Context: an optimization exercise on an open-source flow, tuned for small area and a short achievable clock period. The choices shown serve that exercise and are no tape-out recipe. Not every run is shown, and edits may drop behaviour that the tests do not exercise. Function was not checked in any run shown here: the RTL went through the layout flow alone.

==> design/flow/design.v <==
package PSL_pkg;
    localparam j_bit_width   = 6;   
    localparam h_bit_width   = 6;   
    localparam i_bit_width   = 6;   
    localparam RNG_bit_width = 32;  
endpackage : PSL_pkg
`timescale 1ns / 1ps
module lfsr_bit_n (rst, q, c, d);
input rst, q, c;
output d;
assign d = ~((rst | q) & c);
endmodule
module lfsr_bit_p (nrst, q, b, d);
input nrst, q, b;
output d;
assign d = (nrst & q) | b;
endmodule
module wbit_n (ld, ldn, w, q, d);
input ld, ldn, w, q;
output d;
assign d = ~((ld | q) & (ldn | w));
endmodule
module wbit_p (ld, ldn, w, q, d);
input ld, ldn, w, q;
output d;
assign d = (ld | q) & (ldn | w);
endmodule
`timescale 1ns / 1ps
module LUT_bias (rn, base, q, hk, le, lt, tinf);
input  [31:0] rn;
output [4:0]  base;
output [5:0]  q;
output        hk, le, lt, tinf;
wire [31:0] r = ~rn;
wire [31:0] th;
assign th[0] = r[31];
assign th[1] = th[0] & r[30];
assign th[2] = th[1] & r[29];
assign th[3] = th[2] & r[28];
assign th[4] = th[3] & r[27];
assign th[5] = th[4] & r[26];
assign th[6] = th[5] & r[25];
assign th[7] = th[6] & r[24];
assign th[8] = th[7] & r[23];
assign th[9] = th[8] & r[22];
assign th[10] = th[9] & r[21];
assign th[11] = th[10] & r[20];
assign th[12] = th[11] & r[19];
assign th[13] = th[12] & r[18];
assign th[14] = th[13] & r[17];
assign th[15] = th[14] & r[16];
assign th[16] = th[15] & r[15];
assign th[17] = th[16] & r[14];
assign th[18] = th[17] & r[13];
assign th[19] = th[18] & r[12];
assign th[20] = th[19] & r[11];
assign th[21] = th[20] & r[10];
assign th[22] = th[21] & r[9];
assign th[23] = th[22] & r[8];
assign th[24] = th[23] & r[7];
assign th[25] = th[24] & r[6];
assign th[26] = th[25] & r[5];
assign th[27] = th[26] & r[4];
assign th[28] = th[27] & r[3];
assign th[29] = th[28] & r[2];
assign th[30] = th[29] & r[1];
assign th[31] = th[30] & r[0];
wire [32:0] oh;
assign oh[0] = ~r[31];
assign oh[1] = th[0] & ~r[30];
assign oh[2] = th[1] & ~r[29];
assign oh[3] = th[2] & ~r[28];
assign oh[4] = th[3] & ~r[27];
assign oh[5] = th[4] & ~r[26];
assign oh[6] = th[5] & ~r[25];
assign oh[7] = th[6] & ~r[24];
assign oh[8] = th[7] & ~r[23];
assign oh[9] = th[8] & ~r[22];
assign oh[10] = th[9] & ~r[21];
assign oh[11] = th[10] & ~r[20];
assign oh[12] = th[11] & ~r[19];
assign oh[13] = th[12] & ~r[18];
assign oh[14] = th[13] & ~r[17];
assign oh[15] = th[14] & ~r[16];
assign oh[16] = th[15] & ~r[15];
assign oh[17] = th[16] & ~r[14];
assign oh[18] = th[17] & ~r[13];
assign oh[19] = th[18] & ~r[12];
assign oh[20] = th[19] & ~r[11];
assign oh[21] = th[20] & ~r[10];
assign oh[22] = th[21] & ~r[9];
assign oh[23] = th[22] & ~r[8];
assign oh[24] = th[23] & ~r[7];
assign oh[25] = th[24] & ~r[6];
assign oh[26] = th[25] & ~r[5];
assign oh[27] = th[26] & ~r[4];
assign oh[28] = th[27] & ~r[3];
assign oh[29] = th[28] & ~r[2];
assign oh[30] = th[29] & ~r[1];
assign oh[31] = th[30] & ~r[0];
assign oh[32] = th[31];
wire [31:0] lsel;
assign lsel[0] = oh[1] | oh[10] | oh[17] | oh[20] | oh[23] | oh[25] | oh[28] | oh[30] | th[31];
assign lsel[1] = oh[1] | oh[4] | oh[11] | oh[14] | oh[17] | oh[21] | oh[24] | oh[25] | oh[28] | th[30];
assign lsel[2] = oh[1] | oh[3] | oh[8] | oh[15] | oh[18] | oh[20] | oh[21] | oh[23] | oh[24] | oh[25] | oh[28] | th[29];
assign lsel[3] = oh[1] | oh[5] | oh[7] | oh[10] | oh[12] | oh[14] | oh[15] | oh[17] | oh[20] | oh[21] | oh[23] | oh[24] | oh[25] | oh[27] | th[28];
assign lsel[4] = oh[3] | oh[5] | oh[7] | oh[10] | oh[14] | oh[18] | oh[21] | oh[23] | oh[25] | th[27];
assign lsel[5] = oh[1] | oh[4] | oh[5] | oh[17] | oh[25] | th[26];
assign lsel[6] = oh[3] | oh[4] | oh[5] | oh[8] | oh[11] | oh[12] | oh[14] | oh[15] | oh[17] | oh[21] | oh[24] | th[25];
assign lsel[7] = oh[1] | oh[3] | oh[4] | oh[7] | oh[11] | oh[12] | oh[15] | oh[17] | oh[21] | th[24];
assign lsel[8] = oh[1] | oh[4] | oh[5] | oh[10] | oh[11] | oh[12] | oh[15] | th[23];
assign lsel[9] = oh[1] | oh[3] | oh[10] | oh[14] | oh[15] | oh[18] | oh[20] | oh[21] | th[22];
assign lsel[10] = oh[1] | oh[4] | oh[8] | oh[11] | oh[14] | oh[15] | th[21];
assign lsel[11] = oh[3] | oh[10] | oh[12] | oh[17] | oh[18] | th[20];
assign lsel[12] = oh[8] | oh[17] | oh[18] | th[19];
assign lsel[13] = oh[1] | oh[3] | oh[4] | oh[7] | oh[8] | oh[12] | oh[15] | th[18];
assign lsel[14] = oh[3] | oh[4] | oh[5] | oh[7] | oh[8] | oh[10] | oh[12] | oh[15] | th[17];
assign lsel[15] = oh[1] | oh[3] | oh[4] | oh[8] | oh[12] | oh[15] | th[16];
assign lsel[16] = oh[3] | oh[4] | oh[5] | oh[7] | oh[8] | oh[12] | oh[14] | th[15];
assign lsel[17] = oh[1] | oh[3] | oh[4] | oh[11] | oh[12] | th[14];
assign lsel[18] = oh[1] | oh[5] | oh[8] | oh[10] | oh[12] | th[13];
assign lsel[19] = oh[3] | oh[4] | oh[7] | oh[8] | oh[11] | th[12];
assign lsel[20] = oh[3] | oh[4] | oh[8] | th[11];
assign lsel[21] = oh[1] | oh[3] | oh[5] | th[10];
assign lsel[22] = oh[3] | oh[4] | oh[5] | oh[7] | oh[8] | th[9];
assign lsel[23] = oh[4] | th[8];
assign lsel[24] = oh[1] | oh[3] | oh[4] | oh[5] | th[7];
assign lsel[25] = oh[1] | oh[4] | oh[5] | th[6];
assign lsel[26] = th[5];
assign lsel[27] = oh[1] | th[4];
assign lsel[28] = oh[1] | th[3];
assign lsel[29] = oh[1] | th[2];
assign lsel[30] = th[1];
assign lsel[31] = th[0];
wire [31:0] cg0, ce0;
cmp_leaf cl0 (.a(lsel[0]), .bn(rn[0]), .g(cg0[0]), .e(ce0[0]));
cmp_leaf cl1 (.a(lsel[1]), .bn(rn[1]), .g(cg0[1]), .e(ce0[1]));
cmp_leaf cl2 (.a(lsel[2]), .bn(rn[2]), .g(cg0[2]), .e(ce0[2]));
cmp_leaf cl3 (.a(lsel[3]), .bn(rn[3]), .g(cg0[3]), .e(ce0[3]));
cmp_leaf cl4 (.a(lsel[4]), .bn(rn[4]), .g(cg0[4]), .e(ce0[4]));
cmp_leaf cl5 (.a(lsel[5]), .bn(rn[5]), .g(cg0[5]), .e(ce0[5]));
cmp_leaf cl6 (.a(lsel[6]), .bn(rn[6]), .g(cg0[6]), .e(ce0[6]));
cmp_leaf cl7 (.a(lsel[7]), .bn(rn[7]), .g(cg0[7]), .e(ce0[7]));
cmp_leaf cl8 (.a(lsel[8]), .bn(rn[8]), .g(cg0[8]), .e(ce0[8]));
cmp_leaf cl9 (.a(lsel[9]), .bn(rn[9]), .g(cg0[9]), .e(ce0[9]));
cmp_leaf cl10 (.a(lsel[10]), .bn(rn[10]), .g(cg0[10]), .e(ce0[10]));
cmp_leaf cl11 (.a(lsel[11]), .bn(rn[11]), .g(cg0[11]), .e(ce0[11]));
cmp_leaf cl12 (.a(lsel[12]), .bn(rn[12]), .g(cg0[12]), .e(ce0[12]));
cmp_leaf cl13 (.a(lsel[13]), .bn(rn[13]), .g(cg0[13]), .e(ce0[13]));
cmp_leaf cl14 (.a(lsel[14]), .bn(rn[14]), .g(cg0[14]), .e(ce0[14]));
cmp_leaf cl15 (.a(lsel[15]), .bn(rn[15]), .g(cg0[15]), .e(ce0[15]));
cmp_leaf cl16 (.a(lsel[16]), .bn(rn[16]), .g(cg0[16]), .e(ce0[16]));
cmp_leaf cl17 (.a(lsel[17]), .bn(rn[17]), .g(cg0[17]), .e(ce0[17]));
cmp_leaf cl18 (.a(lsel[18]), .bn(rn[18]), .g(cg0[18]), .e(ce0[18]));
cmp_leaf cl19 (.a(lsel[19]), .bn(rn[19]), .g(cg0[19]), .e(ce0[19]));
cmp_leaf cl20 (.a(lsel[20]), .bn(rn[20]), .g(cg0[20]), .e(ce0[20]));
cmp_leaf cl21 (.a(lsel[21]), .bn(rn[21]), .g(cg0[21]), .e(ce0[21]));
cmp_leaf cl22 (.a(lsel[22]), .bn(rn[22]), .g(cg0[22]), .e(ce0[22]));
cmp_leaf cl23 (.a(lsel[23]), .bn(rn[23]), .g(cg0[23]), .e(ce0[23]));
cmp_leaf cl24 (.a(lsel[24]), .bn(rn[24]), .g(cg0[24]), .e(ce0[24]));
cmp_leaf cl25 (.a(lsel[25]), .bn(rn[25]), .g(cg0[25]), .e(ce0[25]));
cmp_leaf cl26 (.a(lsel[26]), .bn(rn[26]), .g(cg0[26]), .e(ce0[26]));
cmp_leaf cl27 (.a(lsel[27]), .bn(rn[27]), .g(cg0[27]), .e(ce0[27]));
cmp_leaf cl28 (.a(lsel[28]), .bn(rn[28]), .g(cg0[28]), .e(ce0[28]));
cmp_leaf cl29 (.a(lsel[29]), .bn(rn[29]), .g(cg0[29]), .e(ce0[29]));
cmp_leaf cl30 (.a(lsel[30]), .bn(rn[30]), .g(cg0[30]), .e(ce0[30]));
cmp_leaf cl31 (.a(lsel[31]), .bn(rn[31]), .g(cg0[31]), .e(ce0[31]));
wire c1_0g, c1_0e;
cmp_node_p nc1_0 (.gh(cg0[1]), .eh(ce0[1]), .gl(cg0[0]), .el(ce0[0]), .g(c1_0g), .e(c1_0e));
wire c1_1g, c1_1e;
cmp_node_p nc1_1 (.gh(cg0[3]), .eh(ce0[3]), .gl(cg0[2]), .el(ce0[2]), .g(c1_1g), .e(c1_1e));
wire c1_2g, c1_2e;
cmp_node_p nc1_2 (.gh(cg0[5]), .eh(ce0[5]), .gl(cg0[4]), .el(ce0[4]), .g(c1_2g), .e(c1_2e));
wire c1_3g, c1_3e;
cmp_node_p nc1_3 (.gh(cg0[7]), .eh(ce0[7]), .gl(cg0[6]), .el(ce0[6]), .g(c1_3g), .e(c1_3e));
wire c1_4g, c1_4e;
cmp_node_p nc1_4 (.gh(cg0[9]), .eh(ce0[9]), .gl(cg0[8]), .el(ce0[8]), .g(c1_4g), .e(c1_4e));
wire c1_5g, c1_5e;
cmp_node_p nc1_5 (.gh(cg0[11]), .eh(ce0[11]), .gl(cg0[10]), .el(ce0[10]), .g(c1_5g), .e(c1_5e));
wire c1_6g, c1_6e;
cmp_node_p nc1_6 (.gh(cg0[13]), .eh(ce0[13]), .gl(cg0[12]), .el(ce0[12]), .g(c1_6g), .e(c1_6e));
wire c1_7g, c1_7e;
cmp_node_p nc1_7 (.gh(cg0[15]), .eh(ce0[15]), .gl(cg0[14]), .el(ce0[14]), .g(c1_7g), .e(c1_7e));
wire c1_8g, c1_8e;
cmp_node_p nc1_8 (.gh(cg0[17]), .eh(ce0[17]), .gl(cg0[16]), .el(ce0[16]), .g(c1_8g), .e(c1_8e));
wire c1_9g, c1_9e;
cmp_node_p nc1_9 (.gh(cg0[19]), .eh(ce0[19]), .gl(cg0[18]), .el(ce0[18]), .g(c1_9g), .e(c1_9e));
wire c1_10g, c1_10e;
cmp_node_p nc1_10 (.gh(cg0[21]), .eh(ce0[21]), .gl(cg0[20]), .el(ce0[20]), .g(c1_10g), .e(c1_10e));
wire c1_11g, c1_11e;
cmp_node_p nc1_11 (.gh(cg0[23]), .eh(ce0[23]), .gl(cg0[22]), .el(ce0[22]), .g(c1_11g), .e(c1_11e));
wire c1_12g, c1_12e;
cmp_node_p nc1_12 (.gh(cg0[25]), .eh(ce0[25]), .gl(cg0[24]), .el(ce0[24]), .g(c1_12g), .e(c1_12e));
wire c1_13g, c1_13e;
cmp_node_p nc1_13 (.gh(cg0[27]), .eh(ce0[27]), .gl(cg0[26]), .el(ce0[26]), .g(c1_13g), .e(c1_13e));
wire c1_14g, c1_14e;
cmp_node_p nc1_14 (.gh(cg0[29]), .eh(ce0[29]), .gl(cg0[28]), .el(ce0[28]), .g(c1_14g), .e(c1_14e));
wire c1_15g, c1_15e;
cmp_node_p nc1_15 (.gh(cg0[31]), .eh(ce0[31]), .gl(cg0[30]), .el(ce0[30]), .g(c1_15g), .e(c1_15e));
wire c2_0g, c2_0e;
cmp_node_n nc2_0 (.gh(c1_1g), .eh(c1_1e), .gl(c1_0g), .el(c1_0e), .g(c2_0g), .e(c2_0e));
wire c2_1g, c2_1e;
cmp_node_n nc2_1 (.gh(c1_3g), .eh(c1_3e), .gl(c1_2g), .el(c1_2e), .g(c2_1g), .e(c2_1e));
wire c2_2g, c2_2e;
cmp_node_n nc2_2 (.gh(c1_5g), .eh(c1_5e), .gl(c1_4g), .el(c1_4e), .g(c2_2g), .e(c2_2e));
wire c2_3g, c2_3e;
cmp_node_n nc2_3 (.gh(c1_7g), .eh(c1_7e), .gl(c1_6g), .el(c1_6e), .g(c2_3g), .e(c2_3e));
wire c2_4g, c2_4e;
cmp_node_n nc2_4 (.gh(c1_9g), .eh(c1_9e), .gl(c1_8g), .el(c1_8e), .g(c2_4g), .e(c2_4e));
wire c2_5g, c2_5e;
cmp_node_n nc2_5 (.gh(c1_11g), .eh(c1_11e), .gl(c1_10g), .el(c1_10e), .g(c2_5g), .e(c2_5e));
wire c2_6g, c2_6e;
cmp_node_n nc2_6 (.gh(c1_13g), .eh(c1_13e), .gl(c1_12g), .el(c1_12e), .g(c2_6g), .e(c2_6e));
wire c2_7g, c2_7e;
cmp_node_n nc2_7 (.gh(c1_15g), .eh(c1_15e), .gl(c1_14g), .el(c1_14e), .g(c2_7g), .e(c2_7e));
wire c3_0g, c3_0e;
cmp_node_p nc3_0 (.gh(c2_1g), .eh(c2_1e), .gl(c2_0g), .el(c2_0e), .g(c3_0g), .e(c3_0e));
wire c3_1g, c3_1e;
cmp_node_p nc3_1 (.gh(c2_3g), .eh(c2_3e), .gl(c2_2g), .el(c2_2e), .g(c3_1g), .e(c3_1e));
wire c3_2g, c3_2e;
cmp_node_p nc3_2 (.gh(c2_5g), .eh(c2_5e), .gl(c2_4g), .el(c2_4e), .g(c3_2g), .e(c3_2e));
wire c3_3g, c3_3e;
cmp_node_p nc3_3 (.gh(c2_7g), .eh(c2_7e), .gl(c2_6g), .el(c2_6e), .g(c3_3g), .e(c3_3e));
wire c4_0g, c4_0e;
cmp_node_n nc4_0 (.gh(c3_1g), .eh(c3_1e), .gl(c3_0g), .el(c3_0e), .g(c4_0g), .e(c4_0e));
wire c4_1g, c4_1e;
cmp_node_n nc4_1 (.gh(c3_3g), .eh(c3_3e), .gl(c3_2g), .el(c3_2e), .g(c4_1g), .e(c4_1e));
wire c5_0g, c5_0e;
cmp_node_p nc5_0 (.gh(c4_1g), .eh(c4_1e), .gl(c4_0g), .el(c4_0e), .g(c5_0g), .e(c5_0e));
assign le = c5_0g;
assign lt = c5_0g & c5_0e;
assign hk = oh[1] | oh[3] | oh[4] | oh[5] | oh[7] | oh[8] | oh[10] | oh[11] | oh[12] | oh[14] | oh[15] | oh[17] | oh[18] | oh[20] | oh[21] | oh[23] | oh[24] | oh[25] | oh[27] | oh[28] | oh[30];
assign tinf = oh[32];
wire [5:0] mb;
assign mb[0] = oh[1] | oh[3] | oh[5] | oh[7] | oh[9] | oh[11] | oh[13] | oh[15] | oh[17] | oh[19] | oh[21] | oh[23] | oh[25] | oh[27] | oh[29] | oh[31];
assign mb[1] = oh[2] | oh[3] | oh[6] | oh[7] | oh[10] | oh[11] | oh[14] | oh[15] | oh[18] | oh[19] | oh[22] | oh[23] | oh[26] | oh[27] | oh[30] | oh[31];
assign mb[2] = oh[4] | oh[5] | oh[6] | oh[7] | oh[12] | oh[13] | oh[14] | oh[15] | oh[20] | oh[21] | oh[22] | oh[23] | oh[28] | oh[29] | oh[30] | oh[31];
assign mb[3] = oh[8] | oh[9] | oh[10] | oh[11] | oh[12] | oh[13] | oh[14] | oh[15] | oh[24] | oh[25] | oh[26] | oh[27] | oh[28] | oh[29] | oh[30] | oh[31];
assign mb[4] = oh[16] | oh[17] | oh[18] | oh[19] | oh[20] | oh[21] | oh[22] | oh[23] | oh[24] | oh[25] | oh[26] | oh[27] | oh[28] | oh[29] | oh[30] | oh[31];
assign mb[5] = oh[32];
t_base tb (.mb(mb), .base(base), .q(q));
endmodule
module t_base (mb, base, q);
input [5:0] mb;
output reg [4:0] base;
output reg [5:0] q;
always @* begin
  case (mb)
    6'd0: begin base = 5'd0; q = 6'd32; end
    6'd1: begin base = 5'd1; q = 6'd31; end
    6'd2: begin base = 5'd2; q = 6'd30; end
    6'd3: begin base = 5'd2; q = 6'd30; end
    6'd4: begin base = 5'd3; q = 6'd29; end
    6'd5: begin base = 5'd4; q = 6'd28; end
    6'd6: begin base = 5'd5; q = 6'd27; end
    6'd7: begin base = 5'd5; q = 6'd27; end
    6'd8: begin base = 5'd6; q = 6'd26; end
    6'd9: begin base = 5'd7; q = 6'd25; end
    6'd10: begin base = 5'd7; q = 6'd25; end
    6'd11: begin base = 5'd8; q = 6'd24; end
    6'd12: begin base = 5'd9; q = 6'd23; end
    6'd13: begin base = 5'd10; q = 6'd22; end
    6'd14: begin base = 5'd10; q = 6'd22; end
    6'd15: begin base = 5'd11; q = 6'd21; end
    6'd16: begin base = 5'd12; q = 6'd20; end
    6'd17: begin base = 5'd12; q = 6'd20; end
    6'd18: begin base = 5'd13; q = 6'd19; end
    6'd19: begin base = 5'd14; q = 6'd18; end
    6'd20: begin base = 5'd14; q = 6'd18; end
    6'd21: begin base = 5'd15; q = 6'd17; end
    6'd22: begin base = 5'd16; q = 6'd16; end
    6'd23: begin base = 5'd16; q = 6'd16; end
    6'd24: begin base = 5'd17; q = 6'd15; end
    6'd25: begin base = 5'd18; q = 6'd14; end
    6'd26: begin base = 5'd19; q = 6'd13; end
    6'd27: begin base = 5'd19; q = 6'd13; end
    6'd28: begin base = 5'd20; q = 6'd12; end
    6'd29: begin base = 5'd21; q = 6'd11; end
    6'd30: begin base = 5'd21; q = 6'd11; end
    6'd31: begin base = 5'd22; q = 6'd10; end
    6'd32: begin base = 5'd22; q = 6'd10; end
    default: begin base = 5'd0; q = 6'd32; end
  endcase
end
endmodule
module cmp_leaf (a, bn, g, e);
input a, bn;
output g, e;
assign g = a & bn;
assign e = a ^ bn;
endmodule
module cmp_node_p (gh, eh, gl, el, g, e);
input gh, eh, gl, el;
output g, e;
assign g = ~(gh | (eh & gl));
assign e = ~(eh & el);
endmodule
module cmp_node_n (gh, eh, gl, el, g, e);
input gh, eh, gl, el;
output g, e;
assign g = ~(gh & (eh | gl));
assign e = ~(eh | el);
endmodule
`timescale 1ns / 1ps
module weight (s_in, h_n, J_n, U);
input  [5:0]  s_in;        
input  [5:0]  h_n;         
input  [35:0] J_n;         
output [8:0]  U;
wire t0_1 = ~(J_n[1] ^ s_in[0]);
wire t0_2 = ~(J_n[2] ^ s_in[0]);
wire t0_3 = ~(J_n[3] ^ s_in[0]);
wire t0_4 = ~(J_n[4] ^ s_in[0]);
wire t0_5 = J_n[5] ^ s_in[0];
wire c0 = ~(J_n[0] | s_in[0]);
wire t1_1 = ~(J_n[7] ^ s_in[1]);
wire t1_2 = ~(J_n[8] ^ s_in[1]);
wire t1_3 = ~(J_n[9] ^ s_in[1]);
wire t1_4 = ~(J_n[10] ^ s_in[1]);
wire t1_5 = J_n[11] ^ s_in[1];
wire c1 = ~(J_n[6] | s_in[1]);
wire t2_1 = ~(J_n[13] ^ s_in[2]);
wire t2_2 = ~(J_n[14] ^ s_in[2]);
wire t2_3 = ~(J_n[15] ^ s_in[2]);
wire t2_4 = ~(J_n[16] ^ s_in[2]);
wire t2_5 = J_n[17] ^ s_in[2];
wire c2 = ~(J_n[12] | s_in[2]);
wire t3_1 = ~(J_n[19] ^ s_in[3]);
wire t3_2 = ~(J_n[20] ^ s_in[3]);
wire t3_3 = ~(J_n[21] ^ s_in[3]);
wire t3_4 = ~(J_n[22] ^ s_in[3]);
wire t3_5 = J_n[23] ^ s_in[3];
wire c3 = ~(J_n[18] | s_in[3]);
wire t4_1 = ~(J_n[25] ^ s_in[4]);
wire t4_2 = ~(J_n[26] ^ s_in[4]);
wire t4_3 = ~(J_n[27] ^ s_in[4]);
wire t4_4 = ~(J_n[28] ^ s_in[4]);
wire t4_5 = J_n[29] ^ s_in[4];
wire c4 = ~(J_n[24] | s_in[4]);
wire t5_1 = ~(J_n[31] ^ s_in[5]);
wire t5_2 = ~(J_n[32] ^ s_in[5]);
wire t5_3 = ~(J_n[33] ^ s_in[5]);
wire t5_4 = ~(J_n[34] ^ s_in[5]);
wire t5_5 = J_n[35] ^ s_in[5];
wire c5 = ~(J_n[30] | s_in[5]);
wire hb5 = ~h_n[5];
wire fs1, fc1;
fadd fa1 (.a(h_n[1]), .b(c0), .c(c1), .s(fs1), .co(fc1));
wire fs2, fc2;
fadd fa2 (.a(c2), .b(c3), .c(c4), .s(fs2), .co(fc2));
wire hs3, hc3;
hadd ha3 (.a(J_n[0]), .b(J_n[6]), .s(hs3), .co(hc3));
wire fs4, fc4;
fadd fa4 (.a(c5), .b(t0_1), .c(t1_1), .s(fs4), .co(fc4));
wire fs5, fc5;
fadd fa5 (.a(t2_1), .b(t3_1), .c(t4_1), .s(fs5), .co(fc5));
wire fs6, fc6;
fadd fa6 (.a(h_n[2]), .b(t0_2), .c(t1_2), .s(fs6), .co(fc6));
wire fs7, fc7;
fadd fa7 (.a(t2_2), .b(t3_2), .c(t4_2), .s(fs7), .co(fc7));
wire hs8, hc8;
hadd ha8 (.a(t5_2), .b(fc1), .s(hs8), .co(hc8));
wire fs9, fc9;
fadd fa9 (.a(h_n[3]), .b(t0_3), .c(t1_3), .s(fs9), .co(fc9));
wire fs10, fc10;
fadd fa10 (.a(t2_3), .b(t3_3), .c(t4_3), .s(fs10), .co(fc10));
wire fs11, fc11;
fadd fa11 (.a(h_n[4]), .b(t0_4), .c(t1_4), .s(fs11), .co(fc11));
wire hs12, hc12;
hadd ha12 (.a(t2_4), .b(t3_4), .s(hs12), .co(hc12));
wire fs13, fc13;
fadd fa13 (.a(hb5), .b(t0_5), .c(t1_5), .s(fs13), .co(fc13));
wire hs14, hc14;
hadd ha14 (.a(t2_5), .b(t3_5), .s(hs14), .co(hc14));
wire fs15, fc15;
fadd fa15 (.a(J_n[12]), .b(J_n[18]), .c(J_n[24]), .s(fs15), .co(fc15));
wire fs16, fc16;
fadd fa16 (.a(t5_1), .b(hc3), .c(fs1), .s(fs16), .co(fc16));
wire hs17, hc17;
hadd ha17 (.a(fs2), .b(fs4), .s(hs17), .co(hc17));
wire fs18, fc18;
fadd fa18 (.a(fc2), .b(fc4), .c(fc5), .s(fs18), .co(fc18));
wire fs19, fc19;
fadd fa19 (.a(fs6), .b(fs7), .c(hs8), .s(fs19), .co(fc19));
wire fs20, fc20;
fadd fa20 (.a(t5_3), .b(fc6), .c(fc7), .s(fs20), .co(fc20));
wire fs21, fc21;
fadd fa21 (.a(fs9), .b(fs10), .c(hc8), .s(fs21), .co(fc21));
wire fs22, fc22;
fadd fa22 (.a(t4_4), .b(t5_4), .c(hs12), .s(fs22), .co(fc22));
wire fs23, fc23;
fadd fa23 (.a(fc9), .b(fc10), .c(fs11), .s(fs23), .co(fc23));
wire fs24, fc24;
fadd fa24 (.a(t4_5), .b(t5_5), .c(hc12), .s(fs24), .co(fc24));
wire fs25, fc25;
fadd fa25 (.a(hs14), .b(fc11), .c(fs13), .s(fs25), .co(fc25));
wire hs26, hc26;
hadd ha26 (.a(J_n[30]), .b(h_n[0]), .s(hs26), .co(hc26));
wire fs27, fc27;
fadd fa27 (.a(fc15), .b(fs5), .c(hs17), .s(fs27), .co(fc27));
wire fs28, fc28;
fadd fa28 (.a(hc17), .b(fc16), .c(fs18), .s(fs28), .co(fc28));
wire fs29, fc29;
fadd fa29 (.a(fc18), .b(fs20), .c(fc19), .s(fs29), .co(fc29));
wire fs30, fc30;
fadd fa30 (.a(fs22), .b(fc20), .c(fs23), .s(fs30), .co(fc30));
wire fs31, fc31;
fadd fa31 (.a(fc22), .b(fs24), .c(fc23), .s(fs31), .co(fc31));
wire fs32, fc32;
fadd fa32 (.a(hc14), .b(fc13), .c(fc24), .s(fs32), .co(fc32));
wire hs33, hc33;
hadd ha33 (.a(hs26), .b(hs3), .s(hs33), .co(hc33));
wire fs34, fc34;
fadd fa34 (.a(hc26), .b(fs16), .c(fs27), .s(fs34), .co(fc34));
wire fs35, fc35;
fadd fa35 (.a(fs19), .b(fc27), .c(fs28), .s(fs35), .co(fc35));
wire fs36, fc36;
fadd fa36 (.a(fs21), .b(fc28), .c(fs29), .s(fs36), .co(fc36));
wire fs37, fc37;
fadd fa37 (.a(fc21), .b(fs30), .c(fc29), .s(fs37), .co(fc37));
wire fs38, fc38;
fadd fa38 (.a(fs25), .b(fc30), .c(fs31), .s(fs38), .co(fc38));
wire fs39, fc39;
fadd fa39 (.a(fc25), .b(fs32), .c(fc31), .s(fs39), .co(fc39));
wire [8:0] ra = {1'b0, fc39, fc38, fc37, fc36, fc35, fc34, hc33, hs33};
wire [8:0] rb = {1'b0, fc32, fs39, fs38, fs37, fs36, fs35, fs34, fs15};
wire [8:0] g0 = ra & rb;
wire [8:0] x0 = ra ^ rb;
wire [8:0] p0 = x0;
wire g1_1 = g0[1] | (p0[1] & g0[0]);
wire p1_1 = p0[1] & p0[0];
wire g1_2 = g0[2] | (p0[2] & g0[1]);
wire p1_2 = p0[2] & p0[1];
wire g1_3 = g0[3] | (p0[3] & g0[2]);
wire p1_3 = p0[3] & p0[2];
wire g1_4 = g0[4] | (p0[4] & g0[3]);
wire p1_4 = p0[4] & p0[3];
wire g1_5 = g0[5] | (p0[5] & g0[4]);
wire p1_5 = p0[5] & p0[4];
wire g1_6 = g0[6] | (p0[6] & g0[5]);
wire p1_6 = p0[6] & p0[5];
wire g1_7 = g0[7] | (p0[7] & g0[6]);
wire p1_7 = p0[7] & p0[6];
wire g1_8 = g0[8] | (p0[8] & g0[7]);
wire p1_8 = p0[8] & p0[7];
wire g2_2 = g1_2 | (p1_2 & g0[0]);
wire p2_2 = p1_2 & p0[0];
wire g2_3 = g1_3 | (p1_3 & g1_1);
wire p2_3 = p1_3 & p1_1;
wire g2_4 = g1_4 | (p1_4 & g1_2);
wire p2_4 = p1_4 & p1_2;
wire g2_5 = g1_5 | (p1_5 & g1_3);
wire p2_5 = p1_5 & p1_3;
wire g2_6 = g1_6 | (p1_6 & g1_4);
wire p2_6 = p1_6 & p1_4;
wire g2_7 = g1_7 | (p1_7 & g1_5);
wire p2_7 = p1_7 & p1_5;
wire g2_8 = g1_8 | (p1_8 & g1_6);
wire p2_8 = p1_8 & p1_6;
wire g3_4 = g2_4 | (p2_4 & g0[0]);
wire p3_4 = p2_4 & p0[0];
wire g3_5 = g2_5 | (p2_5 & g1_1);
wire p3_5 = p2_5 & p1_1;
wire g3_6 = g2_6 | (p2_6 & g2_2);
wire p3_6 = p2_6 & p2_2;
wire g3_7 = g2_7 | (p2_7 & g2_3);
wire p3_7 = p2_7 & p2_3;
wire g3_8 = g2_8 | (p2_8 & g2_4);
wire p3_8 = p2_8 & p2_4;
wire g4_8 = g3_8 | (p3_8 & g0[0]);
wire p4_8 = p3_8 & p0[0];
assign U[0] = x0[0];
assign U[1] = x0[1] ^ g0[0];
assign U[2] = x0[2] ^ g1_1;
assign U[3] = x0[3] ^ g2_2;
assign U[4] = x0[4] ^ g2_3;
assign U[5] = x0[5] ^ g3_4;
assign U[6] = x0[6] ^ g3_5;
assign U[7] = x0[7] ^ g3_6;
assign U[8] = x0[8] ^ g3_7;
endmodule
module fadd (a, b, c, s, co);
input a, b, c;
output s, co;
assign s = a ^ b ^ c;
assign co = (a & b) | (a & c) | (b & c);
endmodule
module hadd (a, b, s, co);
input a, b;
output s, co;
assign s = a ^ b;
assign co = a & b;
endmodule
`timescale 1ns / 1ps
module pbit (s_in, h_n, J_n, rn, s_new);
input  [5:0]  s_in;
input  [5:0]  h_n;
input  [35:0] J_n;
input  [31:0] rn;     
output        s_new;
wire [8:0] U;
wire [4:0] base;
wire [5:0] q;
wire hk, le, lt, tinf;
weight   w_i (.s_in(s_in), .h_n(h_n), .J_n(J_n), .U(U));
LUT_bias l_i (.rn(rn), .base(base), .q(q), .hk(hk), .le(le), .lt(lt), .tinf(tinf));
wire [4:0] u5 = U[4:0];
wire gtb = u5 > base;
wire eqb = u5 == base;
wire gtq = ~q[5] & (u5 > q[4:0]);
wire eqq = ~q[5] & (u5 == q[4:0]);
wire pos = ~tinf & (U[8] | (U[7] & U[6] & U[5] & (gtb | (eqb & ~(hk & le)))));
wire neg = ~U[8] & U[7] & U[6] & ~U[5] & (gtq | (eqq & hk & lt));
assign s_new = pos | neg;
endmodule
`timescale 1ns / 1ps
import PSL_pkg :: *;
module pbit_lattice (
    input  wire        clk,
    input  wire        rst,         
    input  wire        run,         
    input  wire [31:0] seed_mix,    
    input  wire        cfg_we,      
    input  wire [6:0]  cfg_addr,    
    input  wire [5:0]  cfg_wdata,   
    output wire [26:0] s            
);
localparam L = 3;
localparam N = L*L*L;
localparam [N*RNG_bit_width-1:0] SEEDS = {
        32'h55724a8a,
        32'hafa2d07c,
        32'h1121a14d,
        32'h8fde5639,
        32'h132a29cf,
        32'h27cd95a0,
        32'h26af91d1,
        32'ha71dba49,
        32'h5552da89,
        32'hdab4fcb8,
        32'h093f36eb,
        32'h8eca7365,
        32'h7965c0fe,
        32'h4d317c68,
        32'h022dd18d,
        32'h3c7ba9e3,
        32'h8be9794d,
        32'h3c95ad20,
        32'h819ed6b6,
        32'he7158a80,
        32'h21f64544,
        32'he06c85af,
        32'hbaec4ef7,
        32'h02ff349d,
        32'h4f876aa3,
        32'h9c2b9d9f,
        32'h2ae75e2e
};
reg [2:0] ph;
always @(posedge clk) begin
    if (rst) ph <= 3'b001;
    else ph <= {ph[1:0], ph[2]};
end
reg [j_bit_width-1:0]   Js [0:3*N-1];    
reg [h_bit_width-1:0]   hs [0:N-1];
reg [RNG_bit_width-1:0] rs [0:N-1];
reg [N-1:0]             ss;
wire [4*N-1:0] dec;
genvar a;
generate
for (a = 0; a < 4*N; a = a + 1) begin : gdec
    assign dec[a] = cfg_we && (cfg_addr == a);
end
endgenerate
wire [5:0] wd0 = rst ? 6'd0 : cfg_wdata;
wire [5:0] wd1 = ~wd0;
wire nrst = ~rst;
wire [31:0] rmix1 = {32{rst}} & seed_mix;
wire [31:0] rmix0 = {32{rst}} & ~seed_mix;
wire [31:0] rmixn1 = ~rmix1;    
wire [31:0] rmixn0 = ~rmix0;    
genvar x, y, z, d, b;
generate
for (z = 0; z < L; z = z + 1) begin : gz
  for (y = 0; y < L; y = y + 1) begin : gy
    localparam integer UA  = (L - (y+z)%L) % L;
    localparam integer A   = UA + L*y + L*L*z;
    localparam integer XP  = (UA+1)%L + L*y + L*L*z;
    localparam integer XM  = (UA+L-1)%L + L*y + L*L*z;
    localparam integer YP  = UA + L*((y+1)%L) + L*L*z;
    localparam integer YM  = UA + L*((y+L-1)%L) + L*L*z;
    localparam integer ZP  = UA + L*y + L*L*((z+1)%L);
    localparam integer ZM  = UA + L*y + L*L*((z+L-1)%L);
    wire s_new;
    wire [RNG_bit_width-1:0] r_next;
    pbit unit (
        .s_in({ss[ZM], ss[ZP], ss[YM], ss[YP], ss[XM], ss[XP]}),
        .h_n(hs[A]),
        .J_n({Js[3*ZM+2], Js[3*A+2], Js[3*YM+1], Js[3*A+1], Js[3*XM+0], Js[3*A+0]}),
        .rn(rs[A]), .s_new(s_new));
    wire [RNG_bit_width-1:0] r_a = ~rs[A];
    assign r_next = {r_a[RNG_bit_width-2:0], ~(r_a[31] ^ r_a[21] ^ r_a[1] ^ r_a[0])};
    for (x = 0; x < L; x = x + 1) begin : gu
      localparam integer U   = x;
      localparam integer S   = U + L*y + L*L*z;
      localparam integer SRC = (U+1)%L + L*y + L*L*z;
      localparam integer X0  = (U+1)%L, X1 = (U+2)%L, X2 = U;
      localparam integer I0  = X0 + L*y + L*L*z, I1 = X1 + L*y + L*L*z, I2 = X2 + L*y + L*L*z;
      localparam POL  = (U == (UA+1)%L);
      localparam PSRC = (((U+1)%L) == (UA+1)%L);
      localparam INV  = POL ^ PSRC;
      localparam LPOL  = !POL;
      localparam LPSRC = !PSRC;
      localparam LINV  = LPOL ^ LPSRC;
      localparam [RNG_bit_width-1:0] SEED = SEEDS[S*RNG_bit_width +: RNG_bit_width];
      wire [RNG_bit_width-1:0] rq = (SRC == A) ? (r_next ^ {RNG_bit_width{LPSRC}}) : rs[SRC];
      wire [RNG_bit_width-1:0] rd;
      for (b = 0; b < RNG_bit_width; b = b + 1) begin : gb
        if (LINV) begin : n
          lfsr_bit_n g (.rst(rst), .q(rq[b]), .c((SEED[b] ^ LPOL) ? rmixn0[b] : rmixn1[b]), .d(rd[b]));
        end else begin : p
          lfsr_bit_p g (.nrst(nrst), .q(rq[b]), .b((SEED[b] ^ LPOL) ? rmix0[b] : rmix1[b]), .d(rd[b]));
        end
      end
      always @(posedge clk) rs[S] <= rd;
      always @(posedge clk) begin
          if (rst) ss[S] <= 1'b0;
          else if (SRC == A) ss[S] <= run ? s_new : ss[SRC];
          else ss[S] <= ss[SRC];
      end
      wire hld = rst | (ph[0] & dec[3*N+I0]) | (ph[1] & dec[3*N+I1]) | (ph[2] & dec[3*N+I2]);
      wire [h_bit_width-1:0] hd;
      for (b = 0; b < h_bit_width; b = b + 1) begin : ghb
        if (INV) begin : n
          wbit_n g (.ld(hld), .ldn(~hld), .w(POL ? wd0[b] : wd1[b]), .q(hs[SRC][b]), .d(hd[b]));
        end else begin : p
          wbit_p g (.ld(hld), .ldn(~hld), .w(POL ? wd1[b] : wd0[b]), .q(hs[SRC][b]), .d(hd[b]));
        end
      end
      always @(posedge clk) hs[S] <= hd;
      for (d = 0; d < 3; d = d + 1) begin : gd
        wire jld = rst | (ph[0] & dec[3*I0+d]) | (ph[1] & dec[3*I1+d]) | (ph[2] & dec[3*I2+d]);
        wire [j_bit_width-1:0] jd;
        for (b = 0; b < j_bit_width; b = b + 1) begin : gjb
          if (INV) begin : n
            wbit_n g (.ld(jld), .ldn(~jld), .w(POL ? wd0[b] : wd1[b]), .q(Js[3*SRC+d][b]), .d(jd[b]));
          end else begin : p
            wbit_p g (.ld(jld), .ldn(~jld), .w(POL ? wd1[b] : wd0[b]), .q(Js[3*SRC+d][b]), .d(jd[b]));
          end
        end
        always @(posedge clk) Js[3*S+d] <= jd;
      end
      localparam integer Q0 = x + L*y + L*L*z;
      localparam integer Q1 = (x+L-1)%L + L*y + L*L*z;
      localparam integer Q2 = (x+L-2)%L + L*y + L*L*z;
      assign s[S] = (ph[0] & ss[Q0]) | (ph[1] & ss[Q1]) | (ph[2] & ss[Q2]);
    end
  end
end
endgenerate
endmodule
==> design/flow/run.sh <==
#!/bin/bash
# synth_recipe.tcl (not shown) runs the flow's synth.tcl, then flattens the netlist and writes it again
# the make line also repeats each setting of config.mk as NAME=value (left out here)
make -C /OpenROAD-flow-scripts/flow DESIGN_CONFIG=/design/flow/config.mk WORK_HOME=/design/flow/orfs CLKGATE_MAP_FILE= SYNTH_SCRIPT=/design/flow/synth_recipe.tcl finish
==> design/flow/config.mk <==
export PLATFORM = sky130hd
export DESIGN_NAME = pbit_lattice
export DESIGN_NICKNAME = pbit_lattice
export VERILOG_FILES = /design/flow/design.v
export SDC_FILE = /design/flow/constraint.sdc
export NUM_CORES = 4
export LEC_CHECK = 0
export ABC_CLOCK_PERIOD_IN_PS = 4000
export CAP_MARGIN = 20
export CORE_MARGIN = 2
export CORE_UTILIZATION = 55
export SETUP_SLACK_MARGIN = 5
export SLEW_MARGIN = 20
export SYNTH_HIERARCHICAL = 1
export SYNTH_MINIMUM_KEEP_SIZE = 0
==> design/flow/constraint.sdc <==
create_clock -name core_clock -period 10.0 [get_ports {clk}]
set_input_delay 2.0000 -clock core_clock [delete_from_list [all_inputs] [get_ports {clk}]]
set_output_delay 2.0000 -clock core_clock [all_outputs]
set_load 0.01 [all_outputs]
==> impl_metrics.toml, run 1 <==
[run_status]
run_status = "finished clean"

[floorplanning]
die_area_sq_um = 154000
n_tap_cell = 2016

[cells_and_area]
dominant-cell-class = "multi-input gates"
signal_buffers = 320
drive_above_1_share_pct = 15.8
seq_cells = 1542
fillCellCount = 12491
seq_share_pct = 32.5
clock_cell_area_share_pct = 5.95
fin_area_sq_um = 95600

[grt]
grt_usage_pct = 39.1
grt_pass1_vias = 70087
antenna_found_initial = 11

[yosys]
ys_top_cells_by_count = "1542 x dfxtp_1, 584 x o21ai_1, 576 x ha_1, 559 x nor2_1, 466 x nand2_1"
synth_mux_area_share_pct = 0.690
yosysSeqAreaShare_pct = 37.1
syn_avg_cell_area_sq_um = 9.49
async_flop_share_pct = 0
synth_compound_area_share_pct = 25.3

[critical_path]
crit_required_ps = 10680
crit_type = "reg -> reg"
critPathSlowestCell = "fa_1"
cp_num_buf_inv = 3

[clock_tree]
cts_resized = 223
cts_setup_buffers = 34
clock_latency_ps = 830
holdBufCountCts = 0

[timing]
finalWorstSetupSlack_ps = 4930
tns_ps = 0
hold_viol_final = 0
min_period_over_period_pct = 50.7
worst_slew_pin_slew_ps = 1240
holdWs_ps = 385
fmax_mhz = 197

[place]
dpl.hpwl_mm = 225

[routing]
ant_nets = 0
drc = 0
vias = 74417
via_per_inst = 6.71
-- run 1: placed cells by master, fill, tap and decap left out, types with 100 or more instances in the layout --
| cell | netlist | layout |
|---|---|---|
| dfxtp_1 | 1542 | 1391 |
| o21ai_1 | 584 | 589 |
| nor2_1 | 559 | 551 |
| ha_1 | 576 | 544 |
| o22ai_1 | 462 | 460 |
| nand2_1 | 466 | 453 |
| a21o_1 | 379 | 379 |
| inv_1 | 354 | 338 |
| a21oi_1 | 304 | 273 |
| fa_1 | 297 | 262 |
| o22a_1 | 219 | 219 |
| a21oi_2 | 198 | 218 |
| buf_4 | 33 | 191 |
| xnor2_1 | 252 | 190 |
| o21ai_0 | 196 | 188 |
| nand3_1 | 178 | 175 |
| clkbuf_16 | 0 | 174 |
| nand2b_1 | 135 | 135 |
| nor3_1 | 147 | 135 |
| dfxtp_2 | 0 | 125 |
| o21ai_2 | 110 | 113 |
| o211ai_1 | 100 | 100 |
-- run 1: routing by layer --
layer,wire length [um],GRT usage (%)
met1,129000,53.2
met3,37400,11.1
met5,177,0
met4,16300,16.4
met2,135000,58.0
-- run 1: state kept, by name, summed over array words and instances (netlist names) --
signal / cells
ph: 3
rs: 864
ss: 27
hs: 162
Js: 486
Figure 1. Sequential cells grouped by signal name (run 1).
The bar under the picture is 100 um long.
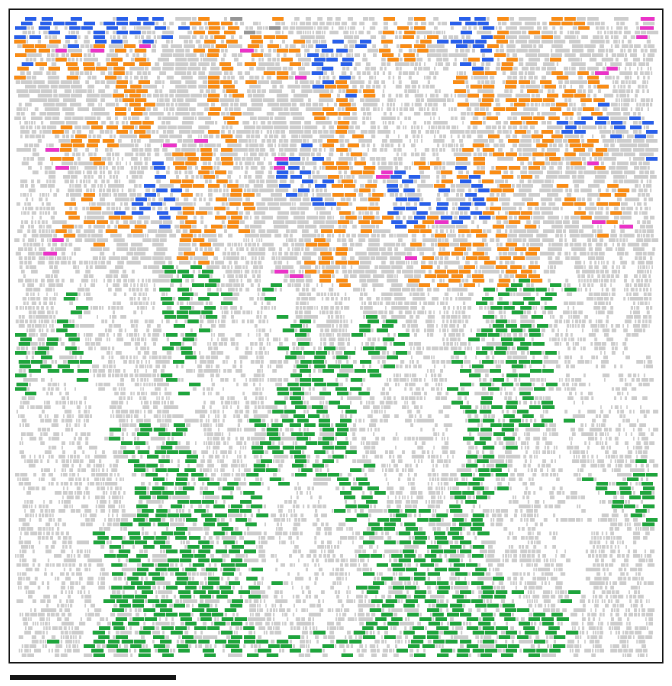
| signal | colour | placed flops |
|---|---|---|
| ss | magenta | 27 |
| Js | orange | 486 |
| rs | green | 864 |
| hs | blue | 162 |

Figure 2. Top view of the die (run 1).
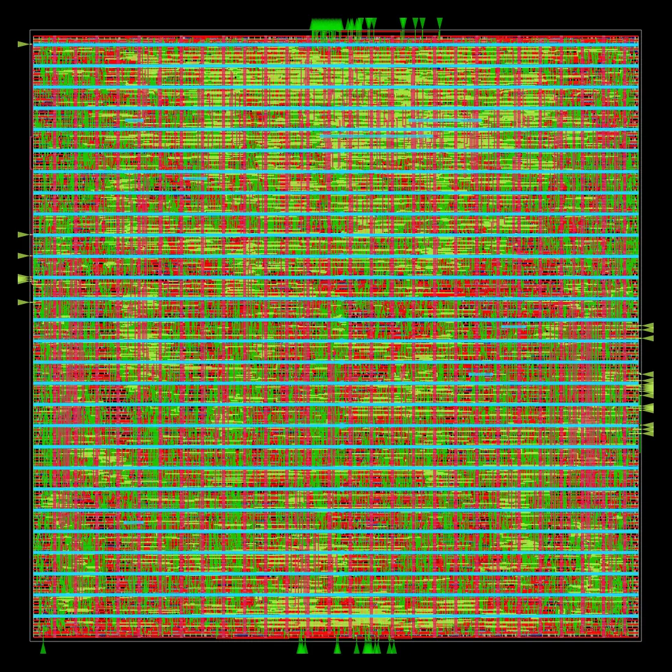
IO Pins: 76
Non-Filler Instances: 11098
fin util: 63.7%
die width: 393 um

Figure 3. Local utilization (run 1).
39 x 39 tiles, from black (low) to pale yellow (high), 0 to 100% covered.
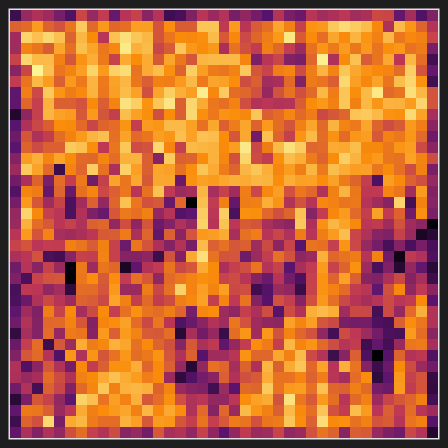
tiles over 75% full: 27%
nearly empty tiles: 0.30%
fullest tile: 97%
mean over tiles: 60%
core area: 150000 sq um
Starting Density: 55.4%

Figure 4. I/O pins on the die edge (run 1).
The bar under the picture is 100 um long. Pins as bars across the die edge, other pins in grey.
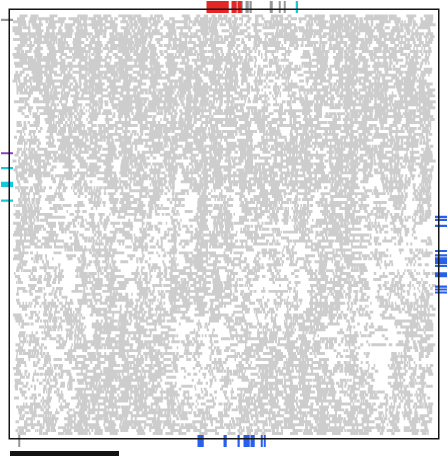
| port | colour | pins | direction | edge |
|---|---|---|---|---|
| cfg_wdata | cyan | 6 | input | 5 left, 1 top |
| s | red | 27 | output | top |
| seed_mix | blue | 32 | input | 16 right, 16 bottom |
| run | purple | 1 | input | left |
all pins by edge: 36 top, 17 bottom, 16 right, 7 left
PortBufs: 75
Die Span Y: 393 um

## Run 2: files that changed since run 1, shown whole
==> design/flow/design.v <==
package PSL_pkg;
    localparam j_bit_width   = 6;   
    localparam h_bit_width   = 6;   
    localparam i_bit_width   = 6;   
    localparam RNG_bit_width = 32;  
endpackage : PSL_pkg
import PSL_pkg :: *;
module LFSR_n (r, r_next);
  input  [RNG_bit_width-1:0] r;
  output [RNG_bit_width-1:0] r_next;
  assign r_next = {r[RNG_bit_width-2:0], ~(r[31] ^ r[21] ^ r[1] ^ r[0])};
endmodule
`timescale 1ns / 1ps
module LUT_bias (r, tp, tinf, tn, nok);
input  [31:0] r;
output [4:0]  tp;
output        tinf;
output [4:0]  tn;
output        nok;
wire [31:0] th;
assign th[0] = r[31];
assign th[1] = th[0] & r[30];
assign th[2] = th[1] & r[29];
assign th[3] = th[2] & r[28];
assign th[4] = th[3] & r[27];
assign th[5] = th[4] & r[26];
assign th[6] = th[5] & r[25];
assign th[7] = th[6] & r[24];
assign th[8] = th[7] & r[23];
assign th[9] = th[8] & r[22];
assign th[10] = th[9] & r[21];
assign th[11] = th[10] & r[20];
assign th[12] = th[11] & r[19];
assign th[13] = th[12] & r[18];
assign th[14] = th[13] & r[17];
assign th[15] = th[14] & r[16];
assign th[16] = th[15] & r[15];
assign th[17] = th[16] & r[14];
assign th[18] = th[17] & r[13];
assign th[19] = th[18] & r[12];
assign th[20] = th[19] & r[11];
assign th[21] = th[20] & r[10];
assign th[22] = th[21] & r[9];
assign th[23] = th[22] & r[8];
assign th[24] = th[23] & r[7];
assign th[25] = th[24] & r[6];
assign th[26] = th[25] & r[5];
assign th[27] = th[26] & r[4];
assign th[28] = th[27] & r[3];
assign th[29] = th[28] & r[2];
assign th[30] = th[29] & r[1];
assign th[31] = th[30] & r[0];
wire [32:0] oh;
assign oh[0] = ~r[31];
assign oh[1] = th[0] & ~r[30];
assign oh[2] = th[1] & ~r[29];
assign oh[3] = th[2] & ~r[28];
assign oh[4] = th[3] & ~r[27];
assign oh[5] = th[4] & ~r[26];
assign oh[6] = th[5] & ~r[25];
assign oh[7] = th[6] & ~r[24];
assign oh[8] = th[7] & ~r[23];
assign oh[9] = th[8] & ~r[22];
assign oh[10] = th[9] & ~r[21];
assign oh[11] = th[10] & ~r[20];
assign oh[12] = th[11] & ~r[19];
assign oh[13] = th[12] & ~r[18];
assign oh[14] = th[13] & ~r[17];
assign oh[15] = th[14] & ~r[16];
assign oh[16] = th[15] & ~r[15];
assign oh[17] = th[16] & ~r[14];
assign oh[18] = th[17] & ~r[13];
assign oh[19] = th[18] & ~r[12];
assign oh[20] = th[19] & ~r[11];
assign oh[21] = th[20] & ~r[10];
assign oh[22] = th[21] & ~r[9];
assign oh[23] = th[22] & ~r[8];
assign oh[24] = th[23] & ~r[7];
assign oh[25] = th[24] & ~r[6];
assign oh[26] = th[25] & ~r[5];
assign oh[27] = th[26] & ~r[4];
assign oh[28] = th[27] & ~r[3];
assign oh[29] = th[28] & ~r[2];
assign oh[30] = th[29] & ~r[1];
assign oh[31] = th[30] & ~r[0];
assign oh[32] = th[31];
wire [31:0] lsel;
assign lsel[0] = oh[1] | oh[10] | oh[17] | oh[20] | oh[23] | oh[25] | oh[28] | oh[30] | th[31];
assign lsel[1] = oh[1] | oh[4] | oh[11] | oh[14] | oh[17] | oh[21] | oh[24] | oh[25] | oh[28] | th[30];
assign lsel[2] = oh[1] | oh[3] | oh[8] | oh[15] | oh[18] | oh[20] | oh[21] | oh[23] | oh[24] | oh[25] | oh[28] | th[29];
assign lsel[3] = oh[1] | oh[5] | oh[7] | oh[10] | oh[12] | oh[14] | oh[15] | oh[17] | oh[20] | oh[21] | oh[23] | oh[24] | oh[25] | oh[27] | th[28];
assign lsel[4] = oh[3] | oh[5] | oh[7] | oh[10] | oh[14] | oh[18] | oh[21] | oh[23] | oh[25] | th[27];
assign lsel[5] = oh[1] | oh[4] | oh[5] | oh[17] | oh[25] | th[26];
assign lsel[6] = oh[3] | oh[4] | oh[5] | oh[8] | oh[11] | oh[12] | oh[14] | oh[15] | oh[17] | oh[21] | oh[24] | th[25];
assign lsel[7] = oh[1] | oh[3] | oh[4] | oh[7] | oh[11] | oh[12] | oh[15] | oh[17] | oh[21] | th[24];
assign lsel[8] = oh[1] | oh[4] | oh[5] | oh[10] | oh[11] | oh[12] | oh[15] | th[23];
assign lsel[9] = oh[1] | oh[3] | oh[10] | oh[14] | oh[15] | oh[18] | oh[20] | oh[21] | th[22];
assign lsel[10] = oh[1] | oh[4] | oh[8] | oh[11] | oh[14] | oh[15] | th[21];
assign lsel[11] = oh[3] | oh[10] | oh[12] | oh[17] | oh[18] | th[20];
assign lsel[12] = oh[8] | oh[17] | oh[18] | th[19];
assign lsel[13] = oh[1] | oh[3] | oh[4] | oh[7] | oh[8] | oh[12] | oh[15] | th[18];
assign lsel[14] = oh[3] | oh[4] | oh[5] | oh[7] | oh[8] | oh[10] | oh[12] | oh[15] | th[17];
assign lsel[15] = oh[1] | oh[3] | oh[4] | oh[8] | oh[12] | oh[15] | th[16];
assign lsel[16] = oh[3] | oh[4] | oh[5] | oh[7] | oh[8] | oh[12] | oh[14] | th[15];
assign lsel[17] = oh[1] | oh[3] | oh[4] | oh[11] | oh[12] | th[14];
assign lsel[18] = oh[1] | oh[5] | oh[8] | oh[10] | oh[12] | th[13];
assign lsel[19] = oh[3] | oh[4] | oh[7] | oh[8] | oh[11] | th[12];
assign lsel[20] = oh[3] | oh[4] | oh[8] | th[11];
assign lsel[21] = oh[1] | oh[3] | oh[5] | th[10];
assign lsel[22] = oh[3] | oh[4] | oh[5] | oh[7] | oh[8] | th[9];
assign lsel[23] = oh[4] | th[8];
assign lsel[24] = oh[1] | oh[3] | oh[4] | oh[5] | th[7];
assign lsel[25] = oh[1] | oh[4] | oh[5] | th[6];
assign lsel[26] = th[5];
assign lsel[27] = oh[1] | th[4];
assign lsel[28] = oh[1] | th[3];
assign lsel[29] = oh[1] | th[2];
assign lsel[30] = th[1];
assign lsel[31] = th[0];
wire [31:0] cg0 = lsel & ~r;
wire [31:0] cl0 = ~lsel & r;
wire cg1_0 = cg0[1] | (~cl0[1] & cg0[0]);
wire cl1_0 = cl0[1] | (~cg0[1] & cl0[0]);
wire cg1_1 = cg0[3] | (~cl0[3] & cg0[2]);
wire cl1_1 = cl0[3] | (~cg0[3] & cl0[2]);
wire cg1_2 = cg0[5] | (~cl0[5] & cg0[4]);
wire cl1_2 = cl0[5] | (~cg0[5] & cl0[4]);
wire cg1_3 = cg0[7] | (~cl0[7] & cg0[6]);
wire cl1_3 = cl0[7] | (~cg0[7] & cl0[6]);
wire cg1_4 = cg0[9] | (~cl0[9] & cg0[8]);
wire cl1_4 = cl0[9] | (~cg0[9] & cl0[8]);
wire cg1_5 = cg0[11] | (~cl0[11] & cg0[10]);
wire cl1_5 = cl0[11] | (~cg0[11] & cl0[10]);
wire cg1_6 = cg0[13] | (~cl0[13] & cg0[12]);
wire cl1_6 = cl0[13] | (~cg0[13] & cl0[12]);
wire cg1_7 = cg0[15] | (~cl0[15] & cg0[14]);
wire cl1_7 = cl0[15] | (~cg0[15] & cl0[14]);
wire cg1_8 = cg0[17] | (~cl0[17] & cg0[16]);
wire cl1_8 = cl0[17] | (~cg0[17] & cl0[16]);
wire cg1_9 = cg0[19] | (~cl0[19] & cg0[18]);
wire cl1_9 = cl0[19] | (~cg0[19] & cl0[18]);
wire cg1_10 = cg0[21] | (~cl0[21] & cg0[20]);
wire cl1_10 = cl0[21] | (~cg0[21] & cl0[20]);
wire cg1_11 = cg0[23] | (~cl0[23] & cg0[22]);
wire cl1_11 = cl0[23] | (~cg0[23] & cl0[22]);
wire cg1_12 = cg0[25] | (~cl0[25] & cg0[24]);
wire cl1_12 = cl0[25] | (~cg0[25] & cl0[24]);
wire cg1_13 = cg0[27] | (~cl0[27] & cg0[26]);
wire cl1_13 = cl0[27] | (~cg0[27] & cl0[26]);
wire cg1_14 = cg0[29] | (~cl0[29] & cg0[28]);
wire cl1_14 = cl0[29] | (~cg0[29] & cl0[28]);
wire cg1_15 = cg0[31] | (~cl0[31] & cg0[30]);
wire cl1_15 = cl0[31] | (~cg0[31] & cl0[30]);
wire cg2_0 = cg1_1 | (~cl1_1 & cg1_0);
wire cl2_0 = cl1_1 | (~cg1_1 & cl1_0);
wire cg2_1 = cg1_3 | (~cl1_3 & cg1_2);
wire cl2_1 = cl1_3 | (~cg1_3 & cl1_2);
wire cg2_2 = cg1_5 | (~cl1_5 & cg1_4);
wire cl2_2 = cl1_5 | (~cg1_5 & cl1_4);
wire cg2_3 = cg1_7 | (~cl1_7 & cg1_6);
wire cl2_3 = cl1_7 | (~cg1_7 & cl1_6);
wire cg2_4 = cg1_9 | (~cl1_9 & cg1_8);
wire cl2_4 = cl1_9 | (~cg1_9 & cl1_8);
wire cg2_5 = cg1_11 | (~cl1_11 & cg1_10);
wire cl2_5 = cl1_11 | (~cg1_11 & cl1_10);
wire cg2_6 = cg1_13 | (~cl1_13 & cg1_12);
wire cl2_6 = cl1_13 | (~cg1_13 & cl1_12);
wire cg2_7 = cg1_15 | (~cl1_15 & cg1_14);
wire cl2_7 = cl1_15 | (~cg1_15 & cl1_14);
wire cg3_0 = cg2_1 | (~cl2_1 & cg2_0);
wire cl3_0 = cl2_1 | (~cg2_1 & cl2_0);
wire cg3_1 = cg2_3 | (~cl2_3 & cg2_2);
wire cl3_1 = cl2_3 | (~cg2_3 & cl2_2);
wire cg3_2 = cg2_5 | (~cl2_5 & cg2_4);
wire cl3_2 = cl2_5 | (~cg2_5 & cl2_4);
wire cg3_3 = cg2_7 | (~cl2_7 & cg2_6);
wire cl3_3 = cl2_7 | (~cg2_7 & cl2_6);
wire cg4_0 = cg3_1 | (~cl3_1 & cg3_0);
wire cl4_0 = cl3_1 | (~cg3_1 & cl3_0);
wire cg4_1 = cg3_3 | (~cl3_3 & cg3_2);
wire cl4_1 = cl3_3 | (~cg3_3 & cl3_2);
wire cg5_0 = cg4_1 | (~cl4_1 & cg4_0);
wire cl5_0 = cl4_1 | (~cg4_1 & cl4_0);
wire gt = cg5_0;
wire ltc = cl5_0;
wire le = ~gt;
wire lt = ltc;
wire [5:0] mb;
assign mb[0] = oh[1] | oh[3] | oh[5] | oh[7] | oh[9] | oh[11] | oh[13] | oh[15] | oh[17] | oh[19] | oh[21] | oh[23] | oh[25] | oh[27] | oh[29] | oh[31];
assign mb[1] = oh[2] | oh[3] | oh[6] | oh[7] | oh[10] | oh[11] | oh[14] | oh[15] | oh[18] | oh[19] | oh[22] | oh[23] | oh[26] | oh[27] | oh[30] | oh[31];
assign mb[2] = oh[4] | oh[5] | oh[6] | oh[7] | oh[12] | oh[13] | oh[14] | oh[15] | oh[20] | oh[21] | oh[22] | oh[23] | oh[28] | oh[29] | oh[30] | oh[31];
assign mb[3] = oh[8] | oh[9] | oh[10] | oh[11] | oh[12] | oh[13] | oh[14] | oh[15] | oh[24] | oh[25] | oh[26] | oh[27] | oh[28] | oh[29] | oh[30] | oh[31];
assign mb[4] = oh[16] | oh[17] | oh[18] | oh[19] | oh[20] | oh[21] | oh[22] | oh[23] | oh[24] | oh[25] | oh[26] | oh[27] | oh[28] | oh[29] | oh[30] | oh[31];
assign mb[5] = oh[32];
reg [4:0] tpa, tpb, tna, tnb;
reg nka, nkb;
always @* begin
  case (mb)
    6'd0: begin tpa = 5'd0; tpb = 5'd0; tna = 5'd1; tnb = 5'd1; nka = 1'b0; nkb = 1'b0; end
    6'd1: begin tpa = 5'd2; tpb = 5'd1; tna = 5'd31; tnb = 5'd0; nka = 1'b1; nkb = 1'b0; end
    6'd2: begin tpa = 5'd2; tpb = 5'd2; tna = 5'd31; tnb = 5'd31; nka = 1'b1; nkb = 1'b1; end
    6'd3: begin tpa = 5'd3; tpb = 5'd2; tna = 5'd30; tnb = 5'd31; nka = 1'b1; nkb = 1'b1; end
    6'd4: begin tpa = 5'd4; tpb = 5'd3; tna = 5'd29; tnb = 5'd30; nka = 1'b1; nkb = 1'b1; end
    6'd5: begin tpa = 5'd5; tpb = 5'd4; tna = 5'd28; tnb = 5'd29; nka = 1'b1; nkb = 1'b1; end
    6'd6: begin tpa = 5'd5; tpb = 5'd5; tna = 5'd28; tnb = 5'd28; nka = 1'b1; nkb = 1'b1; end
    6'd7: begin tpa = 5'd6; tpb = 5'd5; tna = 5'd27; tnb = 5'd28; nka = 1'b1; nkb = 1'b1; end
    6'd8: begin tpa = 5'd7; tpb = 5'd6; tna = 5'd26; tnb = 5'd27; nka = 1'b1; nkb = 1'b1; end
    6'd9: begin tpa = 5'd7; tpb = 5'd7; tna = 5'd26; tnb = 5'd26; nka = 1'b1; nkb = 1'b1; end
    6'd10: begin tpa = 5'd8; tpb = 5'd7; tna = 5'd25; tnb = 5'd26; nka = 1'b1; nkb = 1'b1; end
    6'd11: begin tpa = 5'd9; tpb = 5'd8; tna = 5'd24; tnb = 5'd25; nka = 1'b1; nkb = 1'b1; end
    6'd12: begin tpa = 5'd10; tpb = 5'd9; tna = 5'd23; tnb = 5'd24; nka = 1'b1; nkb = 1'b1; end
    6'd13: begin tpa = 5'd10; tpb = 5'd10; tna = 5'd23; tnb = 5'd23; nka = 1'b1; nkb = 1'b1; end
    6'd14: begin tpa = 5'd11; tpb = 5'd10; tna = 5'd22; tnb = 5'd23; nka = 1'b1; nkb = 1'b1; end
    6'd15: begin tpa = 5'd12; tpb = 5'd11; tna = 5'd21; tnb = 5'd22; nka = 1'b1; nkb = 1'b1; end
    6'd16: begin tpa = 5'd12; tpb = 5'd12; tna = 5'd21; tnb = 5'd21; nka = 1'b1; nkb = 1'b1; end
    6'd17: begin tpa = 5'd13; tpb = 5'd12; tna = 5'd20; tnb = 5'd21; nka = 1'b1; nkb = 1'b1; end
    6'd18: begin tpa = 5'd14; tpb = 5'd13; tna = 5'd19; tnb = 5'd20; nka = 1'b1; nkb = 1'b1; end
    6'd19: begin tpa = 5'd14; tpb = 5'd14; tna = 5'd19; tnb = 5'd19; nka = 1'b1; nkb = 1'b1; end
    6'd20: begin tpa = 5'd15; tpb = 5'd14; tna = 5'd18; tnb = 5'd19; nka = 1'b1; nkb = 1'b1; end
    6'd21: begin tpa = 5'd16; tpb = 5'd15; tna = 5'd17; tnb = 5'd18; nka = 1'b1; nkb = 1'b1; end
    6'd22: begin tpa = 5'd16; tpb = 5'd16; tna = 5'd17; tnb = 5'd17; nka = 1'b1; nkb = 1'b1; end
    6'd23: begin tpa = 5'd17; tpb = 5'd16; tna = 5'd16; tnb = 5'd17; nka = 1'b1; nkb = 1'b1; end
    6'd24: begin tpa = 5'd18; tpb = 5'd17; tna = 5'd15; tnb = 5'd16; nka = 1'b1; nkb = 1'b1; end
    6'd25: begin tpa = 5'd19; tpb = 5'd18; tna = 5'd14; tnb = 5'd15; nka = 1'b1; nkb = 1'b1; end
    6'd26: begin tpa = 5'd19; tpb = 5'd19; tna = 5'd14; tnb = 5'd14; nka = 1'b1; nkb = 1'b1; end
    6'd27: begin tpa = 5'd20; tpb = 5'd19; tna = 5'd13; tnb = 5'd14; nka = 1'b1; nkb = 1'b1; end
    6'd28: begin tpa = 5'd21; tpb = 5'd20; tna = 5'd12; tnb = 5'd13; nka = 1'b1; nkb = 1'b1; end
    6'd29: begin tpa = 5'd21; tpb = 5'd21; tna = 5'd12; tnb = 5'd12; nka = 1'b1; nkb = 1'b1; end
    6'd30: begin tpa = 5'd22; tpb = 5'd21; tna = 5'd11; tnb = 5'd12; nka = 1'b1; nkb = 1'b1; end
    6'd31: begin tpa = 5'd22; tpb = 5'd22; tna = 5'd11; tnb = 5'd11; nka = 1'b1; nkb = 1'b1; end
    6'd32: begin tpa = 5'd0; tpb = 5'd0; tna = 5'd11; tnb = 5'd11; nka = 1'b1; nkb = 1'b1; end
    default: begin tpa = 5'd0; tpb = 5'd0; tna = 5'd0; tnb = 5'd0; nka = 1'b0; nkb = 1'b0; end
  endcase
end
assign tp = le ? tpa : tpb;
assign tinf = oh[32];
assign tn = lt ? tna : tnb;
assign nok = lt ? nka : nkb;
endmodule
`timescale 1ns / 1ps
module weight (s_in, h_n, J_n, U);
input  [5:0]  s_in;        
input  [5:0]  h_n;         
input  [35:0] J_n;         
output [8:0]  U;
wire t0_1 = ~(J_n[1] ^ s_in[0]);
wire t0_2 = ~(J_n[2] ^ s_in[0]);
wire t0_3 = ~(J_n[3] ^ s_in[0]);
wire t0_4 = ~(J_n[4] ^ s_in[0]);
wire t0_5 = J_n[5] ^ s_in[0];
wire c0 = ~(J_n[0] | s_in[0]);
wire t1_1 = ~(J_n[7] ^ s_in[1]);
wire t1_2 = ~(J_n[8] ^ s_in[1]);
wire t1_3 = ~(J_n[9] ^ s_in[1]);
wire t1_4 = ~(J_n[10] ^ s_in[1]);
wire t1_5 = J_n[11] ^ s_in[1];
wire c1 = ~(J_n[6] | s_in[1]);
wire t2_1 = ~(J_n[13] ^ s_in[2]);
wire t2_2 = ~(J_n[14] ^ s_in[2]);
wire t2_3 = ~(J_n[15] ^ s_in[2]);
wire t2_4 = ~(J_n[16] ^ s_in[2]);
wire t2_5 = J_n[17] ^ s_in[2];
wire c2 = ~(J_n[12] | s_in[2]);
wire t3_1 = ~(J_n[19] ^ s_in[3]);
wire t3_2 = ~(J_n[20] ^ s_in[3]);
wire t3_3 = ~(J_n[21] ^ s_in[3]);
wire t3_4 = ~(J_n[22] ^ s_in[3]);
wire t3_5 = J_n[23] ^ s_in[3];
wire c3 = ~(J_n[18] | s_in[3]);
wire t4_1 = ~(J_n[25] ^ s_in[4]);
wire t4_2 = ~(J_n[26] ^ s_in[4]);
wire t4_3 = ~(J_n[27] ^ s_in[4]);
wire t4_4 = ~(J_n[28] ^ s_in[4]);
wire t4_5 = J_n[29] ^ s_in[4];
wire c4 = ~(J_n[24] | s_in[4]);
wire t5_1 = ~(J_n[31] ^ s_in[5]);
wire t5_2 = ~(J_n[32] ^ s_in[5]);
wire t5_3 = ~(J_n[33] ^ s_in[5]);
wire t5_4 = ~(J_n[34] ^ s_in[5]);
wire t5_5 = J_n[35] ^ s_in[5];
wire c5 = ~(J_n[30] | s_in[5]);
wire hb5 = ~h_n[5];
wire fs1, fc1;
assign fs1 = h_n[1] ^ c0 ^ c1;
assign fc1 = (h_n[1] & c0) | (h_n[1] & c1) | (c0 & c1);
wire fs2, fc2;
assign fs2 = c2 ^ c3 ^ c4;
assign fc2 = (c2 & c3) | (c2 & c4) | (c3 & c4);
wire hs3, hc3;
assign hs3 = J_n[0] ^ J_n[6];
assign hc3 = J_n[0] & J_n[6];
wire fs4, fc4;
assign fs4 = c5 ^ t0_1 ^ t1_1;
assign fc4 = (c5 & t0_1) | (c5 & t1_1) | (t0_1 & t1_1);
wire fs5, fc5;
assign fs5 = t2_1 ^ t3_1 ^ t4_1;
assign fc5 = (t2_1 & t3_1) | (t2_1 & t4_1) | (t3_1 & t4_1);
wire fs6, fc6;
assign fs6 = h_n[2] ^ t0_2 ^ t1_2;
assign fc6 = (h_n[2] & t0_2) | (h_n[2] & t1_2) | (t0_2 & t1_2);
wire fs7, fc7;
assign fs7 = t2_2 ^ t3_2 ^ t4_2;
assign fc7 = (t2_2 & t3_2) | (t2_2 & t4_2) | (t3_2 & t4_2);
wire hs8, hc8;
assign hs8 = t5_2 ^ fc1;
assign hc8 = t5_2 & fc1;
wire fs9, fc9;
assign fs9 = h_n[3] ^ t0_3 ^ t1_3;
assign fc9 = (h_n[3] & t0_3) | (h_n[3] & t1_3) | (t0_3 & t1_3);
wire fs10, fc10;
assign fs10 = t2_3 ^ t3_3 ^ t4_3;
assign fc10 = (t2_3 & t3_3) | (t2_3 & t4_3) | (t3_3 & t4_3);
wire fs11, fc11;
assign fs11 = h_n[4] ^ t0_4 ^ t1_4;
assign fc11 = (h_n[4] & t0_4) | (h_n[4] & t1_4) | (t0_4 & t1_4);
wire hs12, hc12;
assign hs12 = t2_4 ^ t3_4;
assign hc12 = t2_4 & t3_4;
wire fs13, fc13;
assign fs13 = hb5 ^ t0_5 ^ t1_5;
assign fc13 = (hb5 & t0_5) | (hb5 & t1_5) | (t0_5 & t1_5);
wire hs14, hc14;
assign hs14 = t2_5 ^ t3_5;
assign hc14 = t2_5 & t3_5;
wire fs15, fc15;
assign fs15 = J_n[12] ^ J_n[18] ^ J_n[24];
assign fc15 = (J_n[12] & J_n[18]) | (J_n[12] & J_n[24]) | (J_n[18] & J_n[24]);
wire fs16, fc16;
assign fs16 = t5_1 ^ hc3 ^ fs1;
assign fc16 = (t5_1 & hc3) | (t5_1 & fs1) | (hc3 & fs1);
wire hs17, hc17;
assign hs17 = fs2 ^ fs4;
assign hc17 = fs2 & fs4;
wire fs18, fc18;
assign fs18 = fc2 ^ fc4 ^ fc5;
assign fc18 = (fc2 & fc4) | (fc2 & fc5) | (fc4 & fc5);
wire fs19, fc19;
assign fs19 = fs6 ^ fs7 ^ hs8;
assign fc19 = (fs6 & fs7) | (fs6 & hs8) | (fs7 & hs8);
wire fs20, fc20;
assign fs20 = t5_3 ^ fc6 ^ fc7;
assign fc20 = (t5_3 & fc6) | (t5_3 & fc7) | (fc6 & fc7);
wire fs21, fc21;
assign fs21 = fs9 ^ fs10 ^ hc8;
assign fc21 = (fs9 & fs10) | (fs9 & hc8) | (fs10 & hc8);
wire fs22, fc22;
assign fs22 = t4_4 ^ t5_4 ^ hs12;
assign fc22 = (t4_4 & t5_4) | (t4_4 & hs12) | (t5_4 & hs12);
wire fs23, fc23;
assign fs23 = fc9 ^ fc10 ^ fs11;
assign fc23 = (fc9 & fc10) | (fc9 & fs11) | (fc10 & fs11);
wire fs24, fc24;
assign fs24 = t4_5 ^ t5_5 ^ hc12;
assign fc24 = (t4_5 & t5_5) | (t4_5 & hc12) | (t5_5 & hc12);
wire fs25, fc25;
assign fs25 = hs14 ^ fc11 ^ fs13;
assign fc25 = (hs14 & fc11) | (hs14 & fs13) | (fc11 & fs13);
wire hs26, hc26;
assign hs26 = J_n[30] ^ h_n[0];
assign hc26 = J_n[30] & h_n[0];
wire fs27, fc27;
assign fs27 = fc15 ^ fs5 ^ hs17;
assign fc27 = (fc15 & fs5) | (fc15 & hs17) | (fs5 & hs17);
wire fs28, fc28;
assign fs28 = hc17 ^ fc16 ^ fs18;
assign fc28 = (hc17 & fc16) | (hc17 & fs18) | (fc16 & fs18);
wire fs29, fc29;
assign fs29 = fc18 ^ fs20 ^ fc19;
assign fc29 = (fc18 & fs20) | (fc18 & fc19) | (fs20 & fc19);
wire fs30, fc30;
assign fs30 = fs22 ^ fc20 ^ fs23;
assign fc30 = (fs22 & fc20) | (fs22 & fs23) | (fc20 & fs23);
wire fs31, fc31;
assign fs31 = fc22 ^ fs24 ^ fc23;
assign fc31 = (fc22 & fs24) | (fc22 & fc23) | (fs24 & fc23);
wire fs32, fc32;
assign fs32 = hc14 ^ fc13 ^ fc24;
assign fc32 = (hc14 & fc13) | (hc14 & fc24) | (fc13 & fc24);
wire hs33, hc33;
assign hs33 = hs26 ^ hs3;
assign hc33 = hs26 & hs3;
wire fs34, fc34;
assign fs34 = hc26 ^ fs16 ^ fs27;
assign fc34 = (hc26 & fs16) | (hc26 & fs27) | (fs16 & fs27);
wire fs35, fc35;
assign fs35 = fs19 ^ fc27 ^ fs28;
assign fc35 = (fs19 & fc27) | (fs19 & fs28) | (fc27 & fs28);
wire fs36, fc36;
assign fs36 = fs21 ^ fc28 ^ fs29;
assign fc36 = (fs21 & fc28) | (fs21 & fs29) | (fc28 & fs29);
wire fs37, fc37;
assign fs37 = fc21 ^ fs30 ^ fc29;
assign fc37 = (fc21 & fs30) | (fc21 & fc29) | (fs30 & fc29);
wire fs38, fc38;
assign fs38 = fs25 ^ fc30 ^ fs31;
assign fc38 = (fs25 & fc30) | (fs25 & fs31) | (fc30 & fs31);
wire fs39, fc39;
assign fs39 = fc25 ^ fs32 ^ fc31;
assign fc39 = (fc25 & fs32) | (fc25 & fc31) | (fs32 & fc31);
wire [8:0] ra = {1'b0, fc39, fc38, fc37, fc36, fc35, fc34, hc33, hs33};
wire [8:0] rb = {1'b0, fc32, fs39, fs38, fs37, fs36, fs35, fs34, fs15};
wire [8:0] g0 = ra & rb;
wire [8:0] x0 = ra ^ rb;
wire [8:0] p0 = x0;
wire g1_1 = g0[1] | (p0[1] & g0[0]);
wire p1_1 = p0[1] & p0[0];
wire g1_2 = g0[2] | (p0[2] & g0[1]);
wire p1_2 = p0[2] & p0[1];
wire g1_3 = g0[3] | (p0[3] & g0[2]);
wire p1_3 = p0[3] & p0[2];
wire g1_4 = g0[4] | (p0[4] & g0[3]);
wire p1_4 = p0[4] & p0[3];
wire g1_5 = g0[5] | (p0[5] & g0[4]);
wire p1_5 = p0[5] & p0[4];
wire g1_6 = g0[6] | (p0[6] & g0[5]);
wire p1_6 = p0[6] & p0[5];
wire g1_7 = g0[7] | (p0[7] & g0[6]);
wire p1_7 = p0[7] & p0[6];
wire g1_8 = g0[8] | (p0[8] & g0[7]);
wire p1_8 = p0[8] & p0[7];
wire g2_2 = g1_2 | (p1_2 & g0[0]);
wire p2_2 = p1_2 & p0[0];
wire g2_3 = g1_3 | (p1_3 & g1_1);
wire p2_3 = p1_3 & p1_1;
wire g2_4 = g1_4 | (p1_4 & g1_2);
wire p2_4 = p1_4 & p1_2;
wire g2_5 = g1_5 | (p1_5 & g1_3);
wire p2_5 = p1_5 & p1_3;
wire g2_6 = g1_6 | (p1_6 & g1_4);
wire p2_6 = p1_6 & p1_4;
wire g2_7 = g1_7 | (p1_7 & g1_5);
wire p2_7 = p1_7 & p1_5;
wire g2_8 = g1_8 | (p1_8 & g1_6);
wire p2_8 = p1_8 & p1_6;
wire g3_4 = g2_4 | (p2_4 & g0[0]);
wire p3_4 = p2_4 & p0[0];
wire g3_5 = g2_5 | (p2_5 & g1_1);
wire p3_5 = p2_5 & p1_1;
wire g3_6 = g2_6 | (p2_6 & g2_2);
wire p3_6 = p2_6 & p2_2;
wire g3_7 = g2_7 | (p2_7 & g2_3);
wire p3_7 = p2_7 & p2_3;
wire g3_8 = g2_8 | (p2_8 & g2_4);
wire p3_8 = p2_8 & p2_4;
wire g4_8 = g3_8 | (p3_8 & g0[0]);
wire p4_8 = p3_8 & p0[0];
assign U[0] = x0[0];
assign U[1] = x0[1] ^ g0[0];
assign U[2] = x0[2] ^ g1_1;
assign U[3] = x0[3] ^ g2_2;
assign U[4] = x0[4] ^ g2_3;
assign U[5] = x0[5] ^ g3_4;
assign U[6] = x0[6] ^ g3_5;
assign U[7] = x0[7] ^ g3_6;
assign U[8] = x0[8] ^ g3_7;
endmodule
`timescale 1ns / 1ps
module pbit (s_in, h_n, J_n, r, s_new);
input  [5:0]  s_in;
input  [5:0]  h_n;
input  [35:0] J_n;
input  [31:0] r;
output        s_new;
wire [8:0] U;
wire [4:0] tp, tn;
wire tinf, nok;
weight   w_i (.s_in(s_in), .h_n(h_n), .J_n(J_n), .U(U));
LUT_bias l_i (.r(r), .tp(tp), .tinf(tinf), .tn(tn), .nok(nok));
function automatic ge5(input [4:0] a, input [4:0] b);
    reg [4:0] g, e;
    reg g1, e1, g2, e2;
    begin
        g = a & ~b; e = ~a & b;    
        g1 = g[4] | (~e[4] & g[3]); e1 = e[4] | (~g[4] & e[3]);
        g2 = g[2] | (~e[2] & (g[1] | (~e[1] & g[0])));
        e2 = e[2] | (~g[2] & (e[1] | (~g[1] & e[0])));
        ge5 = g1 | (~e1 & ~e2);
    end
endfunction
wire pos = ~tinf & (U[8] | (U[7] & U[6] & U[5] & ge5(U[4:0], tp)));
wire neg = nok & ~U[8] & U[7] & U[6] & ~U[5] & ge5(U[4:0], tn);
assign s_new = pos | neg;
endmodule
`timescale 1ns / 1ps
import PSL_pkg :: *;
module pbit_lattice (
    input  wire        clk,
    input  wire        rst,         
    input  wire        run,         
    input  wire [31:0] seed_mix,    
    input  wire        cfg_we,      
    input  wire [6:0]  cfg_addr,    
    input  wire [5:0]  cfg_wdata,   
    output wire [26:0] s            
);
localparam L = 3;
localparam N = L*L*L;
localparam [N*RNG_bit_width-1:0] SEEDS = {
        32'h55724a8a,
        32'hafa2d07c,
        32'h1121a14d,
        32'h8fde5639,
        32'h132a29cf,
        32'h27cd95a0,
        32'h26af91d1,
        32'ha71dba49,
        32'h5552da89,
        32'hdab4fcb8,
        32'h093f36eb,
        32'h8eca7365,
        32'h7965c0fe,
        32'h4d317c68,
        32'h022dd18d,
        32'h3c7ba9e3,
        32'h8be9794d,
        32'h3c95ad20,
        32'h819ed6b6,
        32'he7158a80,
        32'h21f64544,
        32'he06c85af,
        32'hbaec4ef7,
        32'h02ff349d,
        32'h4f876aa3,
        32'h9c2b9d9f,
        32'h2ae75e2e
};
reg [2:0] ph;
always @(posedge clk) begin
    if (rst) ph <= 3'b001;
    else ph <= {ph[1:0], ph[2]};
end
reg [j_bit_width-1:0]   Js [0:3*N-1];    
reg [h_bit_width-1:0]   hs [0:N-1];
reg [RNG_bit_width-1:0] rs [0:N-1];
reg [N-1:0]             ss;
wire [4*N-1:0] dec;
genvar a;
generate
for (a = 0; a < 4*N; a = a + 1) begin : gdec
    assign dec[a] = cfg_we && (cfg_addr == a);
end
endgenerate
wire [5:0] wd = rst ? 6'd0 : cfg_wdata;
genvar x, y, z, d;
generate
for (z = 0; z < L; z = z + 1) begin : gz
  for (y = 0; y < L; y = y + 1) begin : gy
    localparam integer UA  = (L - (y+z)%L) % L;
    localparam integer A   = UA + L*y + L*L*z;
    localparam integer XP  = (UA+1)%L + L*y + L*L*z;
    localparam integer XM  = (UA+L-1)%L + L*y + L*L*z;
    localparam integer YP  = UA + L*((y+1)%L) + L*L*z;
    localparam integer YM  = UA + L*((y+L-1)%L) + L*L*z;
    localparam integer ZP  = UA + L*y + L*L*((z+1)%L);
    localparam integer ZM  = UA + L*y + L*L*((z+L-1)%L);
    wire s_new;
    wire [RNG_bit_width-1:0] r_next;
    pbit unit (
        .s_in({ss[ZM], ss[ZP], ss[YM], ss[YP], ss[XM], ss[XP]}),
        .h_n(hs[A]),
        .J_n({Js[3*ZM+2], Js[3*A+2], Js[3*YM+1], Js[3*A+1], Js[3*XM+0], Js[3*A+0]}),
        .r(rs[A]), .s_new(s_new));
    LFSR_n step (.r(rs[A]), .r_next(r_next));
    for (x = 0; x < L; x = x + 1) begin : gu
      localparam integer U   = x;
      localparam integer S   = U + L*y + L*L*z;
      localparam integer SRC = (U+1)%L + L*y + L*L*z;
      localparam integer X0  = (U+1)%L, X1 = (U+2)%L, X2 = U;
      localparam integer I0  = X0 + L*y + L*L*z, I1 = X1 + L*y + L*L*z, I2 = X2 + L*y + L*L*z;
      always @(posedge clk) begin
          if (rst) rs[S] <= SEEDS[S*RNG_bit_width +: RNG_bit_width] ^ seed_mix;
          else if (SRC == A) rs[S] <= r_next;
          else rs[S] <= rs[SRC];
      end
      always @(posedge clk) begin
          if (rst) ss[S] <= 1'b0;
          else if (SRC == A) ss[S] <= run ? s_new : ss[SRC];
          else ss[S] <= ss[SRC];
      end
      wire hld = rst | (ph[0] & dec[3*N+I0]) | (ph[1] & dec[3*N+I1]) | (ph[2] & dec[3*N+I2]);
      always @(posedge clk) hs[S] <= hld ? wd : hs[SRC];
      for (d = 0; d < 3; d = d + 1) begin : gd
        wire jld = rst | (ph[0] & dec[3*I0+d]) | (ph[1] & dec[3*I1+d]) | (ph[2] & dec[3*I2+d]);
        always @(posedge clk) Js[3*S+d] <= jld ? wd : Js[3*SRC+d];
      end
      localparam integer Q0 = x + L*y + L*L*z;
      localparam integer Q1 = (x+L-1)%L + L*y + L*L*z;
      localparam integer Q2 = (x+L-2)%L + L*y + L*L*z;
      assign s[S] = (ph[0] & ss[Q0]) | (ph[1] & ss[Q1]) | (ph[2] & ss[Q2]);
    end
  end
end
endgenerate
endmodule
==> design/flow/config.mk <==
export PLATFORM = sky130hd
export DESIGN_NAME = pbit_lattice
export DESIGN_NICKNAME = pbit_lattice
export VERILOG_FILES = /design/flow/design.v
export SDC_FILE = /design/flow/constraint.sdc
export NUM_CORES = 4
export LEC_CHECK = 0
export ABC_CLOCK_PERIOD_IN_PS = 3000
export CAP_MARGIN = 20
export CORE_MARGIN = 2
export CORE_UTILIZATION = 55
export SETUP_SLACK_MARGIN = 5
export SLEW_MARGIN = 20
Figure 5. Local utilization (run 2).
20 x 20 tiles, from black (low) to pale yellow (high), 0 to 100% covered.
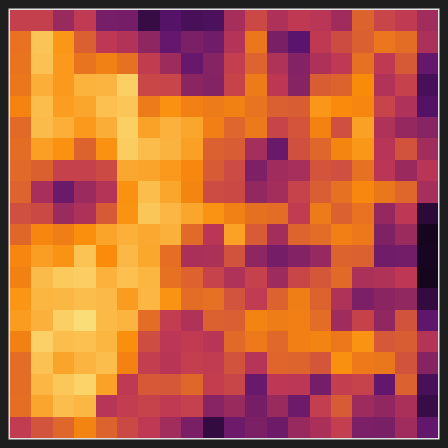
core area: 161000 sq um
Starting Density: 55.5%
fin util: 62.5%

Figure 6. Top view of the die (run 2).
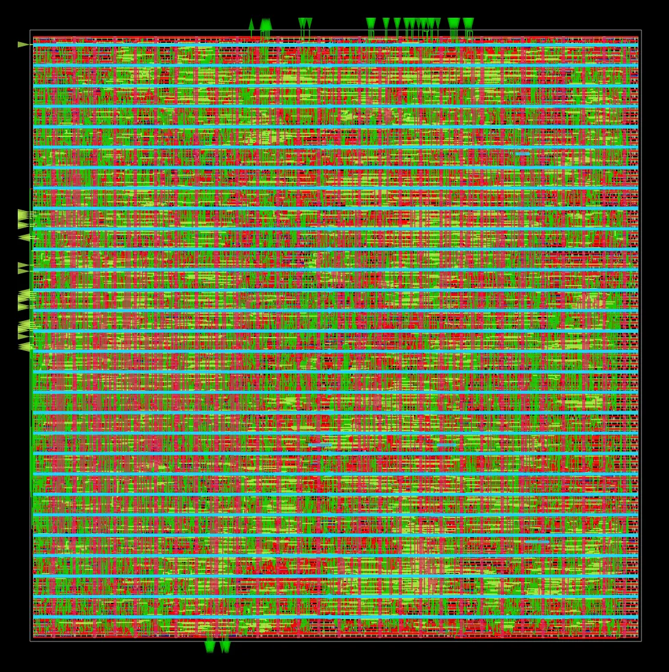
Non-Filler Instances: 13089
die area: 166000 sq um
die width: 407 um
Die Span Y: 407 um
FP Rows: 147

==> run 2 against run 1 <==
Still clean. Area after synthesis increased by 7.4%. Die area increased by 7.3%. Critical path type unchanged. Critical endpoint unchanged. Highest routed layer unchanged.
==> impl_metrics.toml, run 2 <==
[cells_and_area]
dominant-cell-class = "multi-input gates"
seq_cells = 1542
fin_area_sq_um = 101000
largest_reg_flops = 864
drive_above_1_share_pct = 13.4
final_common_cell = "o21ai_0"
largest-register = "rs"
seq_share_pct = 30.9
signal_buffers = 379
largest_registers = "rs: 864 flops, Js: 486 flops, hs: 162 flops"
clock_cell_area_share_pct = 5.51
final_cell_mix = "1554 x o21ai_0, 1451 x dfxtp_1, 1143 x inv_1"
fillCellCount = 13770
clkbuf_count = 223

[critical_path]
crit_type = "reg -> reg"
cp_num_buf_inv = 3
crit_required_ps = 10700
critical_path_arrival_ps = 6030
critPathSlowestCell = "xnor2_1"

[yosys]
ys_ff_latch = 1542
yosysSeqAreaShare_pct = 34.5
syn_nets = 11485
ys_top_cells_by_count = "1578 x o21ai_0, 1542 x dfxtp_1, 1162 x inv_1, 996 x nand2_1, 534 x clkbuf_1"
synth_mux_area_share_pct = 4.50
yosysMostFrequentCell = "o21ai_0"
yosys.area.top_type = "dfxtp_1"
synth_compound_area_share_pct = 24.0
async_flop_share_pct = 0
syn_avg_cell_area_sq_um = 8.17

[place]
dpl.hpwl_mm = 240
port_buffers = 75

[timing]
holdWs_ps = 393
setup_viol = 0
finalWorstSetupSlack_ps = 4670
hold_viol_final = 0
worst_slew_pin_slew_ps = 1270
tns_ps = 0
fmax_mhz = 188

[worst_hold_path]
hp-start = "rs[9][21]"

[grt]
grt_pass1_vias = 78476
grt_usage_pct = 39.4
grt_max_degree = 289
antenna_found_initial = 19
grt_pass1_wl_mm = 502

[floorplanning]
boundaryPins = 76
n_tap_cell = 2160

[routing]
via_per_inst = 6.49
totalWireLength_mm = 342
vias = 84981
ant_nets = 0
drc = 0

[run_status]
run_status = "finished clean"

[clock_tree]
holdBufCountCts = 0
clock_latency_ps = 850
Figure 7. I/O pins on the die edge (run 2).
The bar under the picture is 100 um long. Pins as bars across the die edge, other pins in grey.
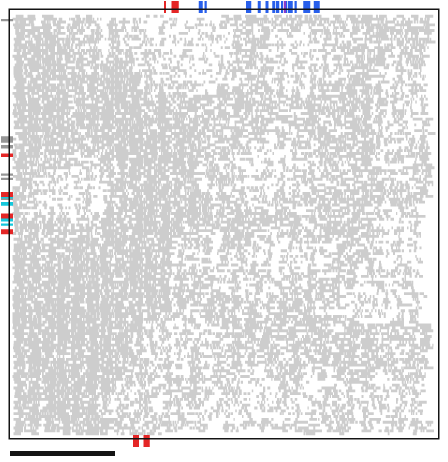

## run 2: cell count changes after synthesis, moves of 286 or more
cell	delta
o22ai_1	-385
a21o_1	-291
o21ai_1	-542
inv_1	+808
clkbuf_1	+402
mux2_2	+286
ha_1	-378
nand2_1	+530
o21ai_0	+1382
## run 2: per-layer routing
metal	up-vias	global-route usage (%)	wire, um
met5	-	0	46
met4	8	24.9	24500
met3	1066	6.95	32600
met2	4922	59.5	148000
met1	40980	52.2	136000
li1	38005	-	-
## run 2: how the worst max path moves through the flow
stage	slack [ps]	to	cells after the start	start
floorplan	4990	ss[4]	24	ss[14]
global placement	3480	ss[17]	17	rs[15][31]
detailed placement	3420	ss[17]	18	rs[15][31]
CTS	4730	ss[17]	20	rs[15][28]
global route	4460	ss[2]	25	ss[3]
finish	4670	ss[17]	17	ss[6]
## run 2: what timing repair did
| action | 4_1_cts | 5_1_grt |
|---|---|---|
| cloned | 10 | 0 |
| pin swaps | 132 | 121 |
| gates resized for setup | 311 | 238 |
| buffers inserted | 125 | 30 |
| setup endpoints to repair | 21 | 13 |
--- run 3 (changed files replaced; the others as in run 2) ---
==> design/flow/design.v <==
package PSL_pkg;
    localparam j_bit_width = 6;  
    localparam h_bit_width = 6;  
    localparam i_bit_width = 6;  
    localparam j_bram_addr_bit_width = 17;  
    localparam h_bram_addr_bit_width = 15;  
    localparam s_bram_addr_bit_width = 20;  
    localparam RNG_bit_width = 32;  
    localparam num_pbits = 50653;  
    localparam length_J_array = 26734;
    localparam length_h_array = 8442;
    localparam available_clocks = 3;
    localparam W_R_clk_ratio = 3;  
    localparam DATA_WIDTH_FMC = 30;  
    localparam DATA_WIDTH_FMCPLUS = 54;  
    localparam actual_num_pbits_sending_2_3 = 1369;  
    localparam TOTAL_NUM_PBITS_SENDING_2_3 = ((actual_num_pbits_sending_2_3 + DATA_WIDTH_FMC - 1) / DATA_WIDTH_FMC) * DATA_WIDTH_FMC;  
    localparam actual_num_pbits_receiving_3_2 = 1369;  
    localparam TOTAL_NUM_PBITS_RECEIVING_3_2 = ((actual_num_pbits_receiving_3_2 + DATA_WIDTH_FMC - 1) / DATA_WIDTH_FMC) * DATA_WIDTH_FMC;  
    localparam actual_num_pbits_sending_3_2 = 1369;  
    localparam TOTAL_NUM_PBITS_SENDING_3_2 = ((actual_num_pbits_sending_3_2 + DATA_WIDTH_FMC - 1) / DATA_WIDTH_FMC) * DATA_WIDTH_FMC;  
    localparam actual_num_pbits_receiving_2_3 = 1369;  
    localparam TOTAL_NUM_PBITS_RECEIVING_2_3 = ((actual_num_pbits_receiving_2_3 + DATA_WIDTH_FMC - 1) / DATA_WIDTH_FMC) * DATA_WIDTH_FMC;  
    localparam actual_num_pbits_sending_3_4 = 1369;  
    localparam TOTAL_NUM_PBITS_SENDING_3_4 = ((actual_num_pbits_sending_3_4 + DATA_WIDTH_FMCPLUS - 1) / DATA_WIDTH_FMCPLUS) * DATA_WIDTH_FMCPLUS;  
    localparam actual_num_pbits_receiving_4_3 = 1369;  
    localparam TOTAL_NUM_PBITS_RECEIVING_4_3 = ((actual_num_pbits_receiving_4_3 + DATA_WIDTH_FMCPLUS - 1) / DATA_WIDTH_FMCPLUS) * DATA_WIDTH_FMCPLUS;  
    localparam actual_num_pbits_sending_4_3 = 1369;  
    localparam TOTAL_NUM_PBITS_SENDING_4_3 = ((actual_num_pbits_sending_4_3 + DATA_WIDTH_FMCPLUS - 1) / DATA_WIDTH_FMCPLUS) * DATA_WIDTH_FMCPLUS;  
    localparam actual_num_pbits_receiving_3_4 = 1369;  
    localparam TOTAL_NUM_PBITS_RECEIVING_3_4 = ((actual_num_pbits_receiving_3_4 + DATA_WIDTH_FMCPLUS - 1) / DATA_WIDTH_FMCPLUS) * DATA_WIDTH_FMCPLUS;  
endpackage : PSL_pkg
`timescale 1ns / 1ps
module LFSR_n (clk, rst, en, seed_mix, LFSR_out);
  parameter RNG_bit_width=2; 
  parameter [RNG_bit_width-1:0] seed = 32'b00100001101100001100011110000001;
  input clk;
  input rst;  
  input en;   
  input [RNG_bit_width-1:0] seed_mix;  
  output [RNG_bit_width-1:0] LFSR_out;
  reg [RNG_bit_width:1] r_LFSR;
  reg  feedback;
 always @(*)
    begin
      case (RNG_bit_width)
        3: begin
          feedback = r_LFSR[3] ^~ r_LFSR[2];
        end
        4: begin
          feedback = r_LFSR[4] ^~ r_LFSR[3];
        end
        5: begin
          feedback = r_LFSR[5] ^~ r_LFSR[3];
        end
        6: begin
          feedback = r_LFSR[6] ^~ r_LFSR[5];
        end
        7: begin
          feedback = r_LFSR[7] ^~ r_LFSR[6];
        end
        8: begin
          feedback = r_LFSR[8] ^~ r_LFSR[6] ^~ r_LFSR[5] ^~ r_LFSR[4];
        end
        9: begin
          feedback = r_LFSR[9] ^~ r_LFSR[5];
        end
        10: begin
          feedback = r_LFSR[10] ^~ r_LFSR[7];
        end
        11: begin
          feedback = r_LFSR[11] ^~ r_LFSR[9];
        end
        12: begin
          feedback = r_LFSR[12] ^~ r_LFSR[6] ^~ r_LFSR[4] ^~ r_LFSR[1];
        end
        13: begin
          feedback = r_LFSR[13] ^~ r_LFSR[4] ^~ r_LFSR[3] ^~ r_LFSR[1];
        end
        14: begin
          feedback = r_LFSR[14] ^~ r_LFSR[5] ^~ r_LFSR[3] ^~ r_LFSR[1];
        end
        15: begin
          feedback = r_LFSR[15] ^~ r_LFSR[14];
        end
        16: begin
          feedback = r_LFSR[16] ^~ r_LFSR[15] ^~ r_LFSR[13] ^~ r_LFSR[4];
          end
        17: begin
          feedback = r_LFSR[17] ^~ r_LFSR[14];
        end
        18: begin
          feedback = r_LFSR[18] ^~ r_LFSR[11];
        end
        19: begin
          feedback = r_LFSR[19] ^~ r_LFSR[6] ^~ r_LFSR[2] ^~ r_LFSR[1];
        end
        20: begin
          feedback = r_LFSR[20] ^~ r_LFSR[17];
        end
        21: begin
          feedback = r_LFSR[21] ^~ r_LFSR[19];
        end
        22: begin
          feedback = r_LFSR[22] ^~ r_LFSR[21];
        end
        23: begin
          feedback = r_LFSR[23] ^~ r_LFSR[18];
        end
        24: begin
          feedback = r_LFSR[24] ^~ r_LFSR[23] ^~ r_LFSR[22] ^~ r_LFSR[17];
        end
        25: begin
          feedback = r_LFSR[25] ^~ r_LFSR[22];
        end
        26: begin
          feedback = r_LFSR[26] ^~ r_LFSR[6] ^~ r_LFSR[2] ^~ r_LFSR[1];
        end
        27: begin
          feedback = r_LFSR[27] ^~ r_LFSR[5] ^~ r_LFSR[2] ^~ r_LFSR[1];
        end
        28: begin
          feedback = r_LFSR[28] ^~ r_LFSR[25];
        end
        29: begin
          feedback = r_LFSR[29] ^~ r_LFSR[27];
        end
        30: begin
          feedback = r_LFSR[30] ^~ r_LFSR[6] ^~ r_LFSR[4] ^~ r_LFSR[1];
        end
        31: begin
          feedback = r_LFSR[31] ^~ r_LFSR[28];
        end
        32: begin
          feedback = r_LFSR[32] ^~ r_LFSR[22] ^~ r_LFSR[2] ^~ r_LFSR[1];
        end
      endcase  
    end  
    always @(posedge clk)
    begin
      if (rst) r_LFSR <= seed ^ seed_mix;
      else if (en) r_LFSR <= {r_LFSR[RNG_bit_width-1:1], feedback};
    end
  assign LFSR_out = r_LFSR[RNG_bit_width:1];
endmodule  
`timescale 1ns / 1ps
import PSL_pkg :: *;
module LUT_bias ( Iin, Out);
input  [i_bit_width-2:0] Iin;
output reg [RNG_bit_width-1:0] Out;
always @ * 
begin 
case (Iin)
5'b00000 : Out =32'b10000000000000000000000000000000;
5'b00001 : Out =32'b10111011001001101010011110101111;
5'b00010 : Out =32'b11100001011110111110101011010100;
5'b00011 : Out =32'b11110011110110111110010111100010;
5'b00100 : Out =32'b11111011011001010100000101111000;
5'b00101 : Out =32'b11111110010010010110000010011000;
5'b00110 : Out =32'b11111111010111011111010001000100;
5'b00111 : Out =32'b11111111110001000100101100011001;
5'b01000 : Out =32'b11111111111010100000010111000010;
5'b01001 : Out =32'b11111111111101111110100111001000;
5'b01010 : Out =32'b11111111111111010000011001011010;
5'b01011 : Out =32'b11111111111111101110011111001100;
5'b01100 : Out =32'b11111111111111111001100011101011;
5'b01101 : Out =32'b11111111111111111101101000010100;
5'b01110 : Out =32'b11111111111111111111001000001101;
5'b01111 : Out =32'b11111111111111111111101011011110;
5'b10000 : Out =32'b11111111111111111111111000011101;
5'b10001 : Out =32'b11111111111111111111111101001110;
5'b10010 : Out =32'b11111111111111111111111110111111;
5'b10011 : Out =32'b11111111111111111111111111101000;
5'b10100 : Out =32'b11111111111111111111111111110111;
5'b10101 : Out =32'b11111111111111111111111111111101;
5'b10110 : Out =32'b11111111111111111111111111111111;
5'b10111 : Out =32'b11111111111111111111111111111111;
5'b11000 : Out =32'b11111111111111111111111111111111;
5'b11001 : Out =32'b11111111111111111111111111111111;
5'b11010 : Out =32'b11111111111111111111111111111111;
5'b11011 : Out =32'b11111111111111111111111111111111;
5'b11100 : Out =32'b11111111111111111111111111111111;
5'b11101 : Out =32'b11111111111111111111111111111111;
5'b11110 : Out =32'b11111111111111111111111111111111;
5'b11111 : Out =32'b11111111111111111111111111111111;
endcase
end
endmodule
`timescale 1ns / 1ps
import PSL_pkg :: *;
(* use_dsp = "yes" *) module weight (s_in0, s_in1, s_in2, s_in3, s_in4, s_in5, h_n, J_n0, J_n1, J_n2, J_n3, J_n4, J_n5, Iin);
output reg[i_bit_width-1:0] Iin;
input [j_bit_width-1:0] J_n0, J_n1, J_n2, J_n3, J_n4, J_n5;
input [h_bit_width-1:0] h_n;
input s_in0, s_in1, s_in2, s_in3, s_in4, s_in5;
wire [j_bit_width-1+3:0] J_n0_temp, J_n1_temp, J_n2_temp, J_n3_temp, J_n4_temp, J_n5_temp;
wire [h_bit_width-1+3:0] h_temp;
assign J_n0_temp = {{3{J_n0[j_bit_width-1]}},J_n0};
assign J_n1_temp = {{3{J_n1[j_bit_width-1]}},J_n1};
assign J_n2_temp = {{3{J_n2[j_bit_width-1]}},J_n2};
assign J_n3_temp = {{3{J_n3[j_bit_width-1]}},J_n3};
assign J_n4_temp = {{3{J_n4[j_bit_width-1]}},J_n4};
assign J_n5_temp = {{3{J_n5[j_bit_width-1]}},J_n5};
assign h_temp =    {{3{h_n[h_bit_width-1]}},h_n};
reg  [h_bit_width-1+3:0] Iin_temp;
reg  [h_bit_width-1+3:0] nmin = 9'b111100001;  
reg  [h_bit_width-1+3:0] pmax = 9'b000011111;  
always @*  begin
Iin_temp = (s_in0 ? J_n0_temp : -J_n0_temp) + (s_in1 ? J_n1_temp : -J_n1_temp) + (s_in2 ? J_n2_temp : -J_n2_temp) + (s_in3 ? J_n3_temp : -J_n3_temp) + (s_in4 ? J_n4_temp : -J_n4_temp) + (s_in5 ? J_n5_temp : -J_n5_temp) + h_temp;
    if ($signed(Iin_temp) > $signed(pmax))
        Iin <= 6'b011111;  
    else if ($signed(Iin_temp) < $signed(nmin))
        Iin <= 6'b100001;  
    else
        Iin <= Iin_temp[i_bit_width-1:0];
end
endmodule
`timescale 1ns / 1ps
import PSL_pkg :: *;
module pbit (GE, rst, seed_mix, phase_en, clk, h_n, J_n0, J_n1, J_n2, J_n3, J_n4, J_n5, s_in0, s_in1, s_in2, s_in3, s_in4, s_in5, s_out);
parameter [RNG_bit_width-1:0] seed = 32'b00100001101100001100011110000011;
input GE;
input rst;
input [RNG_bit_width-1:0] seed_mix;  
input phase_en;  
input clk;
input [j_bit_width-1:0] J_n0, J_n1, J_n2, J_n3, J_n4, J_n5;
input [h_bit_width-1:0] h_n;
input s_in0, s_in1, s_in2, s_in3, s_in4, s_in5;
output reg s_out; 
logic [i_bit_width-1:0] Iin;
logic [i_bit_width-1:0] Iin_LUT;
logic [RNG_bit_width-1:0] LUT_out;
logic [RNG_bit_width-1:0] LFSR_out;
weight weight_i (.s_in0(s_in0), .s_in1(s_in1), .s_in2(s_in2), .s_in3(s_in3), .s_in4(s_in4), .s_in5(s_in5), .h_n(h_n), .J_n0(J_n0), .J_n1(J_n1), .J_n2(J_n2), .J_n3(J_n3), .J_n4(J_n4), .J_n5(J_n5), .Iin(Iin));
LFSR_n  #(.seed(seed), .RNG_bit_width(RNG_bit_width)) LFSR_i(.clk(clk), .rst(rst), .en(phase_en), .seed_mix(seed_mix), .LFSR_out(LFSR_out));
LUT_bias Lut_i (.Iin(Iin_LUT[i_bit_width-2:0]), .Out(LUT_out));
always @ (posedge clk) begin
    if (rst) s_out = 1'b0;
    else if (phase_en == 1'b1 && GE == 1'b1) begin
         if (Iin[i_bit_width-1]==0) begin  
               if (LUT_out == LFSR_out) s_out = 1'b0;  
               else s_out = (LUT_out > LFSR_out) ? 1'b1 : 1'b0 ;
         end
         else if (Iin[i_bit_width-1]==1) begin  
               if (LUT_out == LFSR_out) s_out = 1'b0;  
               else s_out = (LUT_out > LFSR_out) ? 1'b0 : 1'b1 ;
         end
    end
end
always@* begin
    if(Iin[i_bit_width-1]==1) Iin_LUT = -Iin;  
    else Iin_LUT = Iin;
end
endmodule
`timescale 1ns / 1ps
import PSL_pkg :: *;
module pbit_lattice (
    input  wire        clk,
    input  wire        rst,         
    input  wire        run,         
    input  wire [31:0] seed_mix,    
    input  wire        cfg_we,      
    input  wire [6:0]  cfg_addr,    
    input  wire [5:0]  cfg_wdata,   
    output wire [26:0] s            
);
localparam L = 3;
localparam N = L*L*L;
localparam [N*RNG_bit_width-1:0] SEEDS = {
        32'h55724a8a,
        32'hafa2d07c,
        32'h1121a14d,
        32'h8fde5639,
        32'h132a29cf,
        32'h27cd95a0,
        32'h26af91d1,
        32'ha71dba49,
        32'h5552da89,
        32'hdab4fcb8,
        32'h093f36eb,
        32'h8eca7365,
        32'h7965c0fe,
        32'h4d317c68,
        32'h022dd18d,
        32'h3c7ba9e3,
        32'h8be9794d,
        32'h3c95ad20,
        32'h819ed6b6,
        32'he7158a80,
        32'h21f64544,
        32'he06c85af,
        32'hbaec4ef7,
        32'h02ff349d,
        32'h4f876aa3,
        32'h9c2b9d9f,
        32'h2ae75e2e
};
reg [j_bit_width-1:0] J [0:3*N-1];
reg [h_bit_width-1:0] h [0:N-1];
reg [1:0] phase;
integer k;
always @(posedge clk) begin
    if (rst) begin
        for (k = 0; k < 3*N; k = k + 1) J[k] <= {j_bit_width{1'b0}};
        for (k = 0; k < N; k = k + 1) h[k] <= {h_bit_width{1'b0}};
    end else if (cfg_we) begin
        if (cfg_addr < 3*N) J[cfg_addr] <= cfg_wdata;
        else if (cfg_addr < 4*N) h[cfg_addr - 3*N] <= cfg_wdata;
    end
end
always @(posedge clk) begin
    if (rst) phase <= 2'd0;
    else phase <= (phase == 2'd2) ? 2'd0 : phase + 2'd1;
end
genvar x, y, z;
generate
for (z = 0; z < L; z = z + 1) begin : gz
  for (y = 0; y < L; y = y + 1) begin : gy
    for (x = 0; x < L; x = x + 1) begin : gx
      localparam integer I  = x + L*y + L*L*z;
      localparam integer XP = (x+1)%L + L*y + L*L*z;
      localparam integer XM = (x+L-1)%L + L*y + L*L*z;
      localparam integer YP = x + L*((y+1)%L) + L*L*z;
      localparam integer YM = x + L*((y+L-1)%L) + L*L*z;
      localparam integer ZP = x + L*y + L*L*((z+1)%L);
      localparam integer ZM = x + L*y + L*L*((z+L-1)%L);
      localparam integer C  = (x+y+z)%3;
      pbit #(.seed(SEEDS[I*RNG_bit_width +: RNG_bit_width])) bit_i (
          .GE(run), .rst(rst), .seed_mix(seed_mix), .phase_en(phase == C), .clk(clk), .h_n(h[I]),
          .J_n0(J[3*I+0]),  .J_n1(J[3*XM+0]),
          .J_n2(J[3*I+1]),  .J_n3(J[3*YM+1]),
          .J_n4(J[3*I+2]),  .J_n5(J[3*ZM+2]),
          .s_in0(s[XP]), .s_in1(s[XM]), .s_in2(s[YP]), .s_in3(s[YM]), .s_in4(s[ZP]), .s_in5(s[ZM]),
          .s_out(s[I]));
    end
  end
end
endgenerate
endmodule
==> design/flow/config.mk <==
export PLATFORM = sky130hd
export DESIGN_NAME = pbit_lattice
export DESIGN_NICKNAME = pbit_lattice
export VERILOG_FILES = /design/flow/design.v
export SDC_FILE = /design/flow/constraint.sdc
export NUM_CORES = 4
export LEC_CHECK = 0
export CAP_MARGIN = 20
export CORE_MARGIN = 2
export CORE_UTILIZATION = 40
export SLEW_MARGIN = 20
Figure 8. Sequential cells grouped by signal name (run 3).
The bar under the picture is 200 um long.
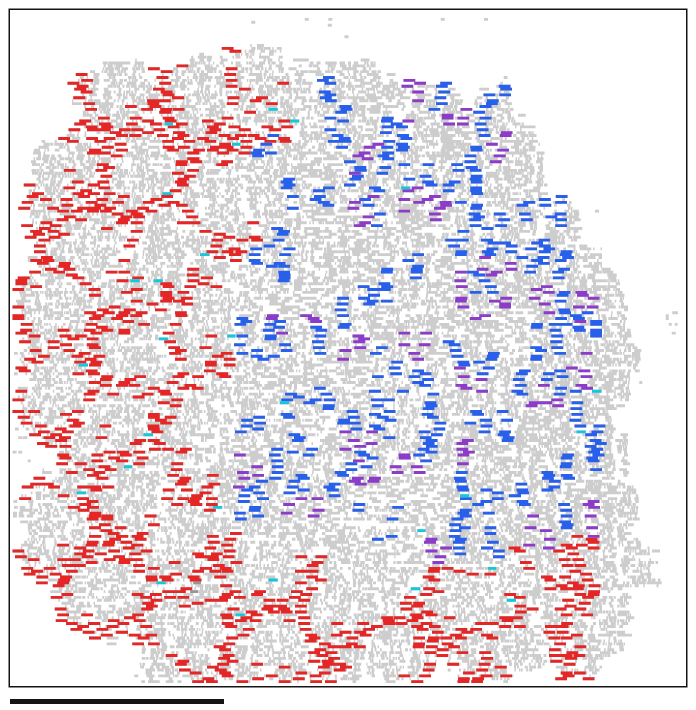
| signal | colour | placed flops |
|---|---|---|
| gz.gy.gx.bit_i.s_out | cyan | 27 |
| J | blue | 486 |
| gz.gy.gx.bit_i.LFSR_i.r_LFSR | red | 864 |
| h | purple | 162 |

Figure 9. I/O pins on the die edge (run 3).
The bar under the picture is 200 um long. Pins as bars across the die edge, other pins in grey.
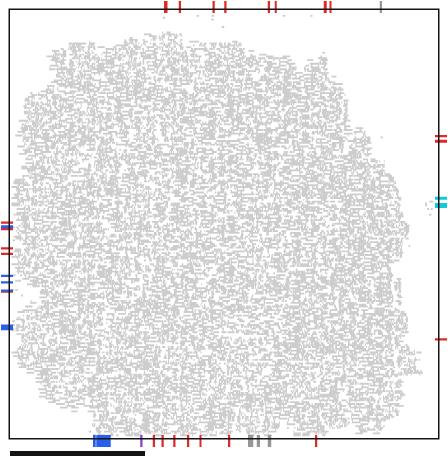
| port | colour | pins | direction | edge |
|---|---|---|---|---|
| run | purple | 1 | input | bottom |
| s | red | 27 | output | 10 top, 7 bottom, 6 left, 4 right |
| seed_mix | blue | 32 | input | 22 bottom, 10 left |
| cfg_wdata | cyan | 6 | input | right |
all pins by edge: 39 bottom, 16 left, 11 top, 10 right

==> run 3 against run 2 <==
Still clean on timing, DRC and antenna. Global-route usage fell by 9.6 points. Sequential share of layout area fell by 5.2 points. Flip-flop and latch count fell by 1. Worst hold slack improved by 62 ps. Critical path depth rose by 23. Maximum frequency fell by 45%. Critical path type unchanged. Highest routed layer unchanged.
==> impl_metrics.toml, run 3 <==
[cells_and_area]
clock_cell_area_share_pct = 3.56
largest-register = "gz.gy.gx.bit_i.LFSR_i.r_LFSR"
fillCellCount = 38025
largest_registers = "gz.gy.gx.bit_i.LFSR_i.r_LFSR: 864 flops, J: 486 flops, h: 162 flops"
seq_share_pct = 25.7
signal_buffers = 1174
final_common_cell = "inv_1"
drive_above_1_share_pct = 12.1
postLayoutCoreUtil_pct = 45.7
final_cell_mix = "2077 x inv_1, 1640 x o21ai_0, 1512 x edfxtp_1"
seq_cells = 1541
largest_reg_flops = 864
clkbuf_count = 228

[timing]
worst_slew_pin_slew_ps = 1250
tns_ps = 0
setup_viol = 0
finalWorstSetupSlack_ps = 285
hold_viol_final = 0
holdWs_ps = 455

[routing]
routed.top_layer = "met5"
wl_met1_mm = 250
dr_wl_met2_mm = 259
met3_wirelength_mm = 69.1
drc = 0
vias = 133836
ant_nets = 0

[grt]
grt_pass1_vias = 124053
grt_pass1_wl_mm = 870
top_usage_layer = "met2"
gr-usage-met1_pct = 41.7
grt_usage_pct = 29.8
antenna_found_initial = 88
grt_util_met2_pct = 44.1
use_met3_pct = 5.76
grt_max_degree = 136

[floorplanning]
n_tap_cell = 5220
die_w_um = 633
initial_core_util_pct = 40.3
boundaryPins = 76
fp-row-count = 230
core_sq_um = 393000

[run_status]
run_status = "finished clean"

[place]
dpl.hpwl_mm = 474
port_buffers = 75

[critical_path]
crit_required_ps = 10790
crit_type = "reg -> reg"
cp_num_buf_inv = 8
critPathSlowestCell = "or4b_2"

[yosys]
synth_compound_area_share_pct = 16.2
yosys.area.top_type = "edfxtp_1"
synth_mux_area_share_pct = 2.25
yosysSeqAreaShare_pct = 29.1
ys_ff_latch = 1541
yosysMostFrequentCell = "inv_1"

[clock_tree]
cts_setup_buffers = 0
holdBufCountCts = 0
clock_latency_ps = 930
Figure 10. Top view of the die (run 3).
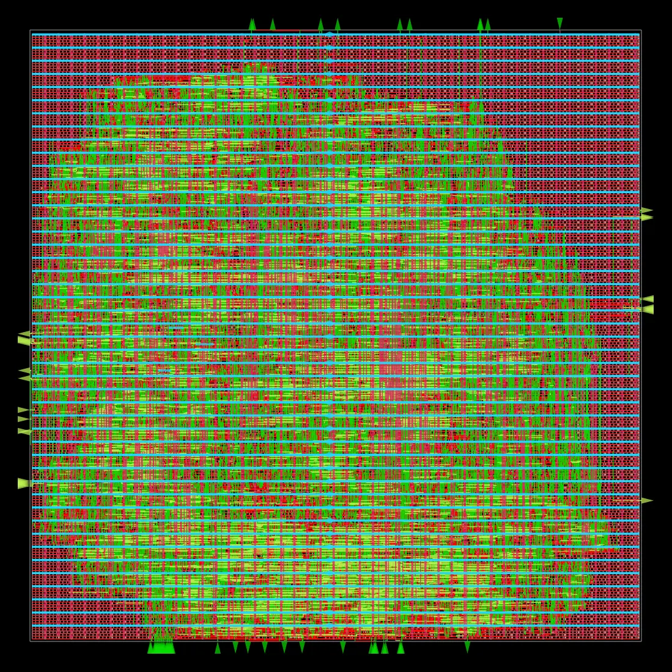
post-route cell area: 180000 sq um
Non-Filler Instances: 23288
Die Span Y: 633 um

==> run 3: changes by cell type after synthesis, moves of 148 or more <==
cell      before   now
a21o_1        88   366
a21oi_1      475   918
and2_1        76   719
clkbuf_1     534   689
dfxtp_1     1542    29
edfxtp_1       0  1512
fa_1         297   999
ha_1         198  1407
inv_1       1162  2078
nand2b_1     101   299
nor2_1       517  1258
nor3_1       193   500
xnor2_1      238   386
xor2_1       109   526
==> run 3: worst max-delay path by stage <==
stage / startpoint / to / slack, ps / cells after the start
finish: gz[2].gy[0].gx[0].bit_i.s_out / gz[2].gy[0].gx[1].bit_i.s_out / 290 / 40
global route: J[3][3] / gz[0].gy[0].gx[2].bit_i.s_out / -160 / 42
CTS: gz[0].gy[0].gx[2].bit_i.s_out / gz[0].gy[2].gx[2].bit_i.s_out / 0.4 / 39
detailed placement: J[33][2] / gz[1].gy[0].gx[2].bit_i.s_out / -270 / 39
global placement: J[33][2] / gz[1].gy[0].gx[2].bit_i.s_out / -250 / 39
floorplan: gz[2].gy[0].gx[2].bit_i.s_out / gz[2].gy[0].gx[0].bit_i.s_out / 130 / 40

==> afterwards: timing with drivers on the ports <==
The flow's constraints put no driver on any port. The routed layouts listed below were extracted and timed again, unchanged, in two steps. Step 1 assumes that a clkbuf_16 drives the clock port and a buf_2 every other input. Step 2, shift: input delay + t, output delay - t, t = (earliest + latest rising clock arrival at the registers) / 2. This alone moves slack from input paths to output paths. Slacks: ideal ports / drivers / drivers and shift; pairs: ideal ports / drivers.
run | t (ns) | setup WS [ns] | worst setup path after step 2 | cell pins on the clock port's net
run 1 | 0.894 | 4.931 / 4.931 / 4.324 | input to register | 1
run 2 | 0.915 | 4.672 / 4.672 / 4.480 | input to register | 1
run 3 | 1.014 | 0.285 / 0.285 / 0.285 | register to register | 1
After both steps every run listed still meets setup and hold. The setup slack of run 1, which loses most, moves by 0.000 ns with the drivers and by -0.607 ns with both steps.
